Background: an optimization exercise with open tools, aiming at small area and a short achievable clock period. Do not read the settings as production practice.
RTL that was checked went through simulation tests only; none was proved equivalent to the original.
Not every run is shown, and edits may drop behaviour that the tests do not exercise.
No functional check of the RTL was part of runs 2 to 8.
Power figures rest on the tool's default switching activity, not on a simulated workload.

--- flow/design.v ---
module mac_unit #(
    parameter AW = 16,
    parameter BW = 16,
    parameter ACCW = 40,
    parameter SIGNED = 0
)(
    input  wire clk,
    input  wire rst_n,
    input  wire en,
    input  wire valid_in,
    input  wire [AW-1:0] a,
    input  wire [BW-1:0] b,
    output reg  valid_out,
    output reg  [ACCW-1:0] acc_out
);
    localparam MW = AW + BW;
    reg [MW-1:0] prod_reg;
    reg          valid_reg;
    wire [MW-1:0] mult;
    generate
        if (SIGNED) begin
            assign mult = $signed($signed(a)) * $signed($signed(b));
        end else begin
            assign mult = a * b;
        end
    endgenerate
    always @(posedge clk) begin
        if (!rst_n) begin
            prod_reg <= {MW{1'b0}};
            valid_reg <= 1'b0;
        end else begin
            prod_reg <= mult;
            valid_reg <= valid_in;
        end
    end
    always @(posedge clk) begin
        if (!rst_n) begin
            acc_out <= {ACCW{1'b0}};
            valid_out <= 1'b0;
        end else begin
            valid_out <= valid_reg;
            if (en && valid_reg) begin
                if (MW <= ACCW) begin
                    if (SIGNED)
                        acc_out <= $signed(acc_out) + $signed({{(ACCW-MW){prod_reg[MW-1]}}, prod_reg});
                    else
                        acc_out <= acc_out + {{(ACCW-MW){1'b0}}, prod_reg};
                end else begin
                    acc_out <= acc_out + prod_reg[MW-1 -: ACCW];
                end
            end
        end
    end
endmodule
--- flow/config.mk ---
export PLATFORM = sky130hd
export DESIGN_NAME = mac_unit
export DESIGN_NICKNAME = mac_unit
export VERILOG_FILES = /design/flow/design.v
export SDC_FILE = /design/flow/constraint.sdc
export NUM_CORES = 4
export LEC_CHECK = 0
export CAP_MARGIN = 20
export CORE_MARGIN = 2
export CORE_UTILIZATION = 40
export SLEW_MARGIN = 20
--- flow/run.sh ---
#!/bin/bash
# synth_recipe.tcl (not shown) runs the flow's synth.tcl, then flattens the netlist and writes it again
# the make line also repeats each setting of config.mk as NAME=value (left out here)
make -C /OpenROAD-flow-scripts/flow DESIGN_CONFIG=/design/flow/config.mk WORK_HOME=/design/flow/orfs CLKGATE_MAP_FILE= SYNTH_SCRIPT=/design/flow/synth_recipe.tcl finish
--- flow/constraint.sdc ---
create_clock -name core_clock -period 7.0 [get_ports {clk}]
set_input_delay 1.4000 -clock core_clock [delete_from_list [all_inputs] [get_ports {clk}]]
set_output_delay 1.4000 -clock core_clock [all_outputs]
set_load 0.01 [all_outputs]
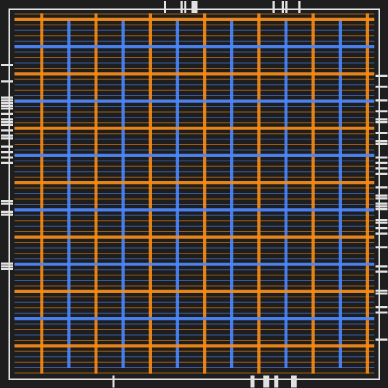
Figure 1: run 1, PDN straps and rails.
Drawn at 2 px/micron. Pins as bars on the die edge.
| net | colour |
|---|---|
| VSS | orange |
| VDD | blue |
signal pins: 77
met1 rails: 67
rows: 66

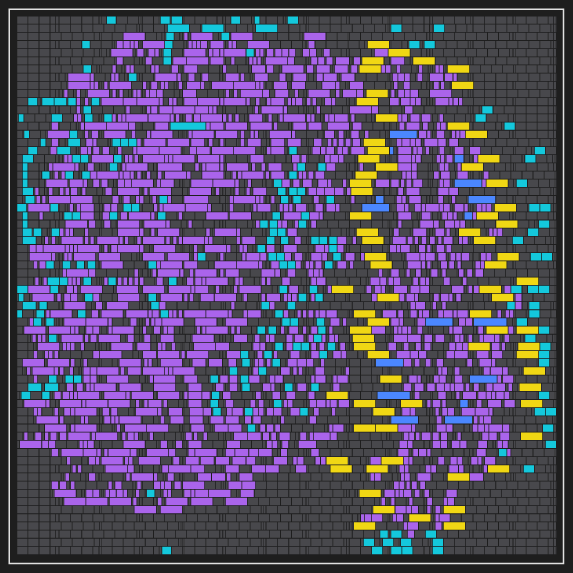
Figure 2: run 1, cell classes on the final placement.
Drawn at 3 px/micron. Fill, decap, tap and diode cells in grey.
| class | colour | cells | share of their area |
|---|---|---|---|
| sequential cells | yellow | 74 | 10% |
| remaining logic cells | purple | 1405 | 76% |
| remaining buffers and delay cells | cyan | 216 | 12% |
| clock drivers and dummy loads | blue | 16 | 2.2% |

==> flow_summary.json, run 1 <==
{
  "die_h_microns": 184,
  "synth_seq_cells": 74,
  "p_sw_share_pct": 46.8,
  "ir_worst_vdd_mv": 0.553,
  "fmax_ghz": 0.147,
  "n_antenna_cell": 0,
  "grt_max_degree": 46,
  "avgSynthCellArea_sq_um": 8.38,
  "r2r-start": "acc_out[6]",
  "dieArea_sq_mm": 0.0339,
  "htreeDepth": 3,
  "layout.nets": 2073,
  "r2r_cells": 8,
  "routabilityCongestion": 0.867,
  "cts_buffer_depth": 2,
  "worstSetupPathType": "input pin to flip-flop",
  "synth_area_sq_mm": 0.0130,
  "finalCriticalPeriod_ps": 6800,
  "first_pass_iters": 5,
  "rows": 66,
  "die_width_microns": 184,
  "slew_headroom_pct": 44.9,
  "area_growth_pct": 18.8,
  "setup_slack_ps": 198,
  "finalHoldViolations": 0,
  "hp-class": "flip-flop to flip-flop",
  "drive_gt1_share_pct": 10.7,
  "synth_edf_count": 0,
  "path_clk_slew_ps": 60,
  "syn_inst": 1550,
  "drt_iter0_markers": 719,
  "cts_tree": "yes",
  "worstPathArrival_ps": 7030,
  "dp_slack_ps": -623,
  "drc": 0,
  "fin_total_pwr_uw": 8530,
  "place_hpwl_mm": 27.8,
  "run_status": "no timing/DRC/antenna violations",
  "antenna_found_initial": 0,
  "io_pins": 77,
  "clkLatencyLatePin_ps": 340,
  "power.internal_uw": 4530,
  "wire_per_inst_microns": 15.3,
  "rsz0062_at_grt": "false",
  "r2r-end": "acc_out[39]",
  "p_sw_uw": 3990,
  "cp_max_fo": 5,
  "min_from": "acc_out[39]",
  "numCtsBuffers": 9,
  "synthFlopType": "dfxtp_1",
  "clock-sinks": 74,
  "p_clk_share_pct": 5.8,
  "crit_path_end_kind": "flip-flop",
  "fin_hold_ws_ps": 473,
  "finClkSkew_ps": 7.26,
  "async_flop_share_pct": 0,
  "largest_reg_flops": 40,
  "p_leak_uw": 0.00744,
  "yosysWarnings": 1,
  "fin_setup_tns_ps": 0,
  "max_cap_viol_count": 0,
  "grt_pass1_vias": 11100,
  "final_max_slew_viol_count": 0,
  "cellPowerDensity_mw_per_mm2": 552,
  "grt_usage_pct": 20.1,
  "synth.distinct_cells": 63,
  "port_buffers": 76,
  "pwr-share-seq_pct": 6.8
}
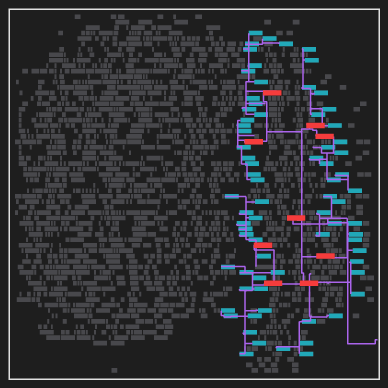
Figure 3: run 1, clock wires, drivers and flops.
Drawn at 2 px/micron.
[flip-flops] cyan | count: 74
[clock wires] purple | length: 1000 microns
[clock-net drivers] red | count: 9
routed clock nets: 10

[run 1: layer usage]
layer  global-route usage, %  vias up  wire length (microns)
met5                       0        -                      0
met4                    4.22        0                    479
met3                    2.00       43                   1400
met2                    33.4      274                  15100
met1                    28.4     5166                  16000
li1                        -     5320                      -
[run 1: worst max-delay path, cell delays in order]
cell             delay, ps
clkdlybuf4s50_1        460
buf_4                  150
nand2_1                 70
fa_1                   450
fa_1                   490
inv_1                   50
fa_1                   520
fa_1                   440
fa_1                   490
inv_1                   50
fa_1                   470
inv_1                   40
ha_1                   300
nand2_2                 60
or4_1                  510
or3_1                  330
o211ai_2               100
and2_4                 200
a41oi_2                110
mux2_4                 320
[run 1: logic make-up (layout without fill, tap and decap cells)]
family                   count (synthesis)  count (layout)  share of synthesized area [%]
flip-flops                              74              74                           11.4
AND/OR/NAND/NOR                        532             532                           20.0
buffers and inverters                  311             472                           9.10
multiplexers                            17              17                           1.35
AO/OA/AOI/OAI                          252             252                           12.8
adder cells (fa/ha/maj)                331             331                           43.1
XOR/XNOR                                33              33                           2.22
[run 1: power groups by stage]
stage	clock (uW)	sequential, uW	combinational, uW
floorplan	0	572	4700
global route	518	585	8500
CTS	503	578	7520
detailed placement	0	587	7420
finish	492	579	7450
global placement	0	588	7340
[run 1: worst max-delay path by stage]
| stage | from | slack, ps | endpoint |
|---|---|---|---|
| after floorplan | b[1] | 3 | prod_reg[31] |
| after global placement | a[6] | -530 | prod_reg[31] |
| after detailed placement | a[6] | -620 | prod_reg[31] |
| after CTS | b[1] | 40 | prod_reg[31] |
| after global routing | a[9] | 10 | prod_reg[31] |
| final | a[0] | 200 | prod_reg[31] |
[run 1: final cells by class]
class,instances,area [sq um]
clock buffers,10,229
clock inverters,6,91.3
fillers,3197,16900
inverters,240,901
multi-input cells,1165,10300
flip-flops and latches,74,1480
well taps,442,553
repair buffers,216,1830
[run 1: cells in the mapped netlist (all sizes together) (10+ instances only)]
cell	instances	area, sq um
inv	240	901
nand2	212	798
fa	195	3900
and2	144	901
ha	136	1700
a21oi	80	400
dfxtp	74	1480
nor2	68	255
clkbuf	62	233
o21ai	48	240
a21o	22	165
nand3	21	105
nor3	19	95.1
xor2	18	158
o21a	17	128
mux2i	16	160
nand2b	15	93.8
xnor2	15	131
a211oi	14	105
nand4	12	75.1
and3	10	62.6
o211ai	10	80.1
[run 1: per-stage QoR]
stage	area [sq um]	cells
floorplan	13000	1550
finish	15400	2153
global placement	15100	2131
CTS	15400	2150
detailed placement	15100	2131
global route	15400	2153
[run 1: cell usage in the layout (no fill, tap or decap), drive strengths merged, types with 4 or more instances in the layout]
cell type / synthesis / layout
ha: 136 / 136
clkdlybuf4s15: 0 / 4
fa: 195 / 195
dlygate4sd2: 0 / 10
nand3: 21 / 21
inv: 240 / 240
clkdlybuf4s50: 0 / 46
dfxtp: 74 / 74
o2111a: 4 / 4
or3: 6 / 6
nand3b: 4 / 4
nand2b: 15 / 15
mux2i: 16 / 16
xor2: 18 / 18
a21oi: 80 / 80
o311ai: 4 / 4
clkbuf: 62 / 21
a41oi: 9 / 9
and3: 10 / 10
nor2b: 9 / 9
o211ai: 10 / 10
nor3: 19 / 19
nand2: 212 / 212
a31oi: 7 / 7
or2: 4 / 4
o21ai: 48 / 48
a211oi: 14 / 14
xnor2: 15 / 15
a21o: 22 / 22
and2: 144 / 144
nand4: 12 / 12
buf: 9 / 139
o21a: 17 / 17
nor2: 68 / 68
a221o: 5 / 5
dlymetal6s2s: 0 / 5
[run 1: what timing repair did]
| action | in CTS | in global routing |
|---|---|---|
| pin swaps | 14 | 6 |
| gates resized for setup | 32 | 34 |
| buffers inserted | 2 | 3 |
| hold endpoints to repair | 0 | 0 |
| hold buffers | 0 | 0 |
| cloned | 1 | 0 |
| setup endpoints to repair | 8 | 14 |
Figure 4. Wiring by layer (run 1).
Drawn at 2 px/micron. Only two layers are drawn.
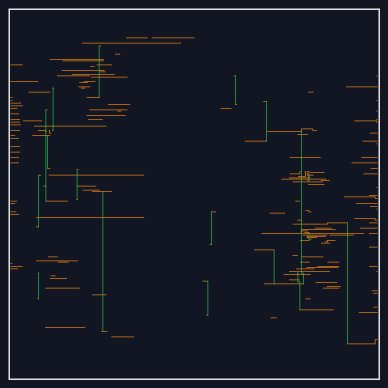

--- run 2 (changed files replaced; the others as in run 1) ---
==> flow/design.v <==
module mac_unit #(
    parameter AW = 16,
    parameter BW = 16,
    parameter ACCW = 40,
    parameter SIGNED = 0
)(
    input  wire clk,
    input  wire rst_n,
    input  wire en,
    input  wire valid_in,
    input  wire [AW-1:0] a,
    input  wire [BW-1:0] b,
    output reg  valid_out,
    output reg  [ACCW-1:0] acc_out
);
  reg [45:0] pr;
  reg valid_reg;
  wire p1;
  wire p2;
  wire p3;
  wire p4;
  wire p5;
  wire p6;
  wire p7;
  wire p8;
  wire p9;
  wire p10;
  wire p11;
  wire p12;
  wire p13;
  wire p14;
  wire p15;
  wire p16;
  wire p17;
  wire p18;
  wire p19;
  wire p20;
  wire p21;
  wire p22;
  wire p23;
  wire p24;
  wire p25;
  wire p26;
  wire p27;
  wire p28;
  wire p29;
  wire p30;
  wire p31;
  wire p32;
  wire p33;
  wire p34;
  wire p35;
  wire p36;
  wire p37;
  wire p38;
  wire p39;
  wire p40;
  wire p41;
  wire p42;
  wire p43;
  wire p44;
  wire p45;
  wire p46;
  wire p47;
  wire p48;
  wire p49;
  wire p50;
  wire p51;
  wire p52;
  wire p53;
  wire p54;
  wire p55;
  wire p56;
  wire p57;
  wire p58;
  wire p59;
  wire p60;
  wire p61;
  wire p62;
  wire p63;
  wire p64;
  wire p65;
  wire p66;
  wire p67;
  wire p68;
  wire p69;
  wire p70;
  wire p71;
  wire p72;
  wire p73;
  wire p74;
  wire p75;
  wire p76;
  wire p77;
  wire p78;
  wire p79;
  wire p80;
  wire p81;
  wire p82;
  wire p83;
  wire p84;
  wire p85;
  wire p86;
  wire p87;
  wire p88;
  wire p89;
  wire p90;
  wire p91;
  wire p92;
  wire p93;
  wire p94;
  wire p95;
  wire p96;
  wire p97;
  wire p98;
  wire p99;
  wire p100;
  wire p101;
  wire p102;
  wire p103;
  wire p104;
  wire p105;
  wire p106;
  wire p107;
  wire p108;
  wire p109;
  wire p110;
  wire p111;
  wire p112;
  wire p113;
  wire p114;
  wire p115;
  wire p116;
  wire p117;
  wire p118;
  wire p119;
  wire p120;
  wire p121;
  wire p122;
  wire p123;
  wire p124;
  wire p125;
  wire p126;
  wire p127;
  wire p128;
  wire p129;
  wire p130;
  wire p131;
  wire p132;
  wire p133;
  wire p134;
  wire p135;
  wire p136;
  wire p137;
  wire p138;
  wire p139;
  wire p140;
  wire p141;
  wire p142;
  wire p143;
  wire p144;
  wire p145;
  wire p146;
  wire p147;
  wire p148;
  wire p149;
  wire p150;
  wire p151;
  wire p152;
  wire p153;
  wire p154;
  wire p155;
  wire p156;
  wire p157;
  wire p158;
  wire p159;
  wire p160;
  wire p161;
  wire p162;
  wire p163;
  wire p164;
  wire p165;
  wire p166;
  wire p167;
  wire p168;
  wire p169;
  wire p170;
  wire p171;
  wire p172;
  wire p173;
  wire p174;
  wire p175;
  wire p176;
  wire p177;
  wire p178;
  wire p179;
  wire p180;
  wire p181;
  wire p182;
  wire p183;
  wire p184;
  wire p185;
  wire p186;
  wire p187;
  wire p188;
  wire p189;
  wire p190;
  wire p191;
  wire p192;
  wire p193;
  wire p194;
  wire p195;
  wire p196;
  wire p197;
  wire p198;
  wire p199;
  wire p200;
  wire p201;
  wire p202;
  wire p203;
  wire p204;
  wire p205;
  wire p206;
  wire p207;
  wire p208;
  wire p209;
  wire p210;
  wire p211;
  wire p212;
  wire p213;
  wire p214;
  wire p215;
  wire p216;
  wire p217;
  wire p218;
  wire p219;
  wire p220;
  wire p221;
  wire p222;
  wire p223;
  wire p224;
  wire p225;
  wire p226;
  wire p227;
  wire p228;
  wire p229;
  wire p230;
  wire p231;
  wire p232;
  wire p233;
  wire p234;
  wire p235;
  wire p236;
  wire p237;
  wire p238;
  wire p239;
  wire p240;
  wire p241;
  wire p242;
  wire p243;
  wire p244;
  wire p245;
  wire p246;
  wire p247;
  wire p248;
  wire p249;
  wire p250;
  wire p251;
  wire p252;
  wire p253;
  wire p254;
  wire p255;
  wire p256;
  wire s257;
  wire c258;
  wire s259;
  wire c260;
  wire s261;
  wire c262;
  wire s263;
  wire c264;
  wire s265;
  wire c266;
  wire s267;
  wire c268;
  wire s269;
  wire c270;
  wire s271;
  wire c272;
  wire s273;
  wire c274;
  wire s275;
  wire c276;
  wire s277;
  wire c278;
  wire s279;
  wire c280;
  wire s281;
  wire c282;
  wire s283;
  wire c284;
  wire s285;
  wire c286;
  wire s287;
  wire c288;
  wire s289;
  wire c290;
  wire s291;
  wire c292;
  wire s293;
  wire c294;
  wire s295;
  wire c296;
  wire s297;
  wire c298;
  wire s299;
  wire c300;
  wire s301;
  wire c302;
  wire s303;
  wire c304;
  wire s305;
  wire c306;
  wire s307;
  wire c308;
  wire s309;
  wire c310;
  wire s311;
  wire c312;
  wire s313;
  wire c314;
  wire s315;
  wire c316;
  wire s317;
  wire c318;
  wire s319;
  wire c320;
  wire s321;
  wire c322;
  wire s323;
  wire c324;
  wire s325;
  wire c326;
  wire s327;
  wire c328;
  wire s329;
  wire c330;
  wire s331;
  wire c332;
  wire s333;
  wire c334;
  wire s335;
  wire c336;
  wire s337;
  wire c338;
  wire s339;
  wire c340;
  wire s341;
  wire c342;
  wire s343;
  wire c344;
  wire s345;
  wire c346;
  wire s347;
  wire c348;
  wire s349;
  wire c350;
  wire s351;
  wire c352;
  wire s353;
  wire c354;
  wire s355;
  wire c356;
  wire s357;
  wire c358;
  wire s359;
  wire c360;
  wire s361;
  wire c362;
  wire s363;
  wire c364;
  wire s365;
  wire c366;
  wire s367;
  wire c368;
  wire s369;
  wire c370;
  wire s371;
  wire c372;
  wire s373;
  wire c374;
  wire s375;
  wire c376;
  wire s377;
  wire c378;
  wire s379;
  wire c380;
  wire s381;
  wire c382;
  wire s383;
  wire c384;
  wire s385;
  wire c386;
  wire s387;
  wire c388;
  wire s389;
  wire c390;
  wire s391;
  wire c392;
  wire s393;
  wire c394;
  wire s395;
  wire c396;
  wire s397;
  wire c398;
  wire s399;
  wire c400;
  wire s401;
  wire c402;
  wire s403;
  wire c404;
  wire s405;
  wire c406;
  wire s407;
  wire c408;
  wire s409;
  wire c410;
  wire s411;
  wire c412;
  wire s413;
  wire c414;
  wire s415;
  wire c416;
  wire s417;
  wire c418;
  wire s419;
  wire c420;
  wire s421;
  wire c422;
  wire s423;
  wire c424;
  wire s425;
  wire c426;
  wire s427;
  wire c428;
  wire s429;
  wire c430;
  wire s431;
  wire c432;
  wire s433;
  wire c434;
  wire s435;
  wire c436;
  wire s437;
  wire c438;
  wire s439;
  wire c440;
  wire s441;
  wire c442;
  wire s443;
  wire c444;
  wire s445;
  wire c446;
  wire s447;
  wire c448;
  wire s449;
  wire c450;
  wire s451;
  wire c452;
  wire s453;
  wire c454;
  wire s455;
  wire c456;
  wire s457;
  wire c458;
  wire s459;
  wire c460;
  wire s461;
  wire c462;
  wire s463;
  wire c464;
  wire s465;
  wire c466;
  wire s467;
  wire c468;
  wire s469;
  wire c470;
  wire s471;
  wire c472;
  wire s473;
  wire c474;
  wire s475;
  wire c476;
  wire s477;
  wire c478;
  wire s479;
  wire c480;
  wire s481;
  wire c482;
  wire s483;
  wire c484;
  wire s485;
  wire c486;
  wire s487;
  wire c488;
  wire s489;
  wire c490;
  wire s491;
  wire c492;
  wire s493;
  wire c494;
  wire s495;
  wire c496;
  wire s497;
  wire c498;
  wire s499;
  wire c500;
  wire s501;
  wire c502;
  wire s503;
  wire c504;
  wire s505;
  wire c506;
  wire s507;
  wire c508;
  wire s509;
  wire c510;
  wire s511;
  wire c512;
  wire s513;
  wire c514;
  wire s515;
  wire c516;
  wire s517;
  wire c518;
  wire s519;
  wire c520;
  wire s521;
  wire c522;
  wire s523;
  wire c524;
  wire s525;
  wire c526;
  wire s527;
  wire c528;
  wire s529;
  wire c530;
  wire s531;
  wire c532;
  wire s533;
  wire c534;
  wire s535;
  wire c536;
  wire s537;
  wire c538;
  wire s539;
  wire c540;
  wire s541;
  wire c542;
  wire s543;
  wire c544;
  wire s545;
  wire c546;
  wire s547;
  wire c548;
  wire s549;
  wire c550;
  wire s551;
  wire c552;
  wire s553;
  wire c554;
  wire s555;
  wire c556;
  wire s557;
  wire c558;
  wire s559;
  wire c560;
  wire s561;
  wire c562;
  wire s563;
  wire c564;
  wire s565;
  wire c566;
  wire s567;
  wire c568;
  wire s569;
  wire c570;
  wire s571;
  wire c572;
  wire s573;
  wire c574;
  wire s575;
  wire c576;
  wire s577;
  wire c578;
  wire s579;
  wire c580;
  wire s581;
  wire c582;
  wire s583;
  wire c584;
  wire s585;
  wire c586;
  wire s587;
  wire c588;
  wire s589;
  wire c590;
  wire s591;
  wire c592;
  wire s593;
  wire c594;
  wire s595;
  wire c596;
  wire s597;
  wire c598;
  wire s599;
  wire c600;
  wire s601;
  wire c602;
  wire s603;
  wire c604;
  wire s605;
  wire c606;
  wire s607;
  wire c608;
  wire s609;
  wire c610;
  wire s611;
  wire c612;
  wire s613;
  wire c614;
  wire s615;
  wire c616;
  wire s617;
  wire c618;
  wire s619;
  wire c620;
  wire s621;
  wire c622;
  wire s623;
  wire c624;
  wire s625;
  wire c626;
  wire s627;
  wire c628;
  wire s629;
  wire c630;
  wire s631;
  wire c632;
  wire s633;
  wire c634;
  wire s635;
  wire c636;
  wire s637;
  wire c638;
  wire s639;
  wire c640;
  wire s641;
  wire c642;
  wire s643;
  wire c644;
  wire s645;
  wire c646;
  wire s647;
  wire c648;
  wire s649;
  wire c650;
  wire s651;
  wire c652;
  wire s653;
  wire c654;
  wire s655;
  wire c656;
  wire s657;
  wire c658;
  wire s659;
  wire c660;
  wire s661;
  wire c662;
  wire s663;
  wire c664;
  wire s665;
  wire c666;
  wire s667;
  wire c668;
  wire s669;
  wire c670;
  wire s671;
  wire c672;
  wire s673;
  wire c674;
  wire s675;
  wire c676;
  wire s677;
  wire c678;
  wire s679;
  wire c680;
  wire s681;
  wire c682;
  wire s683;
  wire c684;
  wire s685;
  wire c686;
  wire s687;
  wire c688;
  wire s689;
  wire c690;
  wire s691;
  wire c692;
  wire s693;
  wire c694;
  wire s695;
  wire c696;
  wire s697;
  wire c698;
  wire s699;
  wire c700;
  wire s701;
  wire c702;
  wire s703;
  wire c704;
  wire s705;
  wire c706;
  wire s707;
  wire c708;
  wire s709;
  wire c710;
  wire s711;
  wire c712;
  wire s713;
  wire c714;
  wire s715;
  wire c716;
  wire s717;
  wire c718;
  wire s719;
  wire c720;
  wire s721;
  wire c722;
  wire s723;
  wire c724;
  wire s725;
  wire c726;
  wire s727;
  wire c728;
  wire s729;
  wire c730;
  wire s731;
  wire c732;
  wire s733;
  wire c734;
  wire s735;
  wire c736;
  assign p1 = a[0] & b[0];
  assign p2 = a[0] & b[1];
  assign p3 = a[0] & b[2];
  assign p4 = a[0] & b[3];
  assign p5 = a[0] & b[4];
  assign p6 = a[0] & b[5];
  assign p7 = a[0] & b[6];
  assign p8 = a[0] & b[7];
  assign p9 = a[0] & b[8];
  assign p10 = a[0] & b[9];
  assign p11 = a[0] & b[10];
  assign p12 = a[0] & b[11];
  assign p13 = a[0] & b[12];
  assign p14 = a[0] & b[13];
  assign p15 = a[0] & b[14];
  assign p16 = a[0] & b[15];
  assign p17 = a[1] & b[0];
  assign p18 = a[1] & b[1];
  assign p19 = a[1] & b[2];
  assign p20 = a[1] & b[3];
  assign p21 = a[1] & b[4];
  assign p22 = a[1] & b[5];
  assign p23 = a[1] & b[6];
  assign p24 = a[1] & b[7];
  assign p25 = a[1] & b[8];
  assign p26 = a[1] & b[9];
  assign p27 = a[1] & b[10];
  assign p28 = a[1] & b[11];
  assign p29 = a[1] & b[12];
  assign p30 = a[1] & b[13];
  assign p31 = a[1] & b[14];
  assign p32 = a[1] & b[15];
  assign p33 = a[2] & b[0];
  assign p34 = a[2] & b[1];
  assign p35 = a[2] & b[2];
  assign p36 = a[2] & b[3];
  assign p37 = a[2] & b[4];
  assign p38 = a[2] & b[5];
  assign p39 = a[2] & b[6];
  assign p40 = a[2] & b[7];
  assign p41 = a[2] & b[8];
  assign p42 = a[2] & b[9];
  assign p43 = a[2] & b[10];
  assign p44 = a[2] & b[11];
  assign p45 = a[2] & b[12];
  assign p46 = a[2] & b[13];
  assign p47 = a[2] & b[14];
  assign p48 = a[2] & b[15];
  assign p49 = a[3] & b[0];
  assign p50 = a[3] & b[1];
  assign p51 = a[3] & b[2];
  assign p52 = a[3] & b[3];
  assign p53 = a[3] & b[4];
  assign p54 = a[3] & b[5];
  assign p55 = a[3] & b[6];
  assign p56 = a[3] & b[7];
  assign p57 = a[3] & b[8];
  assign p58 = a[3] & b[9];
  assign p59 = a[3] & b[10];
  assign p60 = a[3] & b[11];
  assign p61 = a[3] & b[12];
  assign p62 = a[3] & b[13];
  assign p63 = a[3] & b[14];
  assign p64 = a[3] & b[15];
  assign p65 = a[4] & b[0];
  assign p66 = a[4] & b[1];
  assign p67 = a[4] & b[2];
  assign p68 = a[4] & b[3];
  assign p69 = a[4] & b[4];
  assign p70 = a[4] & b[5];
  assign p71 = a[4] & b[6];
  assign p72 = a[4] & b[7];
  assign p73 = a[4] & b[8];
  assign p74 = a[4] & b[9];
  assign p75 = a[4] & b[10];
  assign p76 = a[4] & b[11];
  assign p77 = a[4] & b[12];
  assign p78 = a[4] & b[13];
  assign p79 = a[4] & b[14];
  assign p80 = a[4] & b[15];
  assign p81 = a[5] & b[0];
  assign p82 = a[5] & b[1];
  assign p83 = a[5] & b[2];
  assign p84 = a[5] & b[3];
  assign p85 = a[5] & b[4];
  assign p86 = a[5] & b[5];
  assign p87 = a[5] & b[6];
  assign p88 = a[5] & b[7];
  assign p89 = a[5] & b[8];
  assign p90 = a[5] & b[9];
  assign p91 = a[5] & b[10];
  assign p92 = a[5] & b[11];
  assign p93 = a[5] & b[12];
  assign p94 = a[5] & b[13];
  assign p95 = a[5] & b[14];
  assign p96 = a[5] & b[15];
  assign p97 = a[6] & b[0];
  assign p98 = a[6] & b[1];
  assign p99 = a[6] & b[2];
  assign p100 = a[6] & b[3];
  assign p101 = a[6] & b[4];
  assign p102 = a[6] & b[5];
  assign p103 = a[6] & b[6];
  assign p104 = a[6] & b[7];
  assign p105 = a[6] & b[8];
  assign p106 = a[6] & b[9];
  assign p107 = a[6] & b[10];
  assign p108 = a[6] & b[11];
  assign p109 = a[6] & b[12];
  assign p110 = a[6] & b[13];
  assign p111 = a[6] & b[14];
  assign p112 = a[6] & b[15];
  assign p113 = a[7] & b[0];
  assign p114 = a[7] & b[1];
  assign p115 = a[7] & b[2];
  assign p116 = a[7] & b[3];
  assign p117 = a[7] & b[4];
  assign p118 = a[7] & b[5];
  assign p119 = a[7] & b[6];
  assign p120 = a[7] & b[7];
  assign p121 = a[7] & b[8];
  assign p122 = a[7] & b[9];
  assign p123 = a[7] & b[10];
  assign p124 = a[7] & b[11];
  assign p125 = a[7] & b[12];
  assign p126 = a[7] & b[13];
  assign p127 = a[7] & b[14];
  assign p128 = a[7] & b[15];
  assign p129 = a[8] & b[0];
  assign p130 = a[8] & b[1];
  assign p131 = a[8] & b[2];
  assign p132 = a[8] & b[3];
  assign p133 = a[8] & b[4];
  assign p134 = a[8] & b[5];
  assign p135 = a[8] & b[6];
  assign p136 = a[8] & b[7];
  assign p137 = a[8] & b[8];
  assign p138 = a[8] & b[9];
  assign p139 = a[8] & b[10];
  assign p140 = a[8] & b[11];
  assign p141 = a[8] & b[12];
  assign p142 = a[8] & b[13];
  assign p143 = a[8] & b[14];
  assign p144 = a[8] & b[15];
  assign p145 = a[9] & b[0];
  assign p146 = a[9] & b[1];
  assign p147 = a[9] & b[2];
  assign p148 = a[9] & b[3];
  assign p149 = a[9] & b[4];
  assign p150 = a[9] & b[5];
  assign p151 = a[9] & b[6];
  assign p152 = a[9] & b[7];
  assign p153 = a[9] & b[8];
  assign p154 = a[9] & b[9];
  assign p155 = a[9] & b[10];
  assign p156 = a[9] & b[11];
  assign p157 = a[9] & b[12];
  assign p158 = a[9] & b[13];
  assign p159 = a[9] & b[14];
  assign p160 = a[9] & b[15];
  assign p161 = a[10] & b[0];
  assign p162 = a[10] & b[1];
  assign p163 = a[10] & b[2];
  assign p164 = a[10] & b[3];
  assign p165 = a[10] & b[4];
  assign p166 = a[10] & b[5];
  assign p167 = a[10] & b[6];
  assign p168 = a[10] & b[7];
  assign p169 = a[10] & b[8];
  assign p170 = a[10] & b[9];
  assign p171 = a[10] & b[10];
  assign p172 = a[10] & b[11];
  assign p173 = a[10] & b[12];
  assign p174 = a[10] & b[13];
  assign p175 = a[10] & b[14];
  assign p176 = a[10] & b[15];
  assign p177 = a[11] & b[0];
  assign p178 = a[11] & b[1];
  assign p179 = a[11] & b[2];
  assign p180 = a[11] & b[3];
  assign p181 = a[11] & b[4];
  assign p182 = a[11] & b[5];
  assign p183 = a[11] & b[6];
  assign p184 = a[11] & b[7];
  assign p185 = a[11] & b[8];
  assign p186 = a[11] & b[9];
  assign p187 = a[11] & b[10];
  assign p188 = a[11] & b[11];
  assign p189 = a[11] & b[12];
  assign p190 = a[11] & b[13];
  assign p191 = a[11] & b[14];
  assign p192 = a[11] & b[15];
  assign p193 = a[12] & b[0];
  assign p194 = a[12] & b[1];
  assign p195 = a[12] & b[2];
  assign p196 = a[12] & b[3];
  assign p197 = a[12] & b[4];
  assign p198 = a[12] & b[5];
  assign p199 = a[12] & b[6];
  assign p200 = a[12] & b[7];
  assign p201 = a[12] & b[8];
  assign p202 = a[12] & b[9];
  assign p203 = a[12] & b[10];
  assign p204 = a[12] & b[11];
  assign p205 = a[12] & b[12];
  assign p206 = a[12] & b[13];
  assign p207 = a[12] & b[14];
  assign p208 = a[12] & b[15];
  assign p209 = a[13] & b[0];
  assign p210 = a[13] & b[1];
  assign p211 = a[13] & b[2];
  assign p212 = a[13] & b[3];
  assign p213 = a[13] & b[4];
  assign p214 = a[13] & b[5];
  assign p215 = a[13] & b[6];
  assign p216 = a[13] & b[7];
  assign p217 = a[13] & b[8];
  assign p218 = a[13] & b[9];
  assign p219 = a[13] & b[10];
  assign p220 = a[13] & b[11];
  assign p221 = a[13] & b[12];
  assign p222 = a[13] & b[13];
  assign p223 = a[13] & b[14];
  assign p224 = a[13] & b[15];
  assign p225 = a[14] & b[0];
  assign p226 = a[14] & b[1];
  assign p227 = a[14] & b[2];
  assign p228 = a[14] & b[3];
  assign p229 = a[14] & b[4];
  assign p230 = a[14] & b[5];
  assign p231 = a[14] & b[6];
  assign p232 = a[14] & b[7];
  assign p233 = a[14] & b[8];
  assign p234 = a[14] & b[9];
  assign p235 = a[14] & b[10];
  assign p236 = a[14] & b[11];
  assign p237 = a[14] & b[12];
  assign p238 = a[14] & b[13];
  assign p239 = a[14] & b[14];
  assign p240 = a[14] & b[15];
  assign p241 = a[15] & b[0];
  assign p242 = a[15] & b[1];
  assign p243 = a[15] & b[2];
  assign p244 = a[15] & b[3];
  assign p245 = a[15] & b[4];
  assign p246 = a[15] & b[5];
  assign p247 = a[15] & b[6];
  assign p248 = a[15] & b[7];
  assign p249 = a[15] & b[8];
  assign p250 = a[15] & b[9];
  assign p251 = a[15] & b[10];
  assign p252 = a[15] & b[11];
  assign p253 = a[15] & b[12];
  assign p254 = a[15] & b[13];
  assign p255 = a[15] & b[14];
  assign p256 = a[15] & b[15];
  mac_fa fa1 (.a(p18), .b(p3), .ci(p33), .s(s257), .co(c258));
  mac_fa fa2 (.a(p19), .b(p34), .ci(p4), .s(s259), .co(c260));
  mac_fa fa3 (.a(p49), .b(c258), .ci(s259), .s(s261), .co(c262));
  mac_fa fa4 (.a(p20), .b(p35), .ci(p5), .s(s263), .co(c264));
  mac_fa fa5 (.a(p50), .b(p65), .ci(c260), .s(s265), .co(c266));
  mac_fa fa6 (.a(s263), .b(c262), .ci(s265), .s(s267), .co(c268));
  mac_fa fa7 (.a(p21), .b(p36), .ci(p51), .s(s269), .co(c270));
  mac_fa fa8 (.a(p6), .b(p66), .ci(p81), .s(s271), .co(c272));
  mac_fa fa9 (.a(c264), .b(s269), .ci(s271), .s(s273), .co(c274));
  mac_fa fa10 (.a(c266), .b(s273), .ci(c268), .s(s275), .co(c276));
  mac_fa fa11 (.a(p22), .b(p37), .ci(p52), .s(s277), .co(c278));
  mac_fa fa12 (.a(p67), .b(p7), .ci(p82), .s(s279), .co(c280));
  mac_fa fa13 (.a(p97), .b(c270), .ci(c272), .s(s281), .co(c282));
  mac_fa fa14 (.a(s277), .b(s279), .ci(c274), .s(s283), .co(c284));
  mac_fa fa15 (.a(s281), .b(s283), .ci(c276), .s(s285), .co(c286));
  mac_fa fa16 (.a(p113), .b(p23), .ci(p38), .s(s287), .co(c288));
  mac_fa fa17 (.a(p53), .b(p68), .ci(p8), .s(s289), .co(c290));
  mac_fa fa18 (.a(p83), .b(p98), .ci(c278), .s(s291), .co(c292));
  mac_fa fa19 (.a(c280), .b(s287), .ci(s289), .s(s293), .co(c294));
  mac_fa fa20 (.a(c282), .b(s291), .ci(s293), .s(s295), .co(c296));
  mac_fa fa21 (.a(c284), .b(s295), .ci(c286), .s(s297), .co(c298));
  mac_fa fa22 (.a(p114), .b(p129), .ci(p24), .s(s299), .co(c300));
  mac_fa fa23 (.a(p39), .b(p54), .ci(p69), .s(s301), .co(c302));
  mac_fa fa24 (.a(p84), .b(p9), .ci(p99), .s(s303), .co(c304));
  mac_fa fa25 (.a(c288), .b(c290), .ci(s299), .s(s305), .co(c306));
  mac_fa fa26 (.a(s301), .b(s303), .ci(c292), .s(s307), .co(c308));
  mac_fa fa27 (.a(c294), .b(s305), .ci(s307), .s(s309), .co(c310));
  mac_fa fa28 (.a(c296), .b(s309), .ci(c298), .s(s311), .co(c312));
  mac_fa fa29 (.a(p10), .b(p100), .ci(p115), .s(s313), .co(c314));
  mac_fa fa30 (.a(p130), .b(p145), .ci(p25), .s(s315), .co(c316));
  mac_fa fa31 (.a(p40), .b(p55), .ci(p70), .s(s317), .co(c318));
  mac_fa fa32 (.a(p85), .b(c300), .ci(c302), .s(s319), .co(c320));
  mac_fa fa33 (.a(c304), .b(s313), .ci(s315), .s(s321), .co(c322));
  mac_fa fa34 (.a(s317), .b(c306), .ci(s319), .s(s323), .co(c324));
  mac_fa fa35 (.a(s321), .b(c308), .ci(s323), .s(s325), .co(c326));
  mac_fa fa36 (.a(c310), .b(s325), .ci(c312), .s(s327), .co(c328));
  mac_fa fa37 (.a(p101), .b(p11), .ci(p116), .s(s329), .co(c330));
  mac_fa fa38 (.a(p131), .b(p146), .ci(p161), .s(s331), .co(c332));
  mac_fa fa39 (.a(p26), .b(p41), .ci(p56), .s(s333), .co(c334));
  mac_fa fa40 (.a(p71), .b(p86), .ci(c314), .s(s335), .co(c336));
  mac_fa fa41 (.a(c316), .b(c318), .ci(s329), .s(s337), .co(c338));
  mac_fa fa42 (.a(s331), .b(s333), .ci(c320), .s(s339), .co(c340));
  mac_fa fa43 (.a(c322), .b(s335), .ci(s337), .s(s341), .co(c342));
  mac_fa fa44 (.a(c324), .b(s339), .ci(s341), .s(s343), .co(c344));
  mac_fa fa45 (.a(c326), .b(s343), .ci(c328), .s(s345), .co(c346));
  mac_fa fa46 (.a(p102), .b(p117), .ci(p12), .s(s347), .co(c348));
  mac_fa fa47 (.a(p132), .b(p147), .ci(p162), .s(s349), .co(c350));
  mac_fa fa48 (.a(p177), .b(p27), .ci(p42), .s(s351), .co(c352));
  mac_fa fa49 (.a(p57), .b(p72), .ci(p87), .s(s353), .co(c354));
  mac_fa fa50 (.a(c330), .b(c332), .ci(c334), .s(s355), .co(c356));
  mac_fa fa51 (.a(s347), .b(s349), .ci(s351), .s(s357), .co(c358));
  mac_fa fa52 (.a(s353), .b(c336), .ci(c338), .s(s359), .co(c360));
  mac_fa fa53 (.a(s355), .b(s357), .ci(c340), .s(s361), .co(c362));
  mac_fa fa54 (.a(c342), .b(s359), .ci(s361), .s(s363), .co(c364));
  mac_fa fa55 (.a(c344), .b(s363), .ci(c346), .s(s365), .co(c366));
  mac_fa fa56 (.a(p103), .b(p118), .ci(p13), .s(s367), .co(c368));
  mac_fa fa57 (.a(p133), .b(p148), .ci(p163), .s(s369), .co(c370));
  mac_fa fa58 (.a(p178), .b(p193), .ci(p28), .s(s371), .co(c372));
  mac_fa fa59 (.a(p43), .b(p58), .ci(p73), .s(s373), .co(c374));
  mac_fa fa60 (.a(p88), .b(c348), .ci(c350), .s(s375), .co(c376));
  mac_fa fa61 (.a(c352), .b(c354), .ci(s367), .s(s377), .co(c378));
  mac_fa fa62 (.a(s369), .b(s371), .ci(s373), .s(s379), .co(c380));
  mac_fa fa63 (.a(c356), .b(c358), .ci(s375), .s(s381), .co(c382));
  mac_fa fa64 (.a(s377), .b(s379), .ci(c360), .s(s383), .co(c384));
  mac_fa fa65 (.a(s381), .b(c362), .ci(s383), .s(s385), .co(c386));
  mac_fa fa66 (.a(c364), .b(s385), .ci(c366), .s(s387), .co(c388));
  mac_fa fa67 (.a(p104), .b(p119), .ci(p134), .s(s389), .co(c390));
  mac_fa fa68 (.a(p14), .b(p149), .ci(p164), .s(s391), .co(c392));
  mac_fa fa69 (.a(p179), .b(p194), .ci(p209), .s(s393), .co(c394));
  mac_fa fa70 (.a(p29), .b(p44), .ci(p59), .s(s395), .co(c396));
  mac_fa fa71 (.a(p74), .b(p89), .ci(c368), .s(s397), .co(c398));
  mac_fa fa72 (.a(c370), .b(c372), .ci(c374), .s(s399), .co(c400));
  mac_fa fa73 (.a(s389), .b(s391), .ci(s393), .s(s401), .co(c402));
  mac_fa fa74 (.a(s395), .b(c376), .ci(c378), .s(s403), .co(c404));
  mac_fa fa75 (.a(c380), .b(s397), .ci(s399), .s(s405), .co(c406));
  mac_fa fa76 (.a(s401), .b(c382), .ci(s403), .s(s407), .co(c408));
  mac_fa fa77 (.a(s405), .b(c384), .ci(s407), .s(s409), .co(c410));
  mac_fa fa78 (.a(c386), .b(s409), .ci(c388), .s(s411), .co(c412));
  mac_fa fa79 (.a(p105), .b(p120), .ci(p135), .s(s413), .co(c414));
  mac_fa fa80 (.a(p15), .b(p150), .ci(p165), .s(s415), .co(c416));
  mac_fa fa81 (.a(p180), .b(p195), .ci(p210), .s(s417), .co(c418));
  mac_fa fa82 (.a(p225), .b(p30), .ci(p45), .s(s419), .co(c420));
  mac_fa fa83 (.a(p60), .b(p75), .ci(p90), .s(s421), .co(c422));
  mac_fa fa84 (.a(c390), .b(c392), .ci(c394), .s(s423), .co(c424));
  mac_fa fa85 (.a(c396), .b(s413), .ci(s415), .s(s425), .co(c426));
  mac_fa fa86 (.a(s417), .b(s419), .ci(s421), .s(s427), .co(c428));
  mac_fa fa87 (.a(c398), .b(c400), .ci(c402), .s(s429), .co(c430));
  mac_fa fa88 (.a(s423), .b(s425), .ci(s427), .s(s431), .co(c432));
  mac_fa fa89 (.a(c404), .b(c406), .ci(s429), .s(s433), .co(c434));
  mac_fa fa90 (.a(s431), .b(c408), .ci(s433), .s(s435), .co(c436));
  mac_fa fa91 (.a(c410), .b(s435), .ci(c412), .s(s437), .co(c438));
  mac_fa fa92 (.a(p106), .b(p121), .ci(p136), .s(s439), .co(c440));
  mac_fa fa93 (.a(p151), .b(p16), .ci(p166), .s(s441), .co(c442));
  mac_fa fa94 (.a(p181), .b(p196), .ci(p211), .s(s443), .co(c444));
  mac_fa fa95 (.a(p226), .b(p241), .ci(p31), .s(s445), .co(c446));
  mac_fa fa96 (.a(p46), .b(p61), .ci(p76), .s(s447), .co(c448));
  mac_fa fa97 (.a(p91), .b(c414), .ci(c416), .s(s449), .co(c450));
  mac_fa fa98 (.a(c418), .b(c420), .ci(c422), .s(s451), .co(c452));
  mac_fa fa99 (.a(s439), .b(s441), .ci(s443), .s(s453), .co(c454));
  mac_fa fa100 (.a(s445), .b(s447), .ci(c424), .s(s455), .co(c456));
  mac_fa fa101 (.a(c426), .b(c428), .ci(s449), .s(s457), .co(c458));
  mac_fa fa102 (.a(s451), .b(s453), .ci(c430), .s(s459), .co(c460));
  mac_fa fa103 (.a(s455), .b(c432), .ci(s457), .s(s461), .co(c462));
  mac_fa fa104 (.a(c434), .b(s459), .ci(s461), .s(s463), .co(c464));
  mac_fa fa105 (.a(c436), .b(s463), .ci(c438), .s(s465), .co(c466));
  mac_fa fa106 (.a(p107), .b(p122), .ci(p137), .s(s467), .co(c468));
  mac_fa fa107 (.a(p152), .b(p167), .ci(p182), .s(s469), .co(c470));
  mac_fa fa108 (.a(p197), .b(p212), .ci(p227), .s(s471), .co(c472));
  mac_fa fa109 (.a(p242), .b(p32), .ci(p47), .s(s473), .co(c474));
  mac_fa fa110 (.a(p62), .b(p77), .ci(p92), .s(s475), .co(c476));
  mac_fa fa111 (.a(c440), .b(c442), .ci(c444), .s(s477), .co(c478));
  mac_fa fa112 (.a(c446), .b(c448), .ci(s467), .s(s479), .co(c480));
  mac_fa fa113 (.a(s469), .b(s471), .ci(s473), .s(s481), .co(c482));
  mac_fa fa114 (.a(s475), .b(c450), .ci(c452), .s(s483), .co(c484));
  mac_fa fa115 (.a(c454), .b(s477), .ci(s479), .s(s485), .co(c486));
  mac_fa fa116 (.a(s481), .b(c456), .ci(c458), .s(s487), .co(c488));
  mac_fa fa117 (.a(s483), .b(s485), .ci(c460), .s(s489), .co(c490));
  mac_fa fa118 (.a(c462), .b(s487), .ci(s489), .s(s491), .co(c492));
  mac_fa fa119 (.a(c464), .b(s491), .ci(c466), .s(s493), .co(c494));
  mac_fa fa120 (.a(p108), .b(p123), .ci(p138), .s(s495), .co(c496));
  mac_fa fa121 (.a(p153), .b(p168), .ci(p183), .s(s497), .co(c498));
  mac_fa fa122 (.a(p198), .b(p213), .ci(p228), .s(s499), .co(c500));
  mac_fa fa123 (.a(p243), .b(p48), .ci(p63), .s(s501), .co(c502));
  mac_fa fa124 (.a(p78), .b(p93), .ci(c468), .s(s503), .co(c504));
  mac_fa fa125 (.a(c470), .b(c472), .ci(c474), .s(s505), .co(c506));
  mac_fa fa126 (.a(c476), .b(s495), .ci(s497), .s(s507), .co(c508));
  mac_fa fa127 (.a(s499), .b(s501), .ci(c478), .s(s509), .co(c510));
  mac_fa fa128 (.a(c480), .b(c482), .ci(s503), .s(s511), .co(c512));
  mac_fa fa129 (.a(s505), .b(s507), .ci(c484), .s(s513), .co(c514));
  mac_fa fa130 (.a(s509), .b(c486), .ci(s511), .s(s515), .co(c516));
  mac_fa fa131 (.a(c488), .b(s513), .ci(s515), .s(s517), .co(c518));
  mac_fa fa132 (.a(c490), .b(s517), .ci(c492), .s(s519), .co(c520));
  mac_fa fa133 (.a(p109), .b(p124), .ci(p139), .s(s521), .co(c522));
  mac_fa fa134 (.a(p154), .b(p169), .ci(p184), .s(s523), .co(c524));
  mac_fa fa135 (.a(p199), .b(p214), .ci(p229), .s(s525), .co(c526));
  mac_fa fa136 (.a(p244), .b(p64), .ci(p79), .s(s527), .co(c528));
  mac_fa fa137 (.a(p94), .b(c496), .ci(c498), .s(s529), .co(c530));
  mac_fa fa138 (.a(c500), .b(c502), .ci(s521), .s(s531), .co(c532));
  mac_fa fa139 (.a(s523), .b(s525), .ci(s527), .s(s533), .co(c534));
  mac_fa fa140 (.a(c504), .b(c506), .ci(c508), .s(s535), .co(c536));
  mac_fa fa141 (.a(s529), .b(s531), .ci(s533), .s(s537), .co(c538));
  mac_fa fa142 (.a(c510), .b(c512), .ci(s535), .s(s539), .co(c540));
  mac_fa fa143 (.a(s537), .b(c514), .ci(c516), .s(s541), .co(c542));
  mac_fa fa144 (.a(s539), .b(s541), .ci(c518), .s(s543), .co(c544));
  mac_fa fa145 (.a(p110), .b(p125), .ci(p140), .s(s545), .co(c546));
  mac_fa fa146 (.a(p155), .b(p170), .ci(p185), .s(s547), .co(c548));
  mac_fa fa147 (.a(p200), .b(p215), .ci(p230), .s(s549), .co(c550));
  mac_fa fa148 (.a(p245), .b(p80), .ci(p95), .s(s551), .co(c552));
  mac_fa fa149 (.a(c522), .b(c524), .ci(c526), .s(s553), .co(c554));
  mac_fa fa150 (.a(c528), .b(s545), .ci(s547), .s(s555), .co(c556));
  mac_fa fa151 (.a(s549), .b(s551), .ci(c530), .s(s557), .co(c558));
  mac_fa fa152 (.a(c532), .b(c534), .ci(s553), .s(s559), .co(c560));
  mac_fa fa153 (.a(s555), .b(c536), .ci(s557), .s(s561), .co(c562));
  mac_fa fa154 (.a(c538), .b(s559), .ci(c540), .s(s563), .co(c564));
  mac_fa fa155 (.a(s561), .b(c542), .ci(s563), .s(s565), .co(c566));
  mac_fa fa156 (.a(p111), .b(p126), .ci(p141), .s(s567), .co(c568));
  mac_fa fa157 (.a(p156), .b(p171), .ci(p186), .s(s569), .co(c570));
  mac_fa fa158 (.a(p201), .b(p216), .ci(p231), .s(s571), .co(c572));
  mac_fa fa159 (.a(p246), .b(p96), .ci(c546), .s(s573), .co(c574));
  mac_fa fa160 (.a(c548), .b(c550), .ci(c552), .s(s575), .co(c576));
  mac_fa fa161 (.a(s567), .b(s569), .ci(s571), .s(s577), .co(c578));
  mac_fa fa162 (.a(c554), .b(c556), .ci(s573), .s(s579), .co(c580));
  mac_fa fa163 (.a(s575), .b(s577), .ci(c558), .s(s581), .co(c582));
  mac_fa fa164 (.a(c560), .b(s579), .ci(c562), .s(s583), .co(c584));
  mac_fa fa165 (.a(s581), .b(c564), .ci(s583), .s(s585), .co(c586));
  mac_fa fa166 (.a(p112), .b(p127), .ci(p142), .s(s587), .co(c588));
  mac_fa fa167 (.a(p157), .b(p172), .ci(p187), .s(s589), .co(c590));
  mac_fa fa168 (.a(p202), .b(p217), .ci(p232), .s(s591), .co(c592));
  mac_fa fa169 (.a(p247), .b(c568), .ci(c570), .s(s593), .co(c594));
  mac_fa fa170 (.a(c572), .b(s587), .ci(s589), .s(s595), .co(c596));
  mac_fa fa171 (.a(s591), .b(c574), .ci(c576), .s(s597), .co(c598));
  mac_fa fa172 (.a(c578), .b(s593), .ci(s595), .s(s599), .co(c600));
  mac_fa fa173 (.a(c580), .b(s597), .ci(s599), .s(s601), .co(c602));
  mac_fa fa174 (.a(c582), .b(s601), .ci(c584), .s(s603), .co(c604));
  mac_fa fa175 (.a(p128), .b(p143), .ci(p158), .s(s605), .co(c606));
  mac_fa fa176 (.a(p173), .b(p188), .ci(p203), .s(s607), .co(c608));
  mac_fa fa177 (.a(p218), .b(p233), .ci(p248), .s(s609), .co(c610));
  mac_fa fa178 (.a(c588), .b(c590), .ci(c592), .s(s611), .co(c612));
  mac_fa fa179 (.a(s605), .b(s607), .ci(s609), .s(s613), .co(c614));
  mac_fa fa180 (.a(c594), .b(c596), .ci(s611), .s(s615), .co(c616));
  mac_fa fa181 (.a(s613), .b(c598), .ci(c600), .s(s617), .co(c618));
  mac_fa fa182 (.a(s615), .b(c602), .ci(s617), .s(s619), .co(c620));
  mac_fa fa183 (.a(p144), .b(p159), .ci(p174), .s(s621), .co(c622));
  mac_fa fa184 (.a(p189), .b(p204), .ci(p219), .s(s623), .co(c624));
  mac_fa fa185 (.a(p234), .b(p249), .ci(c606), .s(s625), .co(c626));
  mac_fa fa186 (.a(c608), .b(c610), .ci(s621), .s(s627), .co(c628));
  mac_fa fa187 (.a(s623), .b(c612), .ci(c614), .s(s629), .co(c630));
  mac_fa fa188 (.a(s625), .b(s627), .ci(c616), .s(s631), .co(c632));
  mac_fa fa189 (.a(s629), .b(c618), .ci(s631), .s(s633), .co(c634));
  mac_fa fa190 (.a(p160), .b(p175), .ci(p190), .s(s635), .co(c636));
  mac_fa fa191 (.a(p205), .b(p220), .ci(p235), .s(s637), .co(c638));
  mac_fa fa192 (.a(p250), .b(c622), .ci(c624), .s(s639), .co(c640));
  mac_fa fa193 (.a(s635), .b(s637), .ci(c626), .s(s641), .co(c642));
  mac_fa fa194 (.a(c628), .b(s639), .ci(c630), .s(s643), .co(c644));
  mac_fa fa195 (.a(s641), .b(c632), .ci(s643), .s(s645), .co(c646));
  mac_fa fa196 (.a(p176), .b(p191), .ci(p206), .s(s647), .co(c648));
  mac_fa fa197 (.a(p221), .b(p236), .ci(p251), .s(s649), .co(c650));
  mac_fa fa198 (.a(c636), .b(c638), .ci(s647), .s(s651), .co(c652));
  mac_fa fa199 (.a(s649), .b(c640), .ci(s651), .s(s653), .co(c654));
  mac_fa fa200 (.a(c642), .b(s653), .ci(c644), .s(s655), .co(c656));
  mac_fa fa201 (.a(p192), .b(p207), .ci(p222), .s(s657), .co(c658));
  mac_fa fa202 (.a(p237), .b(p252), .ci(c648), .s(s659), .co(c660));
  mac_fa fa203 (.a(c650), .b(s657), .ci(c652), .s(s661), .co(c662));
  mac_fa fa204 (.a(s659), .b(c654), .ci(s661), .s(s663), .co(c664));
  mac_fa fa205 (.a(p208), .b(p223), .ci(p238), .s(s665), .co(c666));
  mac_fa fa206 (.a(p253), .b(c658), .ci(s665), .s(s667), .co(c668));
  mac_fa fa207 (.a(c660), .b(s667), .ci(c662), .s(s669), .co(c670));
  mac_fa fa208 (.a(p224), .b(p239), .ci(p254), .s(s671), .co(c672));
  mac_fa fa209 (.a(c666), .b(s671), .ci(c668), .s(s673), .co(c674));
  mac_fa fa210 (.a(p240), .b(p255), .ci(c672), .s(s675), .co(c676));
  mac_fa fa211 (.a(acc_out[1]), .b(pr[1]), .ci(pr[2]), .s(s677), .co(c678));
  mac_fa fa212 (.a(acc_out[2]), .b(pr[3]), .ci(c678), .s(s679), .co(c680));
  mac_fa fa213 (.a(acc_out[3]), .b(pr[4]), .ci(c680), .s(s681), .co(c682));
  mac_fa fa214 (.a(acc_out[4]), .b(pr[5]), .ci(c682), .s(s683), .co(c684));
  mac_fa fa215 (.a(acc_out[5]), .b(pr[6]), .ci(c684), .s(s685), .co(c686));
  mac_fa fa216 (.a(acc_out[6]), .b(pr[7]), .ci(c686), .s(s687), .co(c688));
  mac_fa fa217 (.a(acc_out[7]), .b(pr[8]), .ci(c688), .s(s689), .co(c690));
  mac_fa fa218 (.a(acc_out[8]), .b(pr[9]), .ci(c690), .s(s691), .co(c692));
  mac_fa fa219 (.a(acc_out[9]), .b(pr[10]), .ci(c692), .s(s693), .co(c694));
  mac_fa fa220 (.a(acc_out[10]), .b(pr[11]), .ci(c694), .s(s695), .co(c696));
  mac_fa fa221 (.a(acc_out[11]), .b(pr[12]), .ci(c696), .s(s697), .co(c698));
  mac_fa fa222 (.a(acc_out[12]), .b(pr[13]), .ci(c698), .s(s699), .co(c700));
  mac_fa fa223 (.a(acc_out[13]), .b(pr[14]), .ci(c700), .s(s701), .co(c702));
  mac_fa fa224 (.a(acc_out[14]), .b(pr[15]), .ci(c702), .s(s703), .co(c704));
  mac_fa fa225 (.a(acc_out[15]), .b(pr[16]), .ci(c704), .s(s705), .co(c706));
  mac_fa fa226 (.a(acc_out[16]), .b(pr[17]), .ci(c706), .s(s707), .co(c708));
  mac_fa fa227 (.a(acc_out[17]), .b(pr[18]), .ci(pr[19]), .s(s709), .co(c710));
  mac_fa fa228 (.a(acc_out[18]), .b(pr[20]), .ci(pr[21]), .s(s711), .co(c712));
  mac_fa fa229 (.a(acc_out[19]), .b(pr[22]), .ci(pr[23]), .s(s713), .co(c714));
  mac_fa fa230 (.a(acc_out[20]), .b(pr[24]), .ci(pr[25]), .s(s715), .co(c716));
  mac_fa fa231 (.a(acc_out[21]), .b(pr[26]), .ci(pr[27]), .s(s717), .co(c718));
  mac_fa fa232 (.a(acc_out[22]), .b(pr[28]), .ci(pr[29]), .s(s719), .co(c720));
  mac_fa fa233 (.a(acc_out[23]), .b(pr[30]), .ci(pr[31]), .s(s721), .co(c722));
  mac_fa fa234 (.a(acc_out[24]), .b(pr[32]), .ci(pr[33]), .s(s723), .co(c724));
  mac_fa fa235 (.a(acc_out[25]), .b(pr[34]), .ci(pr[35]), .s(s725), .co(c726));
  mac_fa fa236 (.a(acc_out[26]), .b(pr[36]), .ci(pr[37]), .s(s727), .co(c728));
  mac_fa fa237 (.a(acc_out[27]), .b(pr[38]), .ci(pr[39]), .s(s729), .co(c730));
  mac_fa fa238 (.a(acc_out[28]), .b(pr[40]), .ci(pr[41]), .s(s731), .co(c732));
  mac_fa fa239 (.a(acc_out[29]), .b(pr[42]), .ci(pr[43]), .s(s733), .co(c734));
  mac_fa fa240 (.a(acc_out[30]), .b(pr[44]), .ci(pr[45]), .s(s735), .co(c736));
  wire [39:0] ra = {acc_out[39], acc_out[38], acc_out[37], acc_out[36], acc_out[35], acc_out[34], acc_out[33], acc_out[32], acc_out[31], c734, c732, c730, c728, c726, c724, c722, c720, c718, c716, c714, c712, c710, s709, s707, s705, s703, s701, s699, s697, s695, s693, s691, s689, s687, s685, s683, s681, s679, s677, acc_out[0]};
  wire [39:0] rb = {1'b0, 1'b0, 1'b0, 1'b0, 1'b0, 1'b0, 1'b0, 1'b0, c736, s735, s733, s731, s729, s727, s725, s723, s721, s719, s717, s715, s713, s711, c708, 1'b0, 1'b0, 1'b0, 1'b0, 1'b0, 1'b0, 1'b0, 1'b0, 1'b0, 1'b0, 1'b0, 1'b0, 1'b0, 1'b0, 1'b0, 1'b0, pr[0]};
  wire [39:0] sum = ra + rb;
  always @(posedge clk) begin
    pr <= {c676, p256, c674, s675, c670, s673, s669, c664, c656, s663, s655, c646, s645, c634, c620, s633, c604, s619, s603, c586, s585, c566, s565, c544, c520, s543, c494, s519, s493, s465, s437, s411, s387, s365, s345, s327, s311, s297, s285, s275, s267, s261, s257, p2, p17, p1};
    valid_reg <= valid_in & rst_n;
  end
  always @(posedge clk) begin
    if (!rst_n) begin
      acc_out <= 40'd0;
      valid_out <= 1'b0;
    end else begin
      valid_out <= valid_reg;
      if (en && valid_reg)
        acc_out <= sum;
    end
  end
endmodule
module mac_fa (input wire a, input wire b, input wire ci,
               output wire s, output wire co);
  assign s = a ^ b ^ ci;
  assign co = (a & b) | (a & ci) | (b & ci);
endmodule
module mac_ha (input wire a, input wire b, output wire s, output wire co);
  assign s = a ^ b;
  assign co = a & b;
endmodule
==> flow/config.mk <==
export PLATFORM = sky130hd
export DESIGN_NAME = mac_unit
export DESIGN_NICKNAME = mac_unit
export VERILOG_FILES = /design/flow/design.v
export SDC_FILE = /design/flow/constraint.sdc
export NUM_CORES = 4
export LEC_CHECK = 0
export CAP_MARGIN = 20
export CORE_MARGIN = 2
export CORE_UTILIZATION = 40
export SLEW_MARGIN = 20
export SYNTH_HIERARCHICAL = 1
export SYNTH_MINIMUM_KEEP_SIZE = 0
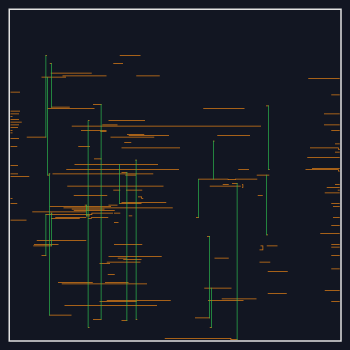
Figure 5: run 2, wiring by layer.
Drawn at 2 px/micron. Only two layers are drawn.
| layer | colour | wire length |
|---|---|---|
| M3 | orange | 1640 microns |
| M4 | green | 847 microns |

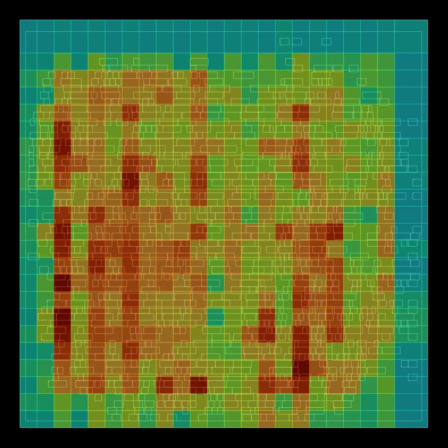
Figure 6: run 2, track usage over the die.
Top Usage Layer GRT: met2
GRT Total Usage: 23.0%
DR WL/cell: 21.1 microns

==> flow_summary.json, run 2 <==
{
  "antenna_found_initial": 2,
  "path_clk_slew_ps": 70,
  "yosysWarnings": 7,
  "async_flop_share_pct": 0,
  "grt_first_pass_wirelength_mm": 46.8,
  "worst_hold_path.endpoint": "acc_out[39]",
  "dieArea_sq_mm": 0.0273,
  "cts_hold_buf": 0,
  "clockRootBuffer": "clkbuf_16",
  "place_hpwl_mm": 23.0,
  "post-route-period-util_pct": 108,
  "drive_gt1_share_pct": 18.7,
  "synth_xor_area_share_pct": 1.60,
  "final_max_slew_viol_count": 0,
  "synth_top_family_by_area": "adder cells",
  "crit_path_end_kind": "flip-flop",
  "grt_pass1_vias": 8137,
  "finalCriticalPeriod_ps": 7560,
  "finalHoldViolations": 0,
  "fin_hold_ws_ps": 471,
  "htreeDepth": 3,
  "finalSetupViolCount": 23,
  "cts_buffer_depth": 2,
  "synthFlopType": "dfxtp_1",
  "synthTopCellsByCount": "and2_1, fa_1, dfxtp_1, clkbuf_1, nand2_1",
  "synth-compound-area-share_pct": 7.16,
  "run_status": "complete, but fails checks",
  "synth_area_leaders": "fa_1, dfxtp_1, and2_1",
  "ant_nets": 0,
  "area_growth_pct": 22.4,
  "cp_max_fo": 2,
  "p_leak_uw": 0.00517,
  "cts_tree": "yes",
  "critPathLaunchType": "flip-flop",
  "r2r_cells": 23,
  "max_cap_viol_count": 0,
  "clkLatencyLatePin_ps": 340,
  "synth_top_area_share_pct": 46.2,
  "die_width_microns": 165,
  "first_pass_iters": 5,
  "syn_inst": 936,
  "avgViaCountPerCell": 5.35,
  "synthAdderAreaFrac_pct": 48.3,
  "cellPowerDensity_mw_per_mm2": 350,
  "core_area_sq_mm": 0.0253,
  "layout_common_cells": "and2_1, fa_1, dfxtp_1, buf_4, clkdlybuf4s50_1",
  "synth_edf_count": 0,
  "drt_iter0_markers": 463,
  "synth_seq_cells": 88,
  "rows": 58,
  "finClkSkew_ps": 14.8,
  "globalRoute.totalOverflow": 0,
  "io_pins": 77,
  "r2r-end": "acc_out[31]",
  "routabilityCongestion": 0.897,
  "rsz0062_at_grt": "true",
  "wl_mm": 29.4,
  "required_ps": 7240,
  "synth_top_area_cell": "fa_1",
  "hp-class": "flip-flop to flip-flop",
  "slew_headroom_pct": 35.7,
  "avgSynthCellArea_sq_um": 11.1,
  "clock-sinks": 88,
  "muxShareOfSynthArea_pct": 0.771,
  "initial_core_util_pct": 41.0,
  "port_buffers": 76,
  "worstSetupPathType": "flip-flop to flip-flop",
  "setup_slack_ps": -561,
  "grt_max_degree": 52,
  "largest_reg_flops": 46,
  "worstMarginPinSlew_ps": 958,
  "fmax_ghz": 0.132,
  "so.violations": "negative setup slack",
  "stdcell_count": 1395,
  "synth_area_sq_mm": 0.0104,
  "drc": 0,
  "layout.nets": 1353,
  "fin_total_pwr_uw": 4450,
  "worstHoldPathCells": 2,
  "ir_worst_vdd_mv": 0.220,
  "r2r_slack_ps": -560,
  "die_h_microns": 165,
  "final_core_util_pct": 50.2,
  "min_from": "acc_out[39]",
  "dp.cells": 1367,
  "n_antenna_cell": 0,
  "top_register": "pr",
  "synth_simple_gate_area_share_pct": 22.9,
  "r2r-start": "acc_out[1]",
  "final_common_cell": "and2_1",
  "synth.distinct_cells": 62,
  "numCtsBuffers": 9,
  "yosysMostFrequentCell": "and2_1",
  "vias": 7460,
  "worstPathArrival_ps": 7800,
  "seq_area_frac_synth_pct": 17.0
}
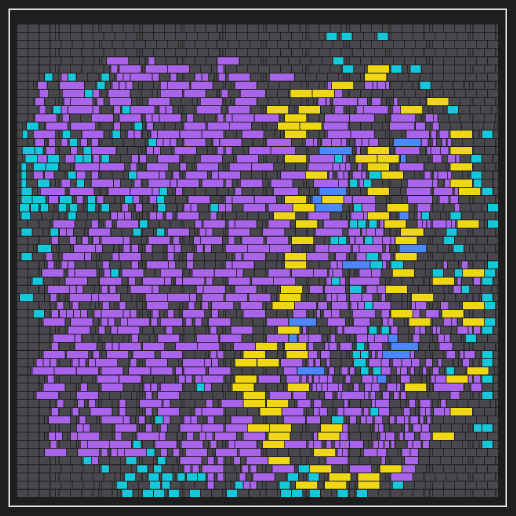
Figure 7: run 2, cell classes on the final placement.
Drawn at 3 px/micron. Fill, decap, tap and diode cells in grey.
| class | colour | cells | share of their area |
|---|---|---|---|
| clock drivers and dummy loads | blue | 16 | 2.5% |
| remaining buffers and delay cells | cyan | 164 | 12% |
| sequential cells | yellow | 88 | 14% |
| remaining logic cells | purple | 797 | 71% |

## run 2: changes by cell type in the layout (fill, tap and decap cells not counted), sizes merged, moves of 16 or more
cell           before  now
fa                195  240
nand2             212   39
a21o               22    4
ha                136   17
inv               240    7
nor2               68   28
o21ai              48   16
buf               139   91
and2              144  262
a21oi              80   25
clkdlybuf4s50      46   62
## run 2: worst max path at each step
stage | startpoint | end | slack (ps) | cells after the start
after floorplan | acc_out[1] | acc_out[31] | -490 | 23
after global placement | a[1] | pr[17] | -780 | 17
after detailed placement | a[1] | pr[17] | -810 | 17
after CTS | acc_out[1] | acc_out[33] | -590 | 23
after global routing | acc_out[1] | acc_out[31] | -760 | 23
final | acc_out[1] | acc_out[31] | -560 | 23
## run 2: where the power goes
part	switching, uW	internal (uW)	total, uW	leakage [uW]
logic	1710	1470	3180	0.00430
clock network	205	280	485	0.000146
registers	104	680	784	0.000729
## run 2: per-stage QoR
step,setup WS (ps),area (sq um),TNS (ps)
2_1_floorplan,-492,10600,-4920
3_3_place_gp,-784,12100,-11150
3_5_place_dp,-814,12100,-11890
4_1_cts,-592,12600,-9550
5_1_grt,-757,12700,-13610
6_report,-561,12700,-9170
## run 2: repair_timing
action,in CTS,in global routing
gates resized for setup,55,35
endpoints found under the setup margin,24,26
pin swaps,28,22
setup buffers,8,4
## run 2: final cells by class
cell class	count	area, sq um
inverters	6	22.5
clock inverters	7	77.6
clock buffers	9	225
flip-flops and latches	88	1760
repair buffers	164	1460
multi-input cells	791	8760
fillers	2261	12600
well taps	330	413
## run 2: per-layer routing
| metal | global-route usage, % | up-vias | share of wire (%) |
|---|---|---|---|
| met1 | 32.0 | 3879 | 45 |
| li1 | - | 3307 | - |
| met5 | 0 | - | 0 |
| met3 | 3.10 | 41 | 5.6 |
| met2 | 37.0 | 233 | 46 |
| met4 | 8.02 | 0 | 2.9 |
## run 2: kinds of logic (layout without fill, tap and decap cells)
| group | count (synthesis) | in the layout |
|---|---|---|
| xor gates and xnor gates | 19 | 19 |
| adders and majority gates | 257 | 257 |
| AOI/OAI and AO/OA | 108 | 108 |
| DFF | 88 | 88 |
| and+or+nand+nor | 399 | 399 |
| buffers and inverters | 57 | 186 |
| muxes | 8 | 8 |
## run 2: critical path: stages (launching register included)
cell      delay, ps
dfxtp_2         330
fa_2            380
fa_2            350
fa_2            350
fa_2            350
fa_2            350
fa_2            350
fa_2            340
fa_2            340
fa_2            340
fa_2            350
fa_2            350
fa_2            350
fa_2            340
fa_2            350
fa_2            360
fa_2            360
ha_4            180
a211oi_4        220
o21ai_1         100
o211ai_1        190
a211oi_2        140
or4_1           470
a41o_1          230
## run 2: modules after synthesis, one instance, submodules excluded
module    flops+latches  cells
mac_fa                0      1
mac_unit             88    696
--- run 3: outline of the changes from run 2 ---
flow/design.v: 1276 -> 1276 lines; modules unchanged: 2
  mac_unit: edited, 1267 -> 1267 lines
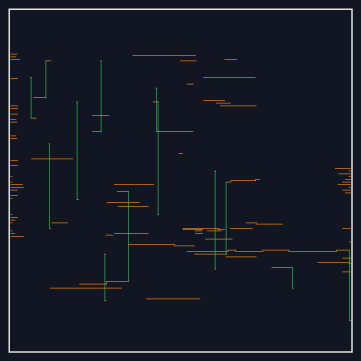
Figure 8: run 3, wiring by layer.
Drawn at 2 px/micron. Only two layers are drawn.
| layer | colour | wire length |
|---|---|---|
| M3 | orange | 765 microns |
| M4 | green | 442 microns |

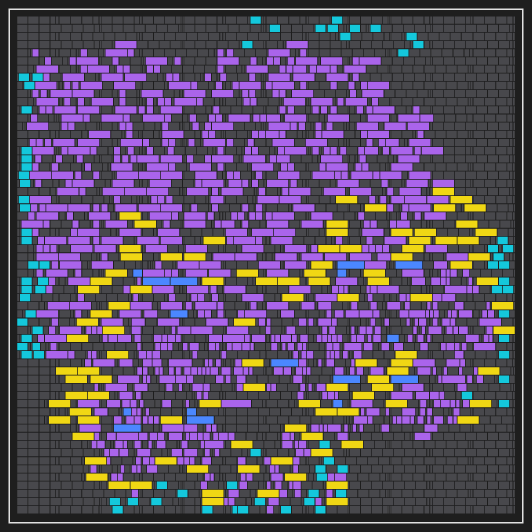
Figure 9: run 3, cell classes on the final placement.
Drawn at 3 px/micron. Fill, decap, tap and diode cells in grey.
| class | colour | cells | share of their area |
|---|---|---|---|
| clock drivers and dummy loads | blue | 16 | 2.5% |
| sequential cells | yellow | 103 | 17% |
| remaining buffers and delay cells | cyan | 77 | 6.4% |
| remaining logic cells | purple | 873 | 74% |

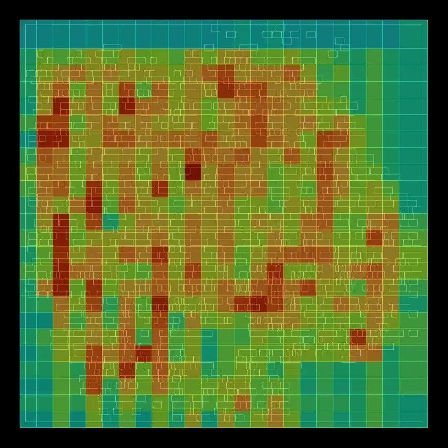
Figure 10: run 3, track usage over the die.
met3 usage: 2.48%
grt met1 use: 27.0%
met2 Use GR: 35.7%
post-layout util: 45.0%

==> flow_summary.json, run 3 <==
{
  "core_area_sq_mm": 0.0276,
  "cts_buffer_depth": 2,
  "synth_seq_cells": 103,
  "hp-class": "flip-flop to flip-flop",
  "dieArea_sq_mm": 0.0291,
  "layout.nets": 1373,
  "required_ps": 7230,
  "yosysMostFrequentCell": "and2_1",
  "slew_headroom_pct": 37.6,
  "first_pass_iters": 7,
  "io_pins": 77,
  "synth_edf_count": 0,
  "top_register": "pr",
  "avgSynthCellArea_sq_um": 10.8,
  "worstPathArrival_ps": 5310,
  "synth_area_sq_mm": 0.0111,
  "finalSetupViolCount": 0,
  "async_flop_share_pct": 0,
  "dp.cells": 1431,
  "ant_nets": 0,
  "wire_per_inst_microns": 19.4,
  "fmax_ghz": 0.197,
  "wl_mm": 28.1,
  "clock-sinks": 103,
  "max_cap_viol_count": 0,
  "syn_inst": 1031,
  "drc": 0,
  "cpMostUsedCell": "fa_1",
  "drt_iter0_markers": 394,
  "cts_resized": 0,
  "synth_top_area_share_pct": 40.5,
  "synth.distinct_cells": 60,
  "cp_slowest_stage_delay_ps": 760,
  "avgViaCountPerCell": 5.15,
  "rsz0062_at_grt": "false",
  "place_hpwl_mm": 21.6,
  "fin_hold_ws_ps": 474,
  "path_cells": "clkdlybuf4s50_1, and2_1, fa_1, fa_1, fa_1, fa_1, fa_1, fa_1",
  "layout_common_cells": "and2_1, fa_1, dfxtp_1, clkdlybuf4s50_1, nand2_1",
  "cp.buffers_inverters": 1,
  "port_buffers": 76,
  "grt_usage_pct": 20.3,
  "p_leak_uw": 0.00519,
  "area_growth_pct": 11.7,
  "cp_max_fo": 16,
  "ir_worst_vdd_mv": 0.248,
  "drive_gt1_share_pct": 3.93,
  "grt_pass1_vias": 7971,
  "path_clk_slew_ps": 80,
  "initial_core_util_pct": 40.3,
  "finalCriticalPeriod_ps": 5090,
  "cts_tree": "yes",
  "final_common_cell": "and2_1",
  "grt_max_degree": 61,
  "yosysWarnings": 7,
  "clockRootBuffer": "clkbuf_16",
  "grt_first_pass_wirelength_mm": 44.8,
  "cts_hold_buf": 0,
  "finalHoldViolations": 0,
  "vias": 7460,
  "cellPowerDensity_mw_per_mm2": 391,
  "seq_area_frac_synth_pct": 18.6,
  "globalRoute.totalOverflow": 0,
  "cp_slowest_cell": "clkdlybuf4s50_1",
  "htreeDepth": 3,
  "synth_area_leaders": "fa_1, dfxtp_1, and2_1",
  "fin_setup_tns_ps": 0,
  "largest_reg_flops": 61,
  "die_h_microns": 171,
  "synth_top_area_cell": "fa_1",
  "cpLargestDelayFamily": "adder cells",
  "die_width_microns": 171,
  "clkLatencyLatePin_ps": 360,
  "run_status": "no timing/DRC/antenna violations",
  "worstMarginPinSlew_ps": 937,
  "stdcell_count": 1448,
  "antenna_found_initial": 0,
  "post_cts_buffers": 0,
  "crit_path_end_kind": "flip-flop",
  "post-route-period-util_pct": 72.7,
  "synthTopCellsByCount": "and2_1, fa_1, dfxtp_1, nand2_1, ha_1",
  "synthFlopType": "dfxtp_1",
  "numCtsBuffers": 9
}
## run 3: changes by cell type in the layout (fill, tap and decap cells not counted), moves of 13 or more
cell / before / now
buf_4: 76 / 1
and2_1: 249 / 286
fa_2: 34 / 0
ha_1: 16 / 48
o21ai_0: 11 / 42
nand2_1: 38 / 61
fa_1: 206 / 225
a21oi_1: 18 / 35
nor2_1: 27 / 10
dfxtp_1: 87 / 103
buf_6: 15 / 0
a211oi_1: 15 / 2
clkdlybuf4s50_1: 62 / 75
## run 3: where the power goes
part / total [uW] / switching [uW] / internal, uW / leakage (uW)
Sequential: 958 / 159 / 799 / 0.000853
Clock: 501 / 249 / 252 / 0.000142
Combinational: 3390 / 1920 / 1460 / 0.00420
## run 3: path summary, 6_finish.rpt
check,cells past startpoint,slack (ps),endpoint,from
min,2,470,acc_out[39],acc_out[39]
min reg2reg,2,470,acc_out[39],acc_out[39]
max,8,1910,pr[34],a[6]
max reg2reg,11,3690,acc_out[26],acc_out[15]
## run 3: modules after synthesis (local to each module, per instance)
module / area [sq um] / flip-flops and latches / cells
mac_fa: 20.0 / 0 / 1
mac_ha: 12.5 / 0 / 1
mac_unit: 6430 / 103 / 791
## run 3: cells by family (layout without fill, tap and decap cells)
group           count (synthesis)  after routing  synth area share, %
simple gates                  421            421                 22.2
fa+ha+maj                     273            273                 45.9
compound gates                136            136                 8.40
flops                         103            103                 18.6
buf+inv                        70            108                 2.69
xor+xnor                       26             26                 2.05
mux                             2              2                0.180
other cells                     0              1                    0
## run 3: area by class of cell
cell class	count	area, sq um	area share (%)
repair buffers	77	763	6.15
multi-input cells	858	8760	70.6
clock inverters	7	70.1	0.565
well taps	378	473	3.81
clock buffers	9	225	1.81
flip-flops and latches	103	2060	16.6
diodes	1	2.50	0.0202
inverters	15	56.3	0.454
## run 3: stage by stage
stage | total power [uW] | area, sq um | utilization, % | worst slack (ps)
after floorplan | 3460 | 11100 | - | 2470
after global placement | 4330 | 12100 | 43.9 | 1680
after global routing | 5330 | 12400 | 45.0 | 1790
final | 4850 | 12400 | 45.0 | 1910
after detailed placement | 4380 | 12100 | 43.9 | 1590
after CTS | 4900 | 12400 | 45.0 | 1960
## run 3: worst min-delay path, delay by kind of cell (launching register included)
kind / cells / cell delay [ps]
flip-flops: 1 / 320
multiplexers: 1 / 50
AND/OR/NAND/NOR: 1 / 50
## run 3: layer usage
metal  share of wire [%]  vias up  track usage (%)
met2                  51      136             35.7
li1                    -     3411                -
met1                  44     3886             27.0
met5                   0        -                0
met3                 2.7       27             2.48
met4                 1.6        0             4.50
==> run 4, diff against run 3 <==
--- a/flow/config.mk
+++ b/flow/config.mk
@@ -9,4 +9,5 @@
 export CORE_MARGIN = 2
 export CORE_UTILIZATION = 40
+export SETUP_SLACK_MARGIN = 2
 export SLEW_MARGIN = 20
 export SYNTH_HIERARCHICAL = 1
==> flow_summary.json, run 4 <==
{
  "cpMostUsedCell": "fa_1",
  "p_leak_uw": 0.00531,
  "path_cells": "clkdlybuf4s50_1, and2_1, ha_1, fa_1, fa_1, fa_1, fa_1, fa_1",
  "cts_tree": "yes",
  "cts_buffer_depth": 2,
  "vias": 7465,
  "synth_area_leaders": "fa_1, dfxtp_1, and2_1",
  "synth_area_sq_mm": 0.0111,
  "cp_slowest_stage_delay_ps": 760,
  "crit_path_end_kind": "flip-flop",
  "synth_top_area_share_pct": 40.5,
  "r2r-start": "acc_out[15]",
  "min_from": "acc_out[39]",
  "power.internal_uw": 2510,
  "first_pass_iters": 6,
  "stdcell_count": 1447,
  "fin_setup_tns_ps": 0,
  "synthFlopType": "dfxtp_1",
  "worst_hold_path.endpoint": "acc_out[39]",
  "io_pins": 77,
  "synth.distinct_cells": 60,
  "critPathLaunchType": "input pin",
  "seq_area_frac_synth_pct": 18.6,
  "synth_top_area_cell": "fa_1",
  "ant_nets": 0,
  "power_frac_comb_pct": 69.9,
  "layout_common_cells": "and2_1, fa_1, dfxtp_1, nand2_1, clkdlybuf4s50_1",
  "drc": 0,
  "worstMarginPinSlew_ps": 951,
  "slew_headroom_pct": 36.6,
  "n_antenna_cell": 0,
  "cts_hold_buf": 0,
  "worstSetupPathType": "input pin to flip-flop",
  "clock-sinks": 103,
  "finalSetupViolCount": 0,
  "pwr-share-seq_pct": 19.8,
  "antenna_found_initial": 0,
  "finalCriticalPeriod_ps": 4860,
  "core_area_sq_mm": 0.0276,
  "synth_edf_count": 0,
  "grt_max_degree": 61,
  "die_width_microns": 171,
  "avgSynthCellArea_sq_um": 10.8,
  "required_ps": 7230,
  "cpLargestDelayFamily": "adder cells",
  "cellPowerDensity_mw_per_mm2": 390,
  "async_flop_share_pct": 0,
  "multi_input_area_sq_mm": 0.00876,
  "cp.buffers_inverters": 1,
  "p_sw_share_pct": 48.1,
  "grt_first_pass_wirelength_mm": 44.8,
  "cp_max_fo": 16,
  "r2r-end": "acc_out[26]",
  "yosysWarnings": 7,
  "top_register": "pr",
  "ir_worst_vdd_mv": 0.249,
  "grt_pass1_vias": 7971,
  "wl_mm": 28.0,
  "clkLatencyLatePin_ps": 360,
  "drt_iter0_markers": 346,
  "avgViaCountPerCell": 5.16,
  "r2r_cells": 11,
  "dieArea_sq_mm": 0.0291,
  "yosysMostFrequentCell": "and2_1",
  "cp_slowest_cell": "clkdlybuf4s50_1",
  "globalRoute.totalOverflow": 0,
  "synth_seq_cells": 103,
  "area_growth_pct": 11.9,
  "worstHoldPathCells": 2,
  "synthTopCellsByCount": "and2_1, fa_1, dfxtp_1, nand2_1, ha_1",
  "register_area_sq_mm": 0.00206,
  "post-route-period-util_pct": 69.5,
  "drive_gt1_share_pct": 3.93,
  "final_max_slew_viol_count": 0,
  "fmax_ghz": 0.206,
  "dp.cells": 1431,
  "p_sw_uw": 2330,
  "max_cap_viol_count": 0,
  "path_clk_slew_ps": 80,
  "routabilityCongestion": 0.849,
  "numCtsBuffers": 9,
  "finClkSkew_ps": 12.3,
  "worst-path-stages": 8,
  "syn_inst": 1031,
  "die_h_microns": 171,
  "final_common_cell": "and2_1",
  "rsz0062_at_grt": "false",
  "rows": 61,
  "largest_reg_flops": 61,
  "worstPathArrival_ps": 5100,
  "fill_cells": 2603,
  "port_buffers": 76,
  "finalHoldViolations": 0,
  "place_hpwl_mm": 21.6,
  "p_clk_share_pct": 10.3,
  "initial_core_util_pct": 40.3,
  "post_cts_buffers": 0,
  "hp-class": "flip-flop to flip-flop",
  "htreeDepth": 3,
  "clockRootBuffer": "clkbuf_16",
  "r2r_slack_ps": 3670,
  "run_status": "no timing/DRC/antenna violations",
  "layout.nets": 1373
}
## run 4: layer usage
metal  routed length [microns]  GRT usage [%]  share of wire, %
met1                     12400           27.0                44
met2                     14300           35.7                51
met3                       863           2.48               3.1
met4                       445           4.50               1.6
met5                         0              0                 0
## run 4: logic make-up after synthesis
logic type      share of synthesized area (%)
simple gates                             22.2
fa+ha+maj                                45.9
compound gates                           8.40
flops                                    18.6
buf+inv                                  2.69
xor+xnor                                 2.05
mux                                     0.180
## run 4: per-stage QoR
stage / setup WS [ps] / power (uW) / hold slack [ps] / utilization [%] / area [sq um]
4_1_cts: 2010 / 4900 / 480 / 45.0 / 12400
3_5_place_dp: 1590 / 4380 / 469 / 43.9 / 12100
2_1_floorplan: 2470 / 3460 / 448 / - / 11100
6_report: 2140 / 4850 / 477 / 45.1 / 12400
5_1_grt: 2030 / 5330 / 511 / 45.1 / 12400
3_3_place_gp: 1680 / 4330 / 452 / 43.9 / 12100
## run 4: area by class of cell
| class | instances | area share, % |
|---|---|---|
| inverters | 15 | 0.453 |
| repair buffers | 77 | 6.38 |
| flip-flops and latches | 103 | 16.6 |
| clock buffers | 9 | 1.81 |
| clock inverters | 7 | 0.563 |
| multi-input cells | 858 | 70.4 |
| well taps | 378 | 3.80 |
## run 4: repair_timing
item,in CTS,in global routing
resized for setup,2,13
endpoints found under the setup margin,3,10
hold endpoints to repair,0,0
gates cloned,0,0
## run 4: modules after synthesis, one instance, submodules excluded
module	cells	flip-flops and latches
mac_unit	791	103
mac_ha	1	0
mac_fa	1	0
## run 4: how the worst max path moves through the flow
stage	end	startpoint
after global routing	pr[32]	b[4]
after global placement	pr[36]	b[10]
after floorplan	pr[34]	a[6]
after detailed placement	pr[36]	b[11]
after CTS	pr[36]	a[6]
final	pr[32]	b[4]
## run 4: power groups by stage
stage / Clock (uW) / Combinational, uW / Sequential (uW)
finish: 500 / 3390 / 958
global placement: 0 / 3360 / 976
detailed placement: 0 / 3400 / 978
CTS: 517 / 3420 / 964
floorplan: 0 / 2520 / 940
global route: 539 / 3810 / 985
## run 4: worst min-delay path: stages (launching register included)
cell	delay (ps)
dfxtp_1	320
nand2_1	50
mux2i_1	60
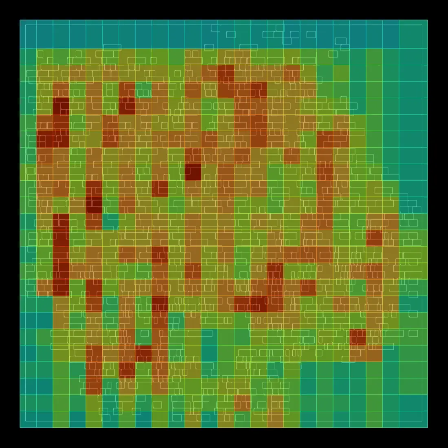
Figure 11: run 4, track usage over the die.
GRT Total Usage: 20.3%
post-layout util: 45.1%
grt met1 use: 27.0%
DR WL/cell: 19.4 microns

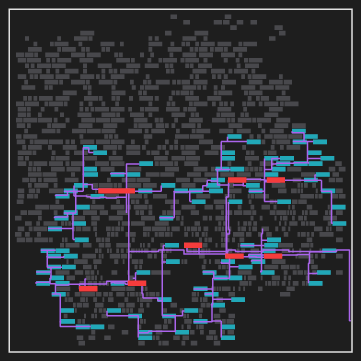
Figure 12: run 4, clock wires, drivers and flops.
Drawn at 2 px/micron.
[clock wires] purple | length: 1350 microns
[clock-net drivers] red | count: 9
[flip-flops] cyan | count: 103
routed clock nets: 10

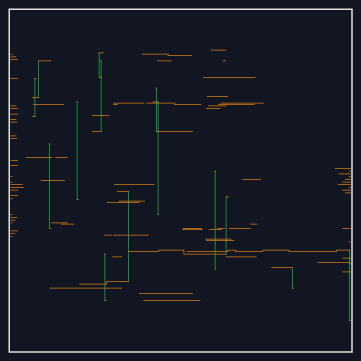
Figure 13: run 4, wiring by layer.
Drawn at 2 px/micron. Only two layers are drawn.
| layer | colour | wire length |
|---|---|---|
| M4 | green | 445 microns |
| M3 | orange | 863 microns |

==> run 5, diff against run 4 <==
--- a/flow/config.mk
+++ b/flow/config.mk
@@ -9,5 +9,5 @@
 export CORE_MARGIN = 2
 export CORE_UTILIZATION = 40
-export SETUP_SLACK_MARGIN = 2
+export SETUP_SLACK_MARGIN = 3
 export SLEW_MARGIN = 20
 export SYNTH_HIERARCHICAL = 1
==> flow_summary.json, run 5 <==
{
  "fin_total_pwr_uw": 4880,
  "required_ps": 7240,
  "synth_area_sq_mm": 0.0111,
  "vias": 7466,
  "run_status": "no timing/DRC/antenna violations",
  "finalSetupViolCount": 0,
  "layout_common_cells": "and2_1, fa_1, dfxtp_1, nand2_1, ha_1",
  "min_from": "acc_out[39]",
  "cp_slowest_stage_delay_ps": 560,
  "worst_hold_path.endpoint": "acc_out[39]",
  "area_growth_pct": 13.8,
  "setup_slack_ps": 2790,
  "r2r_cells": 11,
  "worstHoldPathCells": 2,
  "n_antenna_cell": 0,
  "final_common_cell": "and2_1",
  "htreeDepth": 3,
  "core_area_sq_mm": 0.0276,
  "power.internal_uw": 2560,
  "finalHoldViolations": 0,
  "place_hpwl_mm": 21.0,
  "worstPathArrival_ps": 4450,
  "ir_worst_vdd_mv": 0.249,
  "first_pass_iters": 5,
  "max_cap_viol_count": 0,
  "synth_seq_cells": 103,
  "p_sw_uw": 2310,
  "avgSynthCellArea_sq_um": 10.8,
  "numCtsBuffers": 9,
  "clock-sinks": 103,
  "routabilityCongestion": 0.877,
  "critPathLaunchType": "input pin",
  "final_max_slew_viol_count": 0,
  "synth.distinct_cells": 60,
  "cts_tree": "yes",
  "path_clk_slew_ps": 70,
  "largest_reg_flops": 61,
  "pwr-share-seq_pct": 19.6,
  "power_frac_comb_pct": 70.4,
  "top_register": "pr",
  "die_width_microns": 171,
  "synth_top_area_share_pct": 40.5,
  "avgViaCountPerCell": 5.13,
  "yosysWarnings": 7,
  "path_cells": "buf_12, and2_4, fa_2, fa_1, fa_1, fa_2, fa_1, fa_2",
  "r2r_slack_ps": 3720,
  "drive_gt1_share_pct": 13.8,
  "cts_buffer_depth": 2,
  "cp_slowest_cell": "fa_2",
  "slew_headroom_pct": 36.7,
  "synth_top_area_cell": "fa_1",
  "post-route-period-util_pct": 60.1,
  "dieArea_sq_mm": 0.0291,
  "p_clk_share_pct": 9.9,
  "p_leak_uw": 0.00526,
  "initial_core_util_pct": 40.3,
  "die_h_microns": 171,
  "rows": 61,
  "drc": 0
}
==> run 5: cell types whose count changed in the layout (fill, tap and decap cells not counted), moves of 6 or more <==
cell / change
dlymetal6s2s_1: -13
buf_4: +14
and2_4: +20
clkdlybuf4s50_1: -17
and2_1: -20
fa_2: +46
fa_1: -46
buf_6: +9
clkbuf_4: +6
==> run 5: modules after synthesis, one instance, submodules excluded <==
| module | flops+latches | area [sq um] | copies in the design |
|---|---|---|---|
| mac_unit | 103 | 6430 | 1 |
| mac_fa | 0 | 20.0 | 224 |
| mac_ha | 0 | 12.5 | 16 |
==> run 5: per-layer routing <==
layer  global-route usage, %  part of all wire, %
met5                       0                    0
met4                    4.42                  1.8
met3                    2.85                  3.1
met2                    35.5                   51
met1                    27.1                   44
==> run 5: power by group through the flow <==
stage	logic [uW]	registers, uW	clock network [uW]
floorplan	2560	940	0
global placement	3400	974	0
detailed placement	3440	977	0
CTS	3470	964	500
global route	3890	984	525
finish	3440	957	484
==> run 5: cell families (layout without fill, tap and decap cells) <==
| group | after synthesis | after routing | synth area share, % |
|---|---|---|---|
| adders and majority gates | 273 | 273 | 45.9 |
| muxes | 2 | 2 | 0.180 |
| xor gates and xnor gates | 26 | 26 | 2.05 |
| DFF | 103 | 103 | 18.6 |
| AOI/OAI and AO/OA | 136 | 136 | 8.40 |
| buffers and inverters | 70 | 115 | 2.69 |
| and+or+nand+nor | 421 | 421 | 22.2 |
==> run 5: stage by stage <==
step / std cells / cell area [sq um] / hold slack [ps]
after floorplan: 1031 / 11300 / 448
after global placement: 1430 / 12200 / 452
after detailed placement: 1430 / 12200 / 460
after CTS: 1453 / 12600 / 471
after global routing: 1454 / 12600 / 501
final: 1454 / 12600 / 468
==> run 5: critical path, delay by kind of cell <==
kind                       cells  cell delay [ps]
adders and majority gates      6             2770
and+or+nand+nor                1              150
buffers and inverters          1              110
==> run 5: worst max path at each step <==
stage	from	endpoint	slack, ps	depth (start not counted)
floorplan	a[6]	pr[32]	2540	8
global route	b[9]	pr[32]	2770	8
detailed placement	b[10]	pr[36]	1590	8
finish	b[9]	pr[32]	2790	8
global placement	a[6]	pr[32]	1640	8
CTS	b[9]	pr[32]	2760	8
==> run 5: cell type report <==
class	count	area (sq um)
Clock buffer	9	225
Clock inverter	7	56.3
Fill cell	2626	14900
Inverter	15	56.3
Multi-Input combinational cell	858	8930
Sequential cell	103	2060
Tap cell	378	473
Timing Repair Buffer	84	842
==> run 5: repair_timing <==
item | CTS | global route
buffers inserted | 7 | 0
hold buffers | 0 | 0
setup endpoints to repair | 40 | 13
resized for setup | 216 | 15
pin swaps | 11 | 7
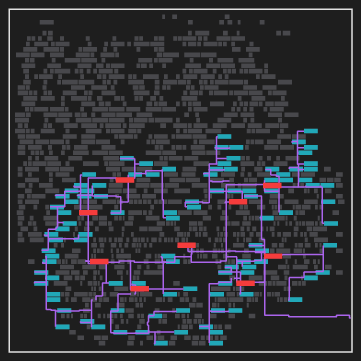
Figure 14: run 5, clock wires, drivers and flops.
Drawn at 2 px/micron.
[clock-net drivers] red | count: 9
[flip-flops] cyan | count: 103
[clock wires] purple | length: 1370 microns
routed clock nets: 10

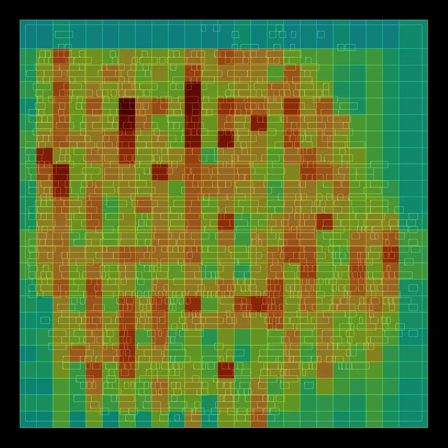
Figure 15: run 5, track usage over the die.
met2 Use GR: 35.5%
DR WL/cell: 19.2 microns
post-layout util: 45.9%
GRT Total Usage: 20.4%

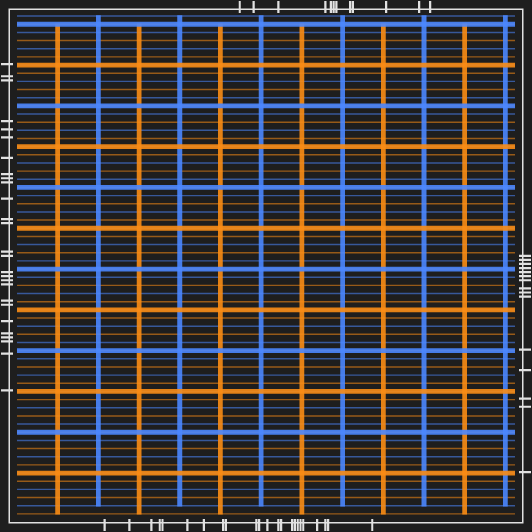
Figure 16: run 5, PDN straps and rails.
Drawn at 3 px/micron. Pins as bars on the die edge.
| net | colour |
|---|---|
| VDD | blue |
| VSS | orange |
signal pins: 77
met5 straps: 12
met1 rails: 62

==> run 6, diff against run 5 <==
--- a/flow/config.mk
+++ b/flow/config.mk
@@ -9,5 +9,5 @@
 export CORE_MARGIN = 2
 export CORE_UTILIZATION = 40
-export SETUP_SLACK_MARGIN = 3
+export SETUP_SLACK_MARGIN = 4
 export SLEW_MARGIN = 20
 export SYNTH_HIERARCHICAL = 1
==> flow_summary.json, run 6 <==
{
  "routed.top_layer": "met4",
  "drive_gt1_share_pct": 29.6,
  "htreeDepth": 3,
  "dieArea_sq_mm": 0.0291,
  "yosysWarnings": 7,
  "synth.distinct_cells": 60,
  "worstPathArrival_ps": 4540,
  "die_h_microns": 171,
  "avgSynthCellArea_sq_um": 10.8,
  "largest_reg_flops": 61,
  "cts_buffer_depth": 2,
  "seq_area_frac_synth_pct": 18.6,
  "multi_input_area_sq_mm": 0.00963,
  "async_flop_share_pct": 0,
  "clkLatencyLatePin_ps": 360,
  "place_hpwl_mm": 21.4,
  "clock-sinks": 103,
  "rsz0062_at_grt": "true",
  "crit_path_end_kind": "flip-flop",
  "avgViaCountPerCell": 5.18,
  "globalRoute.totalOverflow": 0,
  "run_status": "no timing/DRC/antenna violations",
  "finClkSkew_ps": 9.24,
  "cp_max_fo": 6,
  "numCtsBuffers": 9,
  "r2r-start": "acc_out[4]",
  "fill_cells": 2486,
  "yosysMostFrequentCell": "and2_1",
  "register_area_sq_mm": 0.00209,
  "path_clk_slew_ps": 70,
  "startpoint": "b[9]",
  "fin_setup_tns_ps": 0,
  "r2r_cells": 12,
  "cts_hold_buf": 0,
  "finalHoldViolations": 0,
  "synthTopCellsByCount": "and2_1, fa_1, dfxtp_1, nand2_1, ha_1",
  "cellPowerDensity_mw_per_mm2": 418,
  "initial_core_util_pct": 40.3,
  "hp-class": "flip-flop to flip-flop",
  "grt_max_degree": 61,
  "finalSetupViolCount": 0,
  "synth_top_area_share_pct": 40.5,
  "worstMarginPinSlew_ps": 944,
  "ant_nets": 0,
  "drc": 0,
  "wl_met1_mm": 12.6,
  "port_buffers": 76,
  "final_common_cell": "and2_1",
  "crit_end": "pr[36]",
  "max_cap_viol_count": 0,
  "die_width_microns": 171,
  "layout_common_cells": "and2_1, fa_1, fa_2, dfxtp_1, nand2_1",
  "required_ps": 7240,
  "critPathLaunchType": "input pin",
  "core_area_sq_mm": 0.0276,
  "syn_inst": 1031,
  "synth_area_leaders": "fa_1, dfxtp_1, and2_1",
  "wl_met2_mm": 15.1,
  "wl_mm": 29.2,
  "io_pins": 77,
  "rows": 61,
  "top_register": "pr",
  "fmax_ghz": 0.233,
  "r2r-end": "acc_out[33]",
  "grt_pass1_vias": 8302,
  "routabilityCongestion": 0.826,
  "cts_tree": "yes",
  "final_max_slew_viol_count": 0,
  "synth_seq_cells": 103,
  "dp_slack_ps": 1550,
  "ir_worst_vdd_mv": 0.290,
  "p_leak_uw": 0.00548,
  "finalCriticalPeriod_ps": 4300,
  "layout.nets": 1416,
  "slew_headroom_pct": 37.1,
  "vias": 7716,
  "synth_top_area_cell": "fa_1",
  "post-route-period-util_pct": 61.4,
  "drt_iter0_markers": 390,
  "clockRootBuffer": "clkbuf_16",
  "grt_first_pass_wirelength_mm": 45.9,
  "wire_per_inst_microns": 19.6,
  "first_pass_iters": 5,
  "worstSetupPathType": "input pin to flip-flop",
  "fin_hold_ws_ps": 487,
  "area_growth_pct": 23.7,
  "synth_area_sq_mm": 0.0111,
  "antenna_found_initial": 1,
  "route.met3.wl_microns": 796,
  "grt_usage_pct": 20.9,
  "setup_slack_ps": 2700,
  "synthFlopType": "dfxtp_1",
  "synth_edf_count": 0,
  "r2r_slack_ps": 3960
}
## run 6: power by group
| group | switching (uW) | internal (uW) | total, uW |
|---|---|---|---|
| clock | 243 | 249 | 492 |
| sequential | 158 | 807 | 965 |
| combinational | 2270 | 2030 | 4290 |
| total | 2670 | 3080 | 5750 |
## run 6: kinds of logic after synthesis
family / synth area share (%)
simple gates: 22.2
fa+ha+maj: 45.9
compound gates: 8.40
flops: 18.6
buf+inv: 2.69
xor+xnor: 2.05
mux: 0.180
## run 6: cell type report
cell class	count	share of cell area [%]
Inverter	15	0.410
Sequential cell	103	15.2
Tap cell	378	3.44
Antenna cell	1	0.0182
Clock buffer	9	1.64
Clock inverter	7	0.455
Multi-Input combinational cell	858	70.1
Timing Repair Buffer	120	8.78
## run 6: critical path, cell delays in order
cell and delay [ps]:
buf_12 110, buf_8 120, and2_4 130, fa_2 430
fa_2 550, fa_2 440, fa_2 370, fa_2 550
fa_2 420
## run 6: worst min path at each step
stage	startpoint	end	slack [ps]	cells past startpoint
after floorplan	valid_reg	valid_out	450	1
after global placement	acc_out[39]	acc_out[39]	450	2
after detailed placement	acc_out[37]	acc_out[37]	490	2
after CTS	acc_out[37]	acc_out[37]	500	2
after global routing	acc_out[38]	acc_out[38]	520	2
final	acc_out[2]	acc_out[2]	490	2
## run 6: routing by layer
| metal | GRT usage [%] | vias to the layer above |
|---|---|---|
| li1 | - | 3497 |
| met1 | 27.1 | 4019 |
| met2 | 36.5 | 152 |
| met3 | 2.29 | 48 |
| met4 | 6.73 | 0 |
| met5 | 0 | - |
## run 6: per-stage QoR
step | std cells | total power [uW] | cell area [sq um] | util (%)
final | 1491 | 5750 | 13700 | 49.9
after global routing | 1491 | 6260 | 13700 | 49.9
after CTS | 1470 | 5300 | 13200 | 47.8
after detailed placement | 1431 | 4450 | 12400 | 45.0
after global placement | 1431 | 4410 | 12400 | 45.0
after floorplan | 1031 | 3530 | 11600 | -
## run 6: timing repair
item,CTS,global route
gates resized for setup,287,98
buffers inserted,23,20
setup endpoints to repair,73,66
pin swaps,65,85
## run 6: modules after synthesis (local to each module, per instance)
module | cells inside | times used | flops+latches | area [sq um]
mac_unit | 791 | 1 | 103 | 6430
mac_ha | 1 | 16 | 0 | 12.5
mac_fa | 1 | 224 | 0 | 20.0
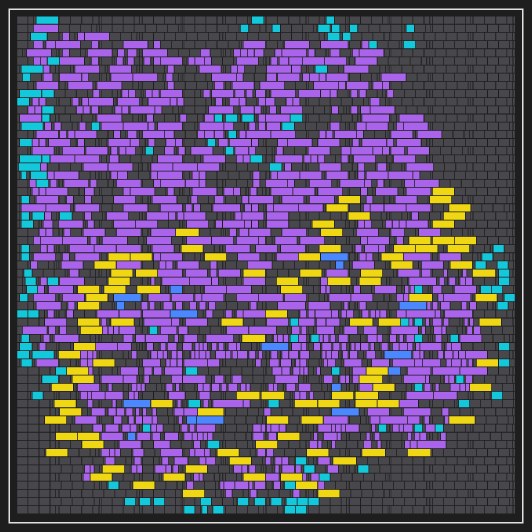
Figure 17: run 6, cell classes on the final placement.
Drawn at 3 px/micron. Fill, decap, tap and diode cells in grey.
| class | colour | cells | share of their area |
|---|---|---|---|
| sequential cells | yellow | 103 | 16% |
| clock drivers and dummy loads | blue | 16 | 2.2% |
| remaining logic cells | purple | 873 | 73% |
| remaining buffers and delay cells | cyan | 120 | 9.1% |

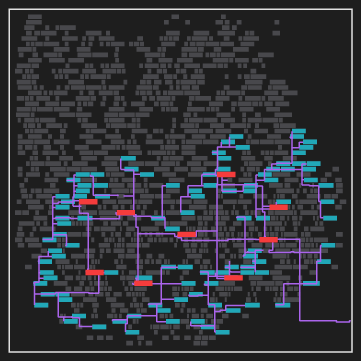
Figure 18: run 6, clock wires, drivers and flops.
Drawn at 2 px/micron.
[flip-flops] cyan | count: 103
[clock-net drivers] red | count: 9
[clock wires] purple | length: 1350 microns
routed clock nets: 10

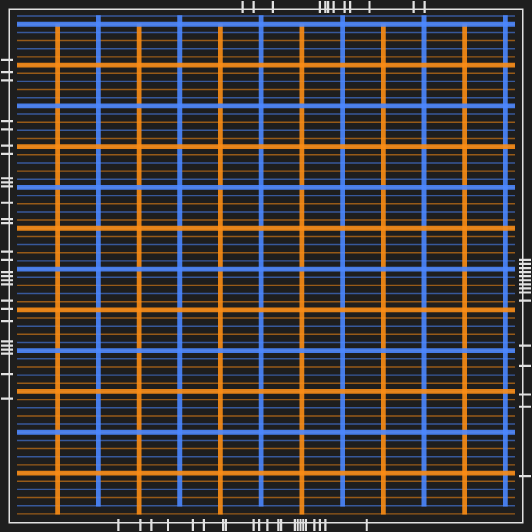
Figure 19: run 6, PDN straps and rails.
Drawn at 3 px/micron. Pins as bars on the die edge.
| net | colour |
|---|---|
| VDD | blue |
| VSS | orange |
rows: 61
signal pins: 77
met1 rails: 62

==> run 7, diff against run 6 <==
--- a/flow/config.mk
+++ b/flow/config.mk
@@ -9,5 +9,5 @@
 export CORE_MARGIN = 2
 export CORE_UTILIZATION = 40
-export SETUP_SLACK_MARGIN = 4
+export SETUP_SLACK_MARGIN = 5
 export SLEW_MARGIN = 20
 export SYNTH_HIERARCHICAL = 1
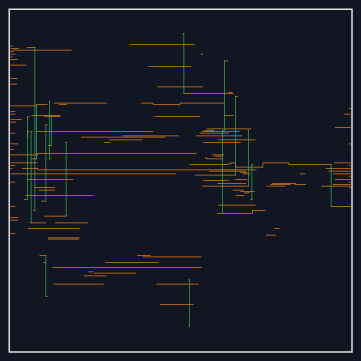
Figure 20: run 7, wiring by layer.
Drawn at 2 px/micron. Only two layers are drawn.
| layer | colour | wire length |
|---|---|---|
| M3 | orange | 1730 microns |
| M4 | green | 570 microns |

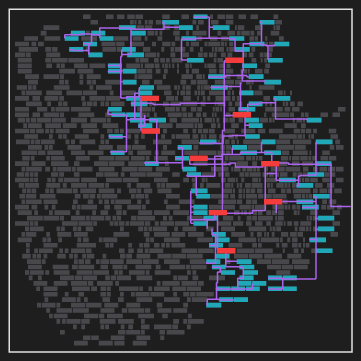
Figure 21: run 7, clock wires, drivers and flops.
Drawn at 2 px/micron.
[clock wires] purple | length: 1360 microns
[flip-flops] cyan | count: 103
[clock-net drivers] red | count: 9
routed clock nets: 10

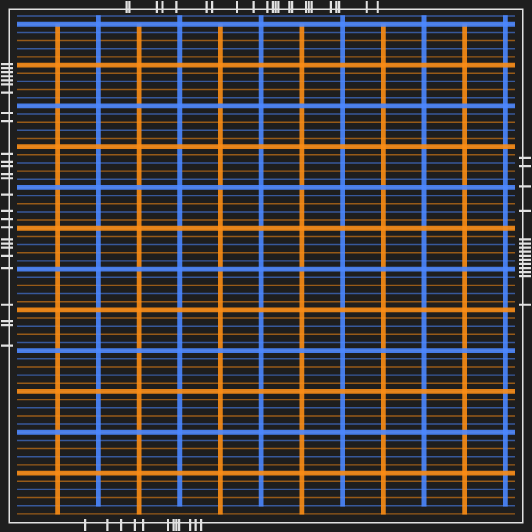
Figure 22: run 7, PDN straps and rails.
Drawn at 3 px/micron. Pins as bars on the die edge.
| net | colour |
|---|---|
| VSS | orange |
| VDD | blue |
met5 straps: 12
met1 rails: 62
rows: 61
met4 straps: 12
signal pins: 77

==> flow_summary.json, run 7 <==
{
  "synth.distinct_cells": 60,
  "fin_setup_tns_ps": 0,
  "worstPathArrival_ps": 4420,
  "synth_edf_count": 0,
  "fin_area_sq_mm": 0.0153,
  "largest_reg_flops": 61,
  "path_clk_slew_ps": 80,
  "finalSetupViolCount": 0,
  "async_flop_share_pct": 0,
  "ir_worst_vdd_mv": 0.295,
  "finalCriticalPeriod_ps": 4180,
  "syn_inst": 1031,
  "cts_tree": "yes",
  "worstHoldPathCells": 2,
  "numCtsBuffers": 9,
  "post-route-period-util_pct": 59.7,
  "ant_nets": 0,
  "cts_buffer_depth": 2,
  "wire_per_inst_microns": 21.1,
  "critPathLaunchType": "input pin",
  "drive_gt1_share_pct": 45.1,
  "routabilityCongestion": 0.859,
  "slew_headroom_pct": 53.8,
  "run_status": "no timing/DRC/antenna violations",
  "synthTopCellsByCount": "and2_1, fa_1, dfxtp_1, nand2_1, ha_1",
  "globalRoute.totalOverflow": 0,
  "p_leak_uw": 0.00629,
  "post_dp_cell_area_sq_mm": 0.0127,
  "cellPowerDensity_mw_per_mm2": 435,
  "core_area_sq_mm": 0.0276,
  "seq_area_frac_synth_pct": 18.6,
  "synth_top_area_cell": "fa_1",
  "fmax_ghz": 0.239,
  "synth_top_area_share_pct": 40.5,
  "cp_max_fo": 5,
  "wl_mm": 33.3,
  "io_pins": 77,
  "htreeDepth": 3,
  "rows": 61,
  "final_max_slew_viol_count": 0,
  "rsz0062_at_grt": "true",
  "worstMarginPinSlew_ps": 692,
  "cpMostUsedCell": "fa_2",
  "worstSetupPathType": "input pin to flip-flop",
  "final_common_cell": "and2_1",
  "top_register": "pr",
  "max_cap_viol_count": 0,
  "clock-sinks": 103,
  "yosysMostFrequentCell": "and2_1",
  "vias": 8201,
  "path_cells": "buf_12, and2_4, fa_2, fa_2, fa_2, fa_2, fa_2, fa_2",
  "grt_usage_pct": 23.6,
  "finClkSkew_ps": 12.9,
  "grt_first_pass_wirelength_mm": 51.2,
  "yosysWarnings": 7,
  "avgSynthCellArea_sq_um": 10.8,
  "area_growth_pct": 37.9,
  "place_hpwl_mm": 22.8,
  "die_width_microns": 171,
  "first_pass_iters": 5,
  "hp-class": "flip-flop to flip-flop",
  "drc": 0,
  "synthFlopType": "dfxtp_1",
  "synth_seq_cells": 103,
  "avgViaCountPerCell": 5.20,
  "die_h_microns": 171,
  "drt_iter0_markers": 523,
  "layout_common_cells": "and2_1, fa_1, fa_2, buf_6, buf_4",
  "cp_slowest_cell": "fa_2",
  "grt_pass1_vias": 8723,
  "crit_path_end_kind": "flip-flop",
  "initial_core_util_pct": 40.3,
  "dieArea_sq_mm": 0.0291,
  "clkLatencyLatePin_ps": 360,
  "synth_area_sq_mm": 0.0111,
  "antenna_found_initial": 0,
  "synth_area_leaders": "fa_1, dfxtp_1, and2_1",
  "required_ps": 7240,
  "r2r_cells": 12,
  "finalHoldViolations": 0,
  "layout.nets": 1504,
  "clockRootBuffer": "clkbuf_16",
  "n_antenna_cell": 0,
  "cp_slowest_stage_delay_ps": 540,
  "port_buffers": 76,
  "grt_max_degree": 57
}
-- run 7: worst paths after layout --
check,start,to,slack [ps]
worst max register to register,pr[44],acc_out[29],4010
worst max-delay path,b[9],pr[36],2820
worst min-delay path,acc_out[39],acc_out[39],480
worst min register to register,acc_out[39],acc_out[39],480
-- run 7: power breakdown --
part	switching (uW)	leakage, uW	internal (uW)	total, uW
sequential	152	0.000881	826	978
combinational	2600	0.00527	2590	5190
clock	248	0.000137	249	497
total	3000	0.00629	3660	6660
-- run 7: kinds of logic (layout without fill, tap and decap cells) --
group	Yosys count	count (layout)	share of synthesized area (%)
buf+inv	70	237	2.69
fa+ha+maj	273	273	45.9
compound gates	136	136	8.40
flops	103	103	18.6
xor+xnor	26	26	2.05
mux	2	2	0.180
simple gates	421	423	22.2
-- run 7: critical path, delay by kind of cell --
family,cells,cell delay [ps]
fa+ha+maj,6,2750
buf+inv,1,110
simple gates,1,150
-- run 7: repair_timing --
action / CTS / global route
gates resized for setup: 664 / 80
pin swaps: 83 / 74
buffers inserted: 76 / 49
setup endpoints to repair: 142 / 132
hold buffers: 0 / 0
gates cloned: 4 / 2
-- run 7: final cells by class --
class / instances / area [sq um]
Tap cell: 378 / 473
Clock inverter: 7 / 61.3
Fill cell: 2327 / 12200
Multi-Input combinational cell: 860 / 9960
Clock buffer: 9 / 225
Sequential cell: 103 / 2190
Timing Repair Buffer: 206 / 2350
Inverter: 15 / 56.3
-- run 7: routing by layer --
layer | share of wire (%) | GRT usage, %
met1 | 45 | 33.3
met2 | 48 | 38.3
met3 | 5.2 | 3.89
met4 | 1.7 | 5.28
met5 | 0 | 0
-- run 7: Yosys stat by module (local to each module, per instance) --
module | flip-flops and latches | area, sq um
mac_fa | 0 | 20.0
mac_ha | 0 | 12.5
mac_unit | 103 | 6430
-- run 7: metrics by stage --
| step | total power (uW) | std cells | setup WS [ps] | hold WS, ps | util [%] |
|---|---|---|---|---|---|
| 2_1_floorplan | 3820 | 1031 | 2540 | 479 | - |
| 5_1_grt | 7190 | 1578 | 2780 | 491 | 55.6 |
| 3_5_place_dp | 4670 | 1431 | 1580 | 470 | 46.0 |
| 3_3_place_gp | 4640 | 1431 | 1660 | 463 | 46.0 |
| 4_1_cts | 6050 | 1527 | 2840 | 484 | 52.8 |
| 6_report | 6660 | 1578 | 2820 | 480 | 55.6 |
==> run 8: too many edits to list; what changed since run 7 <==
flow/design.v: 1276 -> 1277 lines; modules unchanged: 2
  mac_unit: edited, 1267 -> 1268 lines
--- a/flow/config.mk
+++ b/flow/config.mk
@@ -9,5 +9,5 @@
 export CORE_MARGIN = 2
 export CORE_UTILIZATION = 40
-export SETUP_SLACK_MARGIN = 5
+export SETUP_SLACK_MARGIN = 3
 export SLEW_MARGIN = 20
 export SYNTH_HIERARCHICAL = 1
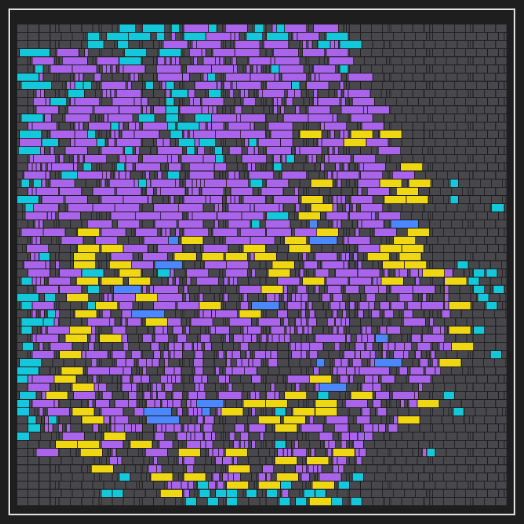
Figure 23: run 8, cell classes on the final placement.
Drawn at 3 px/micron. Fill, decap, tap and diode cells in grey.
| class | colour | cells | share of their area |
|---|---|---|---|
| sequential cells | yellow | 103 | 16% |
| remaining buffers and delay cells | cyan | 137 | 13% |
| remaining logic cells | purple | 903 | 69% |
| clock drivers and dummy loads | blue | 16 | 2.6% |

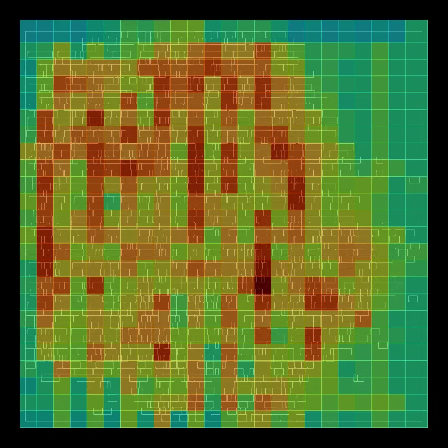
Figure 24: run 8, track usage over the die.
grt met1 use: 29.5%
post-layout util: 50.5%
DR WL/cell: 20.2 microns
met2 Use GR: 37.9%

==> flow_summary.json, run 8 <==
{
  "port_buffers": 76,
  "layout_common_cells": "nand2_1, fa_1, dfxtp_1, fa_2",
  "path_clk_slew_ps": 70,
  "largest_reg_flops": 61,
  "post_dp_cell_area_sq_mm": 0.0120,
  "n_antenna_cell": 0,
  "synthTopCellsByCount": "nand2_1, fa_1, dfxtp_1, clkbuf_1, a21oi_1",
  "worstSetupPathType": "input pin to flip-flop",
  "synth_area_leaders": "fa_1, dfxtp_1, nand2_1",
  "run_status": "no timing/DRC/antenna violations",
  "finClkSkew_ps": 9.31,
  "crit_end": "pr[36]",
  "r2r_cells": 11,
  "fin_area_sq_mm": 0.0132,
  "die_h_microns": 168,
  "cellPowerDensity_mw_per_mm2": 423,
  "core_area_sq_mm": 0.0262,
  "syn_inst": 1077,
  "hp-class": "flip-flop to flip-flop",
  "power.internal_uw": 2880,
  "rows": 59,
  "numCtsBuffers": 9,
  "fin_hold_ws_ps": 476,
  "drt_iter0_markers": 567,
  "crit_path_end_kind": "flip-flop",
  "wl_mm": 30.2,
  "cp_slowest_cell": "fa_2",
  "htreeDepth": 3,
  "pwr-share-seq_pct": 16.2,
  "place_hpwl_mm": 22.5,
  "fin_total_pwr_uw": 5590,
  "max_cap_viol_count": 0,
  "synth_edf_count": 0,
  "fill_cells": 2357,
  "final_common_cell": "nand2_1",
  "worstPathArrival_ps": 4450,
  "area_growth_pct": 23.0,
  "routabilityCongestion": 0.886,
  "drive_gt1_share_pct": 22.3,
  "r2r-start": "acc_out[6]",
  "grt_max_degree": 57,
  "path_cells": "buf_12, buf_4, nand2_4, fa_2, fa_2, fa_2, fa_2, fa_2, fa_2",
  "synth.distinct_cells": 63,
  "busiest_layer": "met2",
  "p_clk_share_pct": 10.0,
  "cts_buffer_depth": 2,
  "drc": 0,
  "avgSynthCellArea_sq_um": 9.98,
  "synth_top_area_cell": "fa_1",
  "first_pass_iters": 5,
  "r2r_slack_ps": 3400,
  "cp_slowest_stage_delay_ps": 550,
  "dp.cells": 1432,
  "cts_tree": "yes",
  "fin_setup_tns_ps": 0,
  "dieArea_sq_mm": 0.0282,
  "stdcell_count": 1494,
  "io_pins": 77,
  "power_frac_comb_pct": 73.9,
  "synth_top_area_share_pct": 44.9,
  "grt_first_pass_wirelength_mm": 47.4,
  "synth_seq_cells": 103,
  "synth_area_sq_mm": 0.0107,
  "antenna_found_initial": 0,
  "finalHoldViolations": 0,
  "ant_nets": 0,
  "vias": 8108,
  "p_sw_share_pct": 48.4,
  "fmax_ghz": 0.237,
  "yosysWarnings": 7,
  "yosysMostFrequentCell": "nand2_1",
  "ir_worst_vdd_mv": 0.273,
  "clockRootBuffer": "clkbuf_16",
  "slew_headroom_pct": 30.9,
  "cp_max_fo": 4,
  "critPathLaunchType": "input pin",
  "grt_usage_pct": 22.0,
  "cpMostUsedCell": "fa_2",
  "cts_hold_buf": 0,
  "rsz0062_at_grt": "true",
  "worstMarginPinSlew_ps": 1040,
  "required_ps": 7230,
  "finalCriticalPeriod_ps": 4210,
  "seq_area_frac_synth_pct": 19.2,
  "avgViaCountPerCell": 5.43,
  "grt_pass1_vias": 8605,
  "clkLatencyLatePin_ps": 360,
  "r2r-end": "acc_out[29]",
  "async_flop_share_pct": 0,
  "die_width_microns": 168,
  "synthFlopType": "dfxtp_1",
  "startpoint": "b[9]",
  "met3_usage_pct": 3.10,
  "finalSetupViolCount": 0,
  "post-route-period-util_pct": 60.2,
  "globalRoute.totalOverflow": 0,
  "final_max_slew_viol_count": 0,
  "initial_core_util_pct": 41.0,
  "p_leak_uw": 0.00477,
  "top_register": "pr",
  "p_sw_uw": 2710,
  "layout.nets": 1463,
  "clock-sinks": 103
}
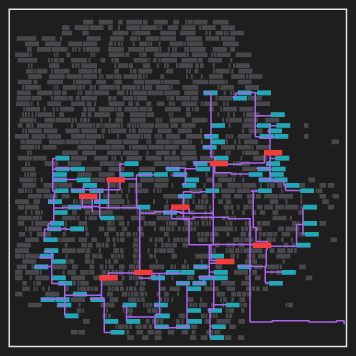
Figure 25: run 8, clock wires, drivers and flops.
Drawn at 2 px/micron.
[clock wires] purple | length: 1410 microns
[flip-flops] cyan | count: 103
[clock-net drivers] red | count: 9
routed clock nets: 10

==> run 8: changes by cell type after synthesis, moves of 17 or more <==
cell / change
nor2_1: +30
nand2_1: +230
inv_1: +25
clkbuf_1: +34
and2_1: -283
o21ai_0: -17
==> run 8: what timing repair did <==
item | CTS | global route
pin swaps | 36 | 44
setup endpoints to repair | 42 | 16
buffers inserted | 30 | 16
endpoints found under the hold margin | 0 | 0
gates resized for setup | 260 | 86
==> run 8: power groups by stage <==
stage               clock (uW)  combinational (uW)  sequential, uW
finish                     558                4130             905
global route               594                4630             925
CTS                        570                4100             913
detailed placement           0                4020             927
global placement             0                3960             928
floorplan                    0                3080             886
==> run 8: kinds of logic after synthesis <==
group / share of synthesized area [%]
compound gates: 10.0
other cells: 0.0349
buf+inv: 4.59
mux: 0.186
simple gates: 15.1
xor+xnor: 2.28
flops: 19.2
fa+ha+maj: 48.6
==> run 8: metrics by stage <==
stage	utilization, %	setup WS, ps
floorplan	-	2450
global placement	45.6	1520
detailed placement	45.6	1460
CTS	48.7	2790
global route	50.5	2750
finish	50.5	2790
==> run 8: worst min path at each step <==
stage | start | to | slack [ps] | cells after the start
floorplan | valid_reg | valid_out | 450 | 1
global placement | acc_out[7] | acc_out[7] | 460 | 2
detailed placement | acc_out[7] | acc_out[7] | 470 | 2
CTS | acc_out[7] | acc_out[7] | 480 | 2
global route | acc_out[1] | acc_out[1] | 500 | 2
finish | acc_out[39] | acc_out[39] | 480 | 2
==> run 8: Yosys stat by module (local to each module, per instance) <==
module    times used  cells  flip-flops and latches  area, sq um
mac_unit           1    837                     103         5940
mac_fa           240      1                       0         20.0
==> run 8: worst max-delay path, delay by kind of cell <==
kind	cells	cell delay, ps
AND/OR/NAND/NOR	1	60
adder cells (fa/ha/maj)	6	2730
buffers and inverters	2	240
==> run 8: area by class of cell <==
class / instances / area, sq um / area share, %
sequential: 103 / 2060 / 15.6
clock buffer: 9 / 225 / 1.70
clock inverter: 7 / 103 / 0.776
inverter: 40 / 150 / 1.14
tap: 335 / 419 / 3.17
multi-input combinational: 863 / 8650 / 65.4
timing repair buffer: 137 / 1610 / 12.2
==> run 8: layer usage <==
metal / wire, microns / part of all wire [%]
met1: 12600 / 42
met2: 15100 / 50
met3: 1850 / 6.1
met4: 625 / 2.1
met5: 0 / 0
## Run 9: large edit since run 8, in outline
flow/design.v: 1277 -> 1277 lines; modules unchanged: 2
  mac_unit: edited, 1268 -> 1268 lines
==> flow_summary.json, run 9 <==
{
  "pwr-share-seq_pct": 14.9,
  "synth.distinct_cells": 58,
  "r2r_slack_ps": 3170,
  "htreeDepth": 4,
  "core_area_sq_mm": 0.0278,
  "finalHoldViolations": 0,
  "port_buffers": 76,
  "numCtsBuffers": 17,
  "power.internal_uw": 3690,
  "grt_max_degree": 56,
  "grt_pass1_vias": 8572,
  "r2r-end": "acc_out[32]",
  "r2r-start": "acc_out[11]",
  "worstPathArrival_ps": 4230,
  "wl_mm": 30.7,
  "cp_max_fo": 16,
  "power_frac_comb_pct": 72.2,
  "rsz0062_at_grt": "true",
  "cellPowerDensity_mw_per_mm2": 564,
  "finClkSkew_ps": 7.63,
  "cts_tree": "yes",
  "min_from": "valid_reg",
  "avgViaCountPerCell": 5.26,
  "critPathLaunchType": "input pin",
  "clkLatencyLatePin_ps": 420,
  "fin_setup_tns_ps": 0,
  "n_antenna_cell": 0,
  "vias": 8165,
  "synthTopCellsByCount": "nand2_1, fa_1, dfxtp_1, clkbuf_1, a21oi_1",
  "p_leak_uw": 0.00468,
  "max_cap_viol_count": 0,
  "synth_area_sq_mm": 0.0113,
  "drt_iter0_markers": 595,
  "worstMarginPinSlew_ps": 1040,
  "drc": 0,
  "slew_headroom_pct": 30.9,
  "synth_edf_count": 0,
  "worst_hold_path.endpoint": "valid_out",
  "worstSetupPathType": "input pin to flip-flop",
  "p_sw_share_pct": 49.5,
  "routabilityCongestion": 0.893,
  "initial_core_util_pct": 40.7,
  "globalRoute.totalOverflow": 0,
  "final_common_cell": "nand2_1",
  "wire_per_inst_microns": 19.8,
  "ant_nets": 0,
  "synthFlopType": "dfxtp_1",
  "drive_gt1_share_pct": 8.18,
  "finalCriticalPeriod_ps": 3940,
  "antenna_found_initial": 0,
  "hp-class": "flip-flop to flip-flop",
  "setup_slack_ps": 3060,
  "layout.nets": 1469,
  "synth_seq_cells": 130,
  "syn_inst": 1127,
  "yosysWarnings": 7,
  "dp_slack_ps": 1920,
  "grt_usage_pct": 22.1,
  "rows": 61,
  "fmax_ghz": 0.254,
  "layout_common_cells": "nand2_1, fa_1, dfxtp_1, a21oi_1",
  "die_h_microns": 172,
  "cts_buffer_depth": 2,
  "avgSynthCellArea_sq_um": 10.0,
  "synth_area_leaders": "fa_1, dfxtp_1, nand2_1",
  "yosysMostFrequentCell": "nand2_1",
  "p_clk_share_pct": 12.9,
  "first_pass_iters": 5,
  "synth_top_area_share_pct": 42.7,
  "clock-sinks": 130,
  "clockRootBuffer": "clkbuf_16",
  "grt_first_pass_wirelength_mm": 48.7,
  "required_ps": 7290,
  "run_status": "no timing/DRC/antenna violations",
  "cts_hold_buf": 0,
  "ir_worst_vdd_mv": 0.348,
  "async_flop_share_pct": 0,
  "final_max_slew_viol_count": 0,
  "worstHoldPathCells": 1,
  "top_register": "pr",
  "area_growth_pct": 14.6,
  "p_sw_uw": 3620,
  "r2r_cells": 12,
  "finalSetupViolCount": 0,
  "largest_reg_flops": 88,
  "dieArea_sq_mm": 0.0296,
  "crit_path_end_kind": "flip-flop",
  "place_hpwl_mm": 22.9,
  "io_pins": 77,
  "die_width_microns": 172,
  "path_clk_slew_ps": 60,
  "post-route-period-util_pct": 56.3,
  "synth_top_area_cell": "fa_1",
  "seq_area_frac_synth_pct": 23.0
}
run 9: cell count changes after synthesis, moves of 5 or more:
cell / change
a31oi_1: +7
clkbuf_1: +8
dfxtp_1: +27
o21ai_0: +10
a21oi_1: +9
nand4_1: -6
nor3_1: +5
xor2_1: -7
or3_1: -5
xnor2_1: +6
o21a_1: -7
buf_2: -6
a21o_1: -7
run 9: cells by family (layout without fill, tap and decap cells):
family,after synthesis,in the layout,synth area share [%]
xor gates and xnor gates,27,27,2.09
and+or+nand+nor,392,392,14.3
DFF,130,130,23.0
AOI/OAI and AO/OA,170,170,9.68
buffers and inverters,131,162,4.40
muxes,3,3,0.266
adders and majority gates,273,273,46.2
other,1,16,0.0332
run 9: cell type report:
class / instances / area, sq um
repair buffers: 86 / 783
flip-flops and latches: 130 / 2600
clock buffers: 17 / 425
clock inverters: 15 / 198
fillers: 2621 / 14800
well taps: 378 / 473
multi-input cells: 881 / 8310
inverters: 44 / 165
run 9: worst max-delay path by stage:
stage,startpoint,to,cells past startpoint
2_1_floorplan,a[12],pr[47],8
3_3_place_gp,b[5],pr[44],7
3_5_place_dp,b[5],pr[47],7
4_1_cts,b[14],pr[44],7
5_1_grt,acc_out[2],acc_out[18],12
6_report,b[11],pr[53],7
run 9: what timing repair did:
action / CTS / global route
gates resized for setup: 108 / 22
endpoints found under the setup margin: 41 / 18
setup buffers: 6 / 1
pin swaps: 4 / 1
run 9: modules after synthesis, one instance, submodules excluded:
module / flip-flops and latches / times used
mac_fa: 0 / 240
mac_unit: 130 / 1
run 9: routing by layer:
metal	GRT usage, %	part of all wire [%]	vias up
met1	31.8	46	4133
met4	5.59	1.4	0
met2	34.5	46	325
li1	-	-	3664
met5	0	0	-
met3	4.23	7.0	43
run 9: per-stage QoR:
step                      instances  util, %  total power [uW]  area (sq um)  hold WS (ps)
final                          1551     46.6              7310         13000           477
after global routing           1551     46.6              7960         13000           505
after CTS                      1550     46.8              7250         13000           477
after detailed placement       1512     44.4              6250         12300           466
after global placement         1512     44.4              6210         12300           461
after floorplan                1142        -              5000         11700           448
run 9: critical path: stages:
cell             delay, ps
clkdlybuf4s18_2        440
nand2_1                140
fa_1                   510
fa_1                   520
fa_2                   450
fa_2                   350
fa_1                   420
run 9: power by group through the flow:
| stage | clock (uW) | combinational [uW] | sequential (uW) |
|---|---|---|---|
| 4_1_cts | 957 | 5200 | 1090 |
| 6_report | 944 | 5270 | 1090 |
| 3_3_place_gp | 0 | 5100 | 1110 |
| 5_1_grt | 994 | 5850 | 1110 |
| 2_1_floorplan | 0 | 3920 | 1080 |
| 3_5_place_dp | 0 | 5140 | 1110 |
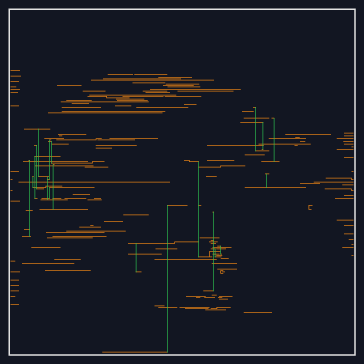
Figure 26: run 9, wiring by layer.
Drawn at 2 px/micron. Only two layers are drawn.
| layer | colour | wire length |
|---|---|---|
| M4 | green | 427 microns |
| M3 | orange | 2160 microns |

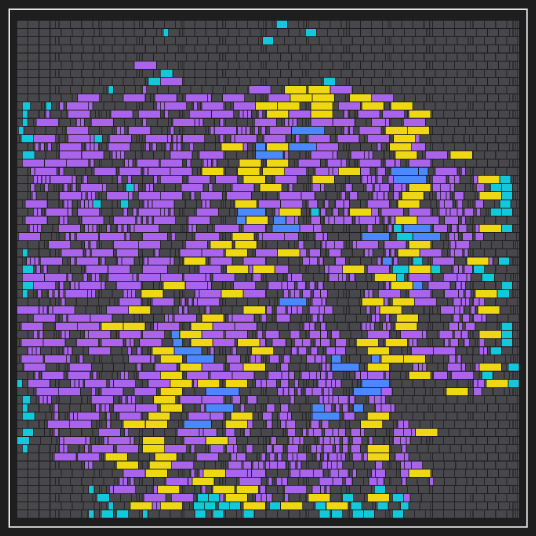
Figure 27: run 9, cell classes on the final placement.
Drawn at 3 px/micron. Fill, decap, tap and diode cells in grey.
| class | colour | cells | share of their area |
|---|---|---|---|
| remaining buffers and delay cells | cyan | 86 | 6.3% |
| clock drivers and dummy loads | blue | 32 | 5.0% |
| remaining logic cells | purple | 925 | 68% |
| sequential cells | yellow | 130 | 21% |

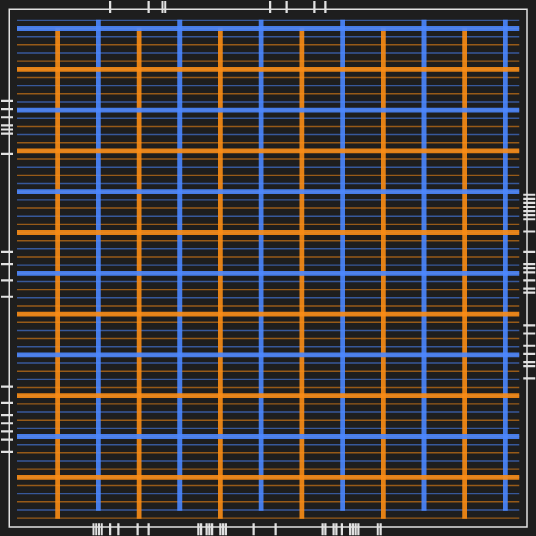
Figure 28: run 9, PDN straps and rails.
Drawn at 3 px/micron. Pins as bars on the die edge.
| net | colour |
|---|---|
| VDD | blue |
| VSS | orange |
met5 straps: 12
signal pins: 77
rows: 61


## Gallery

Clock wires, drivers and flops.
Drawn at 2 px/micron.
panel A
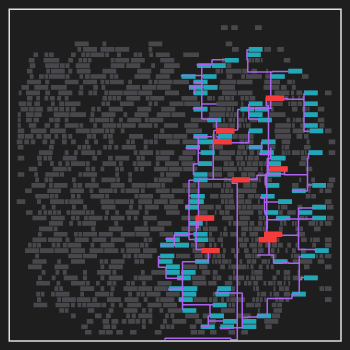
panel B
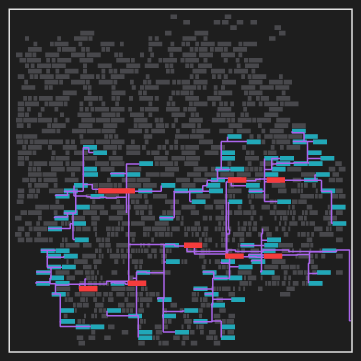
panel C
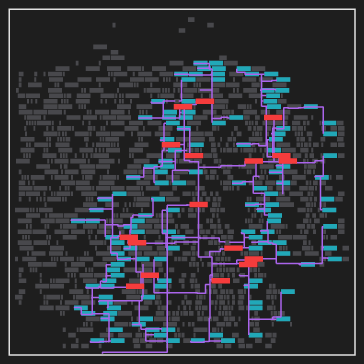
panel C: run 9
panel A: run 2
panel B: run 3
Of these, most sequential cells: panel C

Key to panel A:
[flip-flops] cyan | count: 88
[clock wires] purple | length: 1120 microns
[clock-net drivers] red | count: 9
routed clock nets: 10


==> notes/layouts.md <==
Pictures saved along the way, in no particular order.

Cell classes on the final placement.
Drawn at 3 px/micron. Fill, decap, tap and diode cells in grey.
(a)
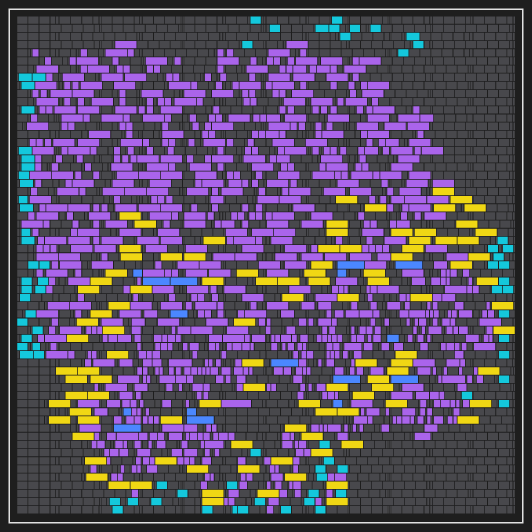
(b)
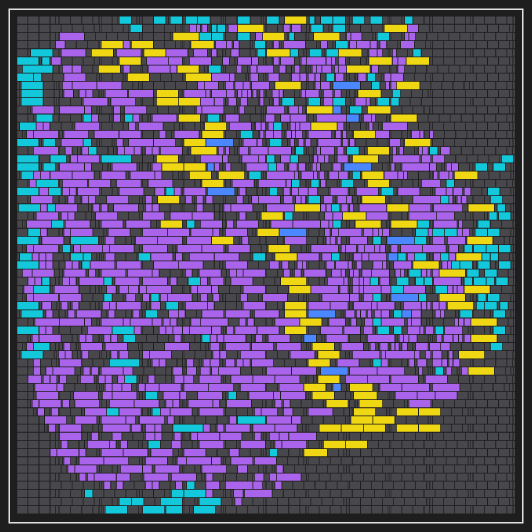
run 7: (b)
run 4: (a)

==> afterwards: timing with drivers on the ports <==
How much do the figures lean on ideal ports? The routed layouts below were timed once more, with nothing changed but the port constraints.
Step 1 sets driving cells, clkbuf_16 on the clock port and buf_2 on the other inputs (assumed; they add their load-dependent delay and slew).
Step 2 adds t to the input delays and takes it off the output delays; t is the mean of the earliest and latest rising clock arrival at the registers after step 1. Input paths then give back, and output paths get back, about the clock's delay inside the block.
Three values: ideal, step 1, step 2; two values: the first two.
run	t, ns	setup slack, ns	clock arrival spread, ns
run 1	0.378	0.198 / 0.186 / -0.192	0.007 / 0.007
run 2	0.378	-0.561 / -0.561 / -0.561	0.014 / 0.015
run 3	0.395	1.913 / 1.933 / 1.538	0.014 / 0.013
run 4	0.394	2.136 / 2.152 / 1.758	0.013 / 0.014
run 5	0.396	2.792 / 2.788 / 2.392	0.008 / 0.008
run 6	0.403	2.704 / 2.702 / 2.299	0.009 / 0.009
run 7	0.394	2.823 / 2.786 / 2.392	0.013 / 0.013
run 8	0.402	2.788 / 2.783 / 2.380	0.010 / 0.009
run 9	0.452	3.059 / 3.067 / 2.615	0.008 / 0.008
Met with ideal ports but missed after step 2: setup timing in run 1. For run 9, which loses most, drivers alone change the setup slack by +0.008 ns; drivers and shift together by -0.444 ns.
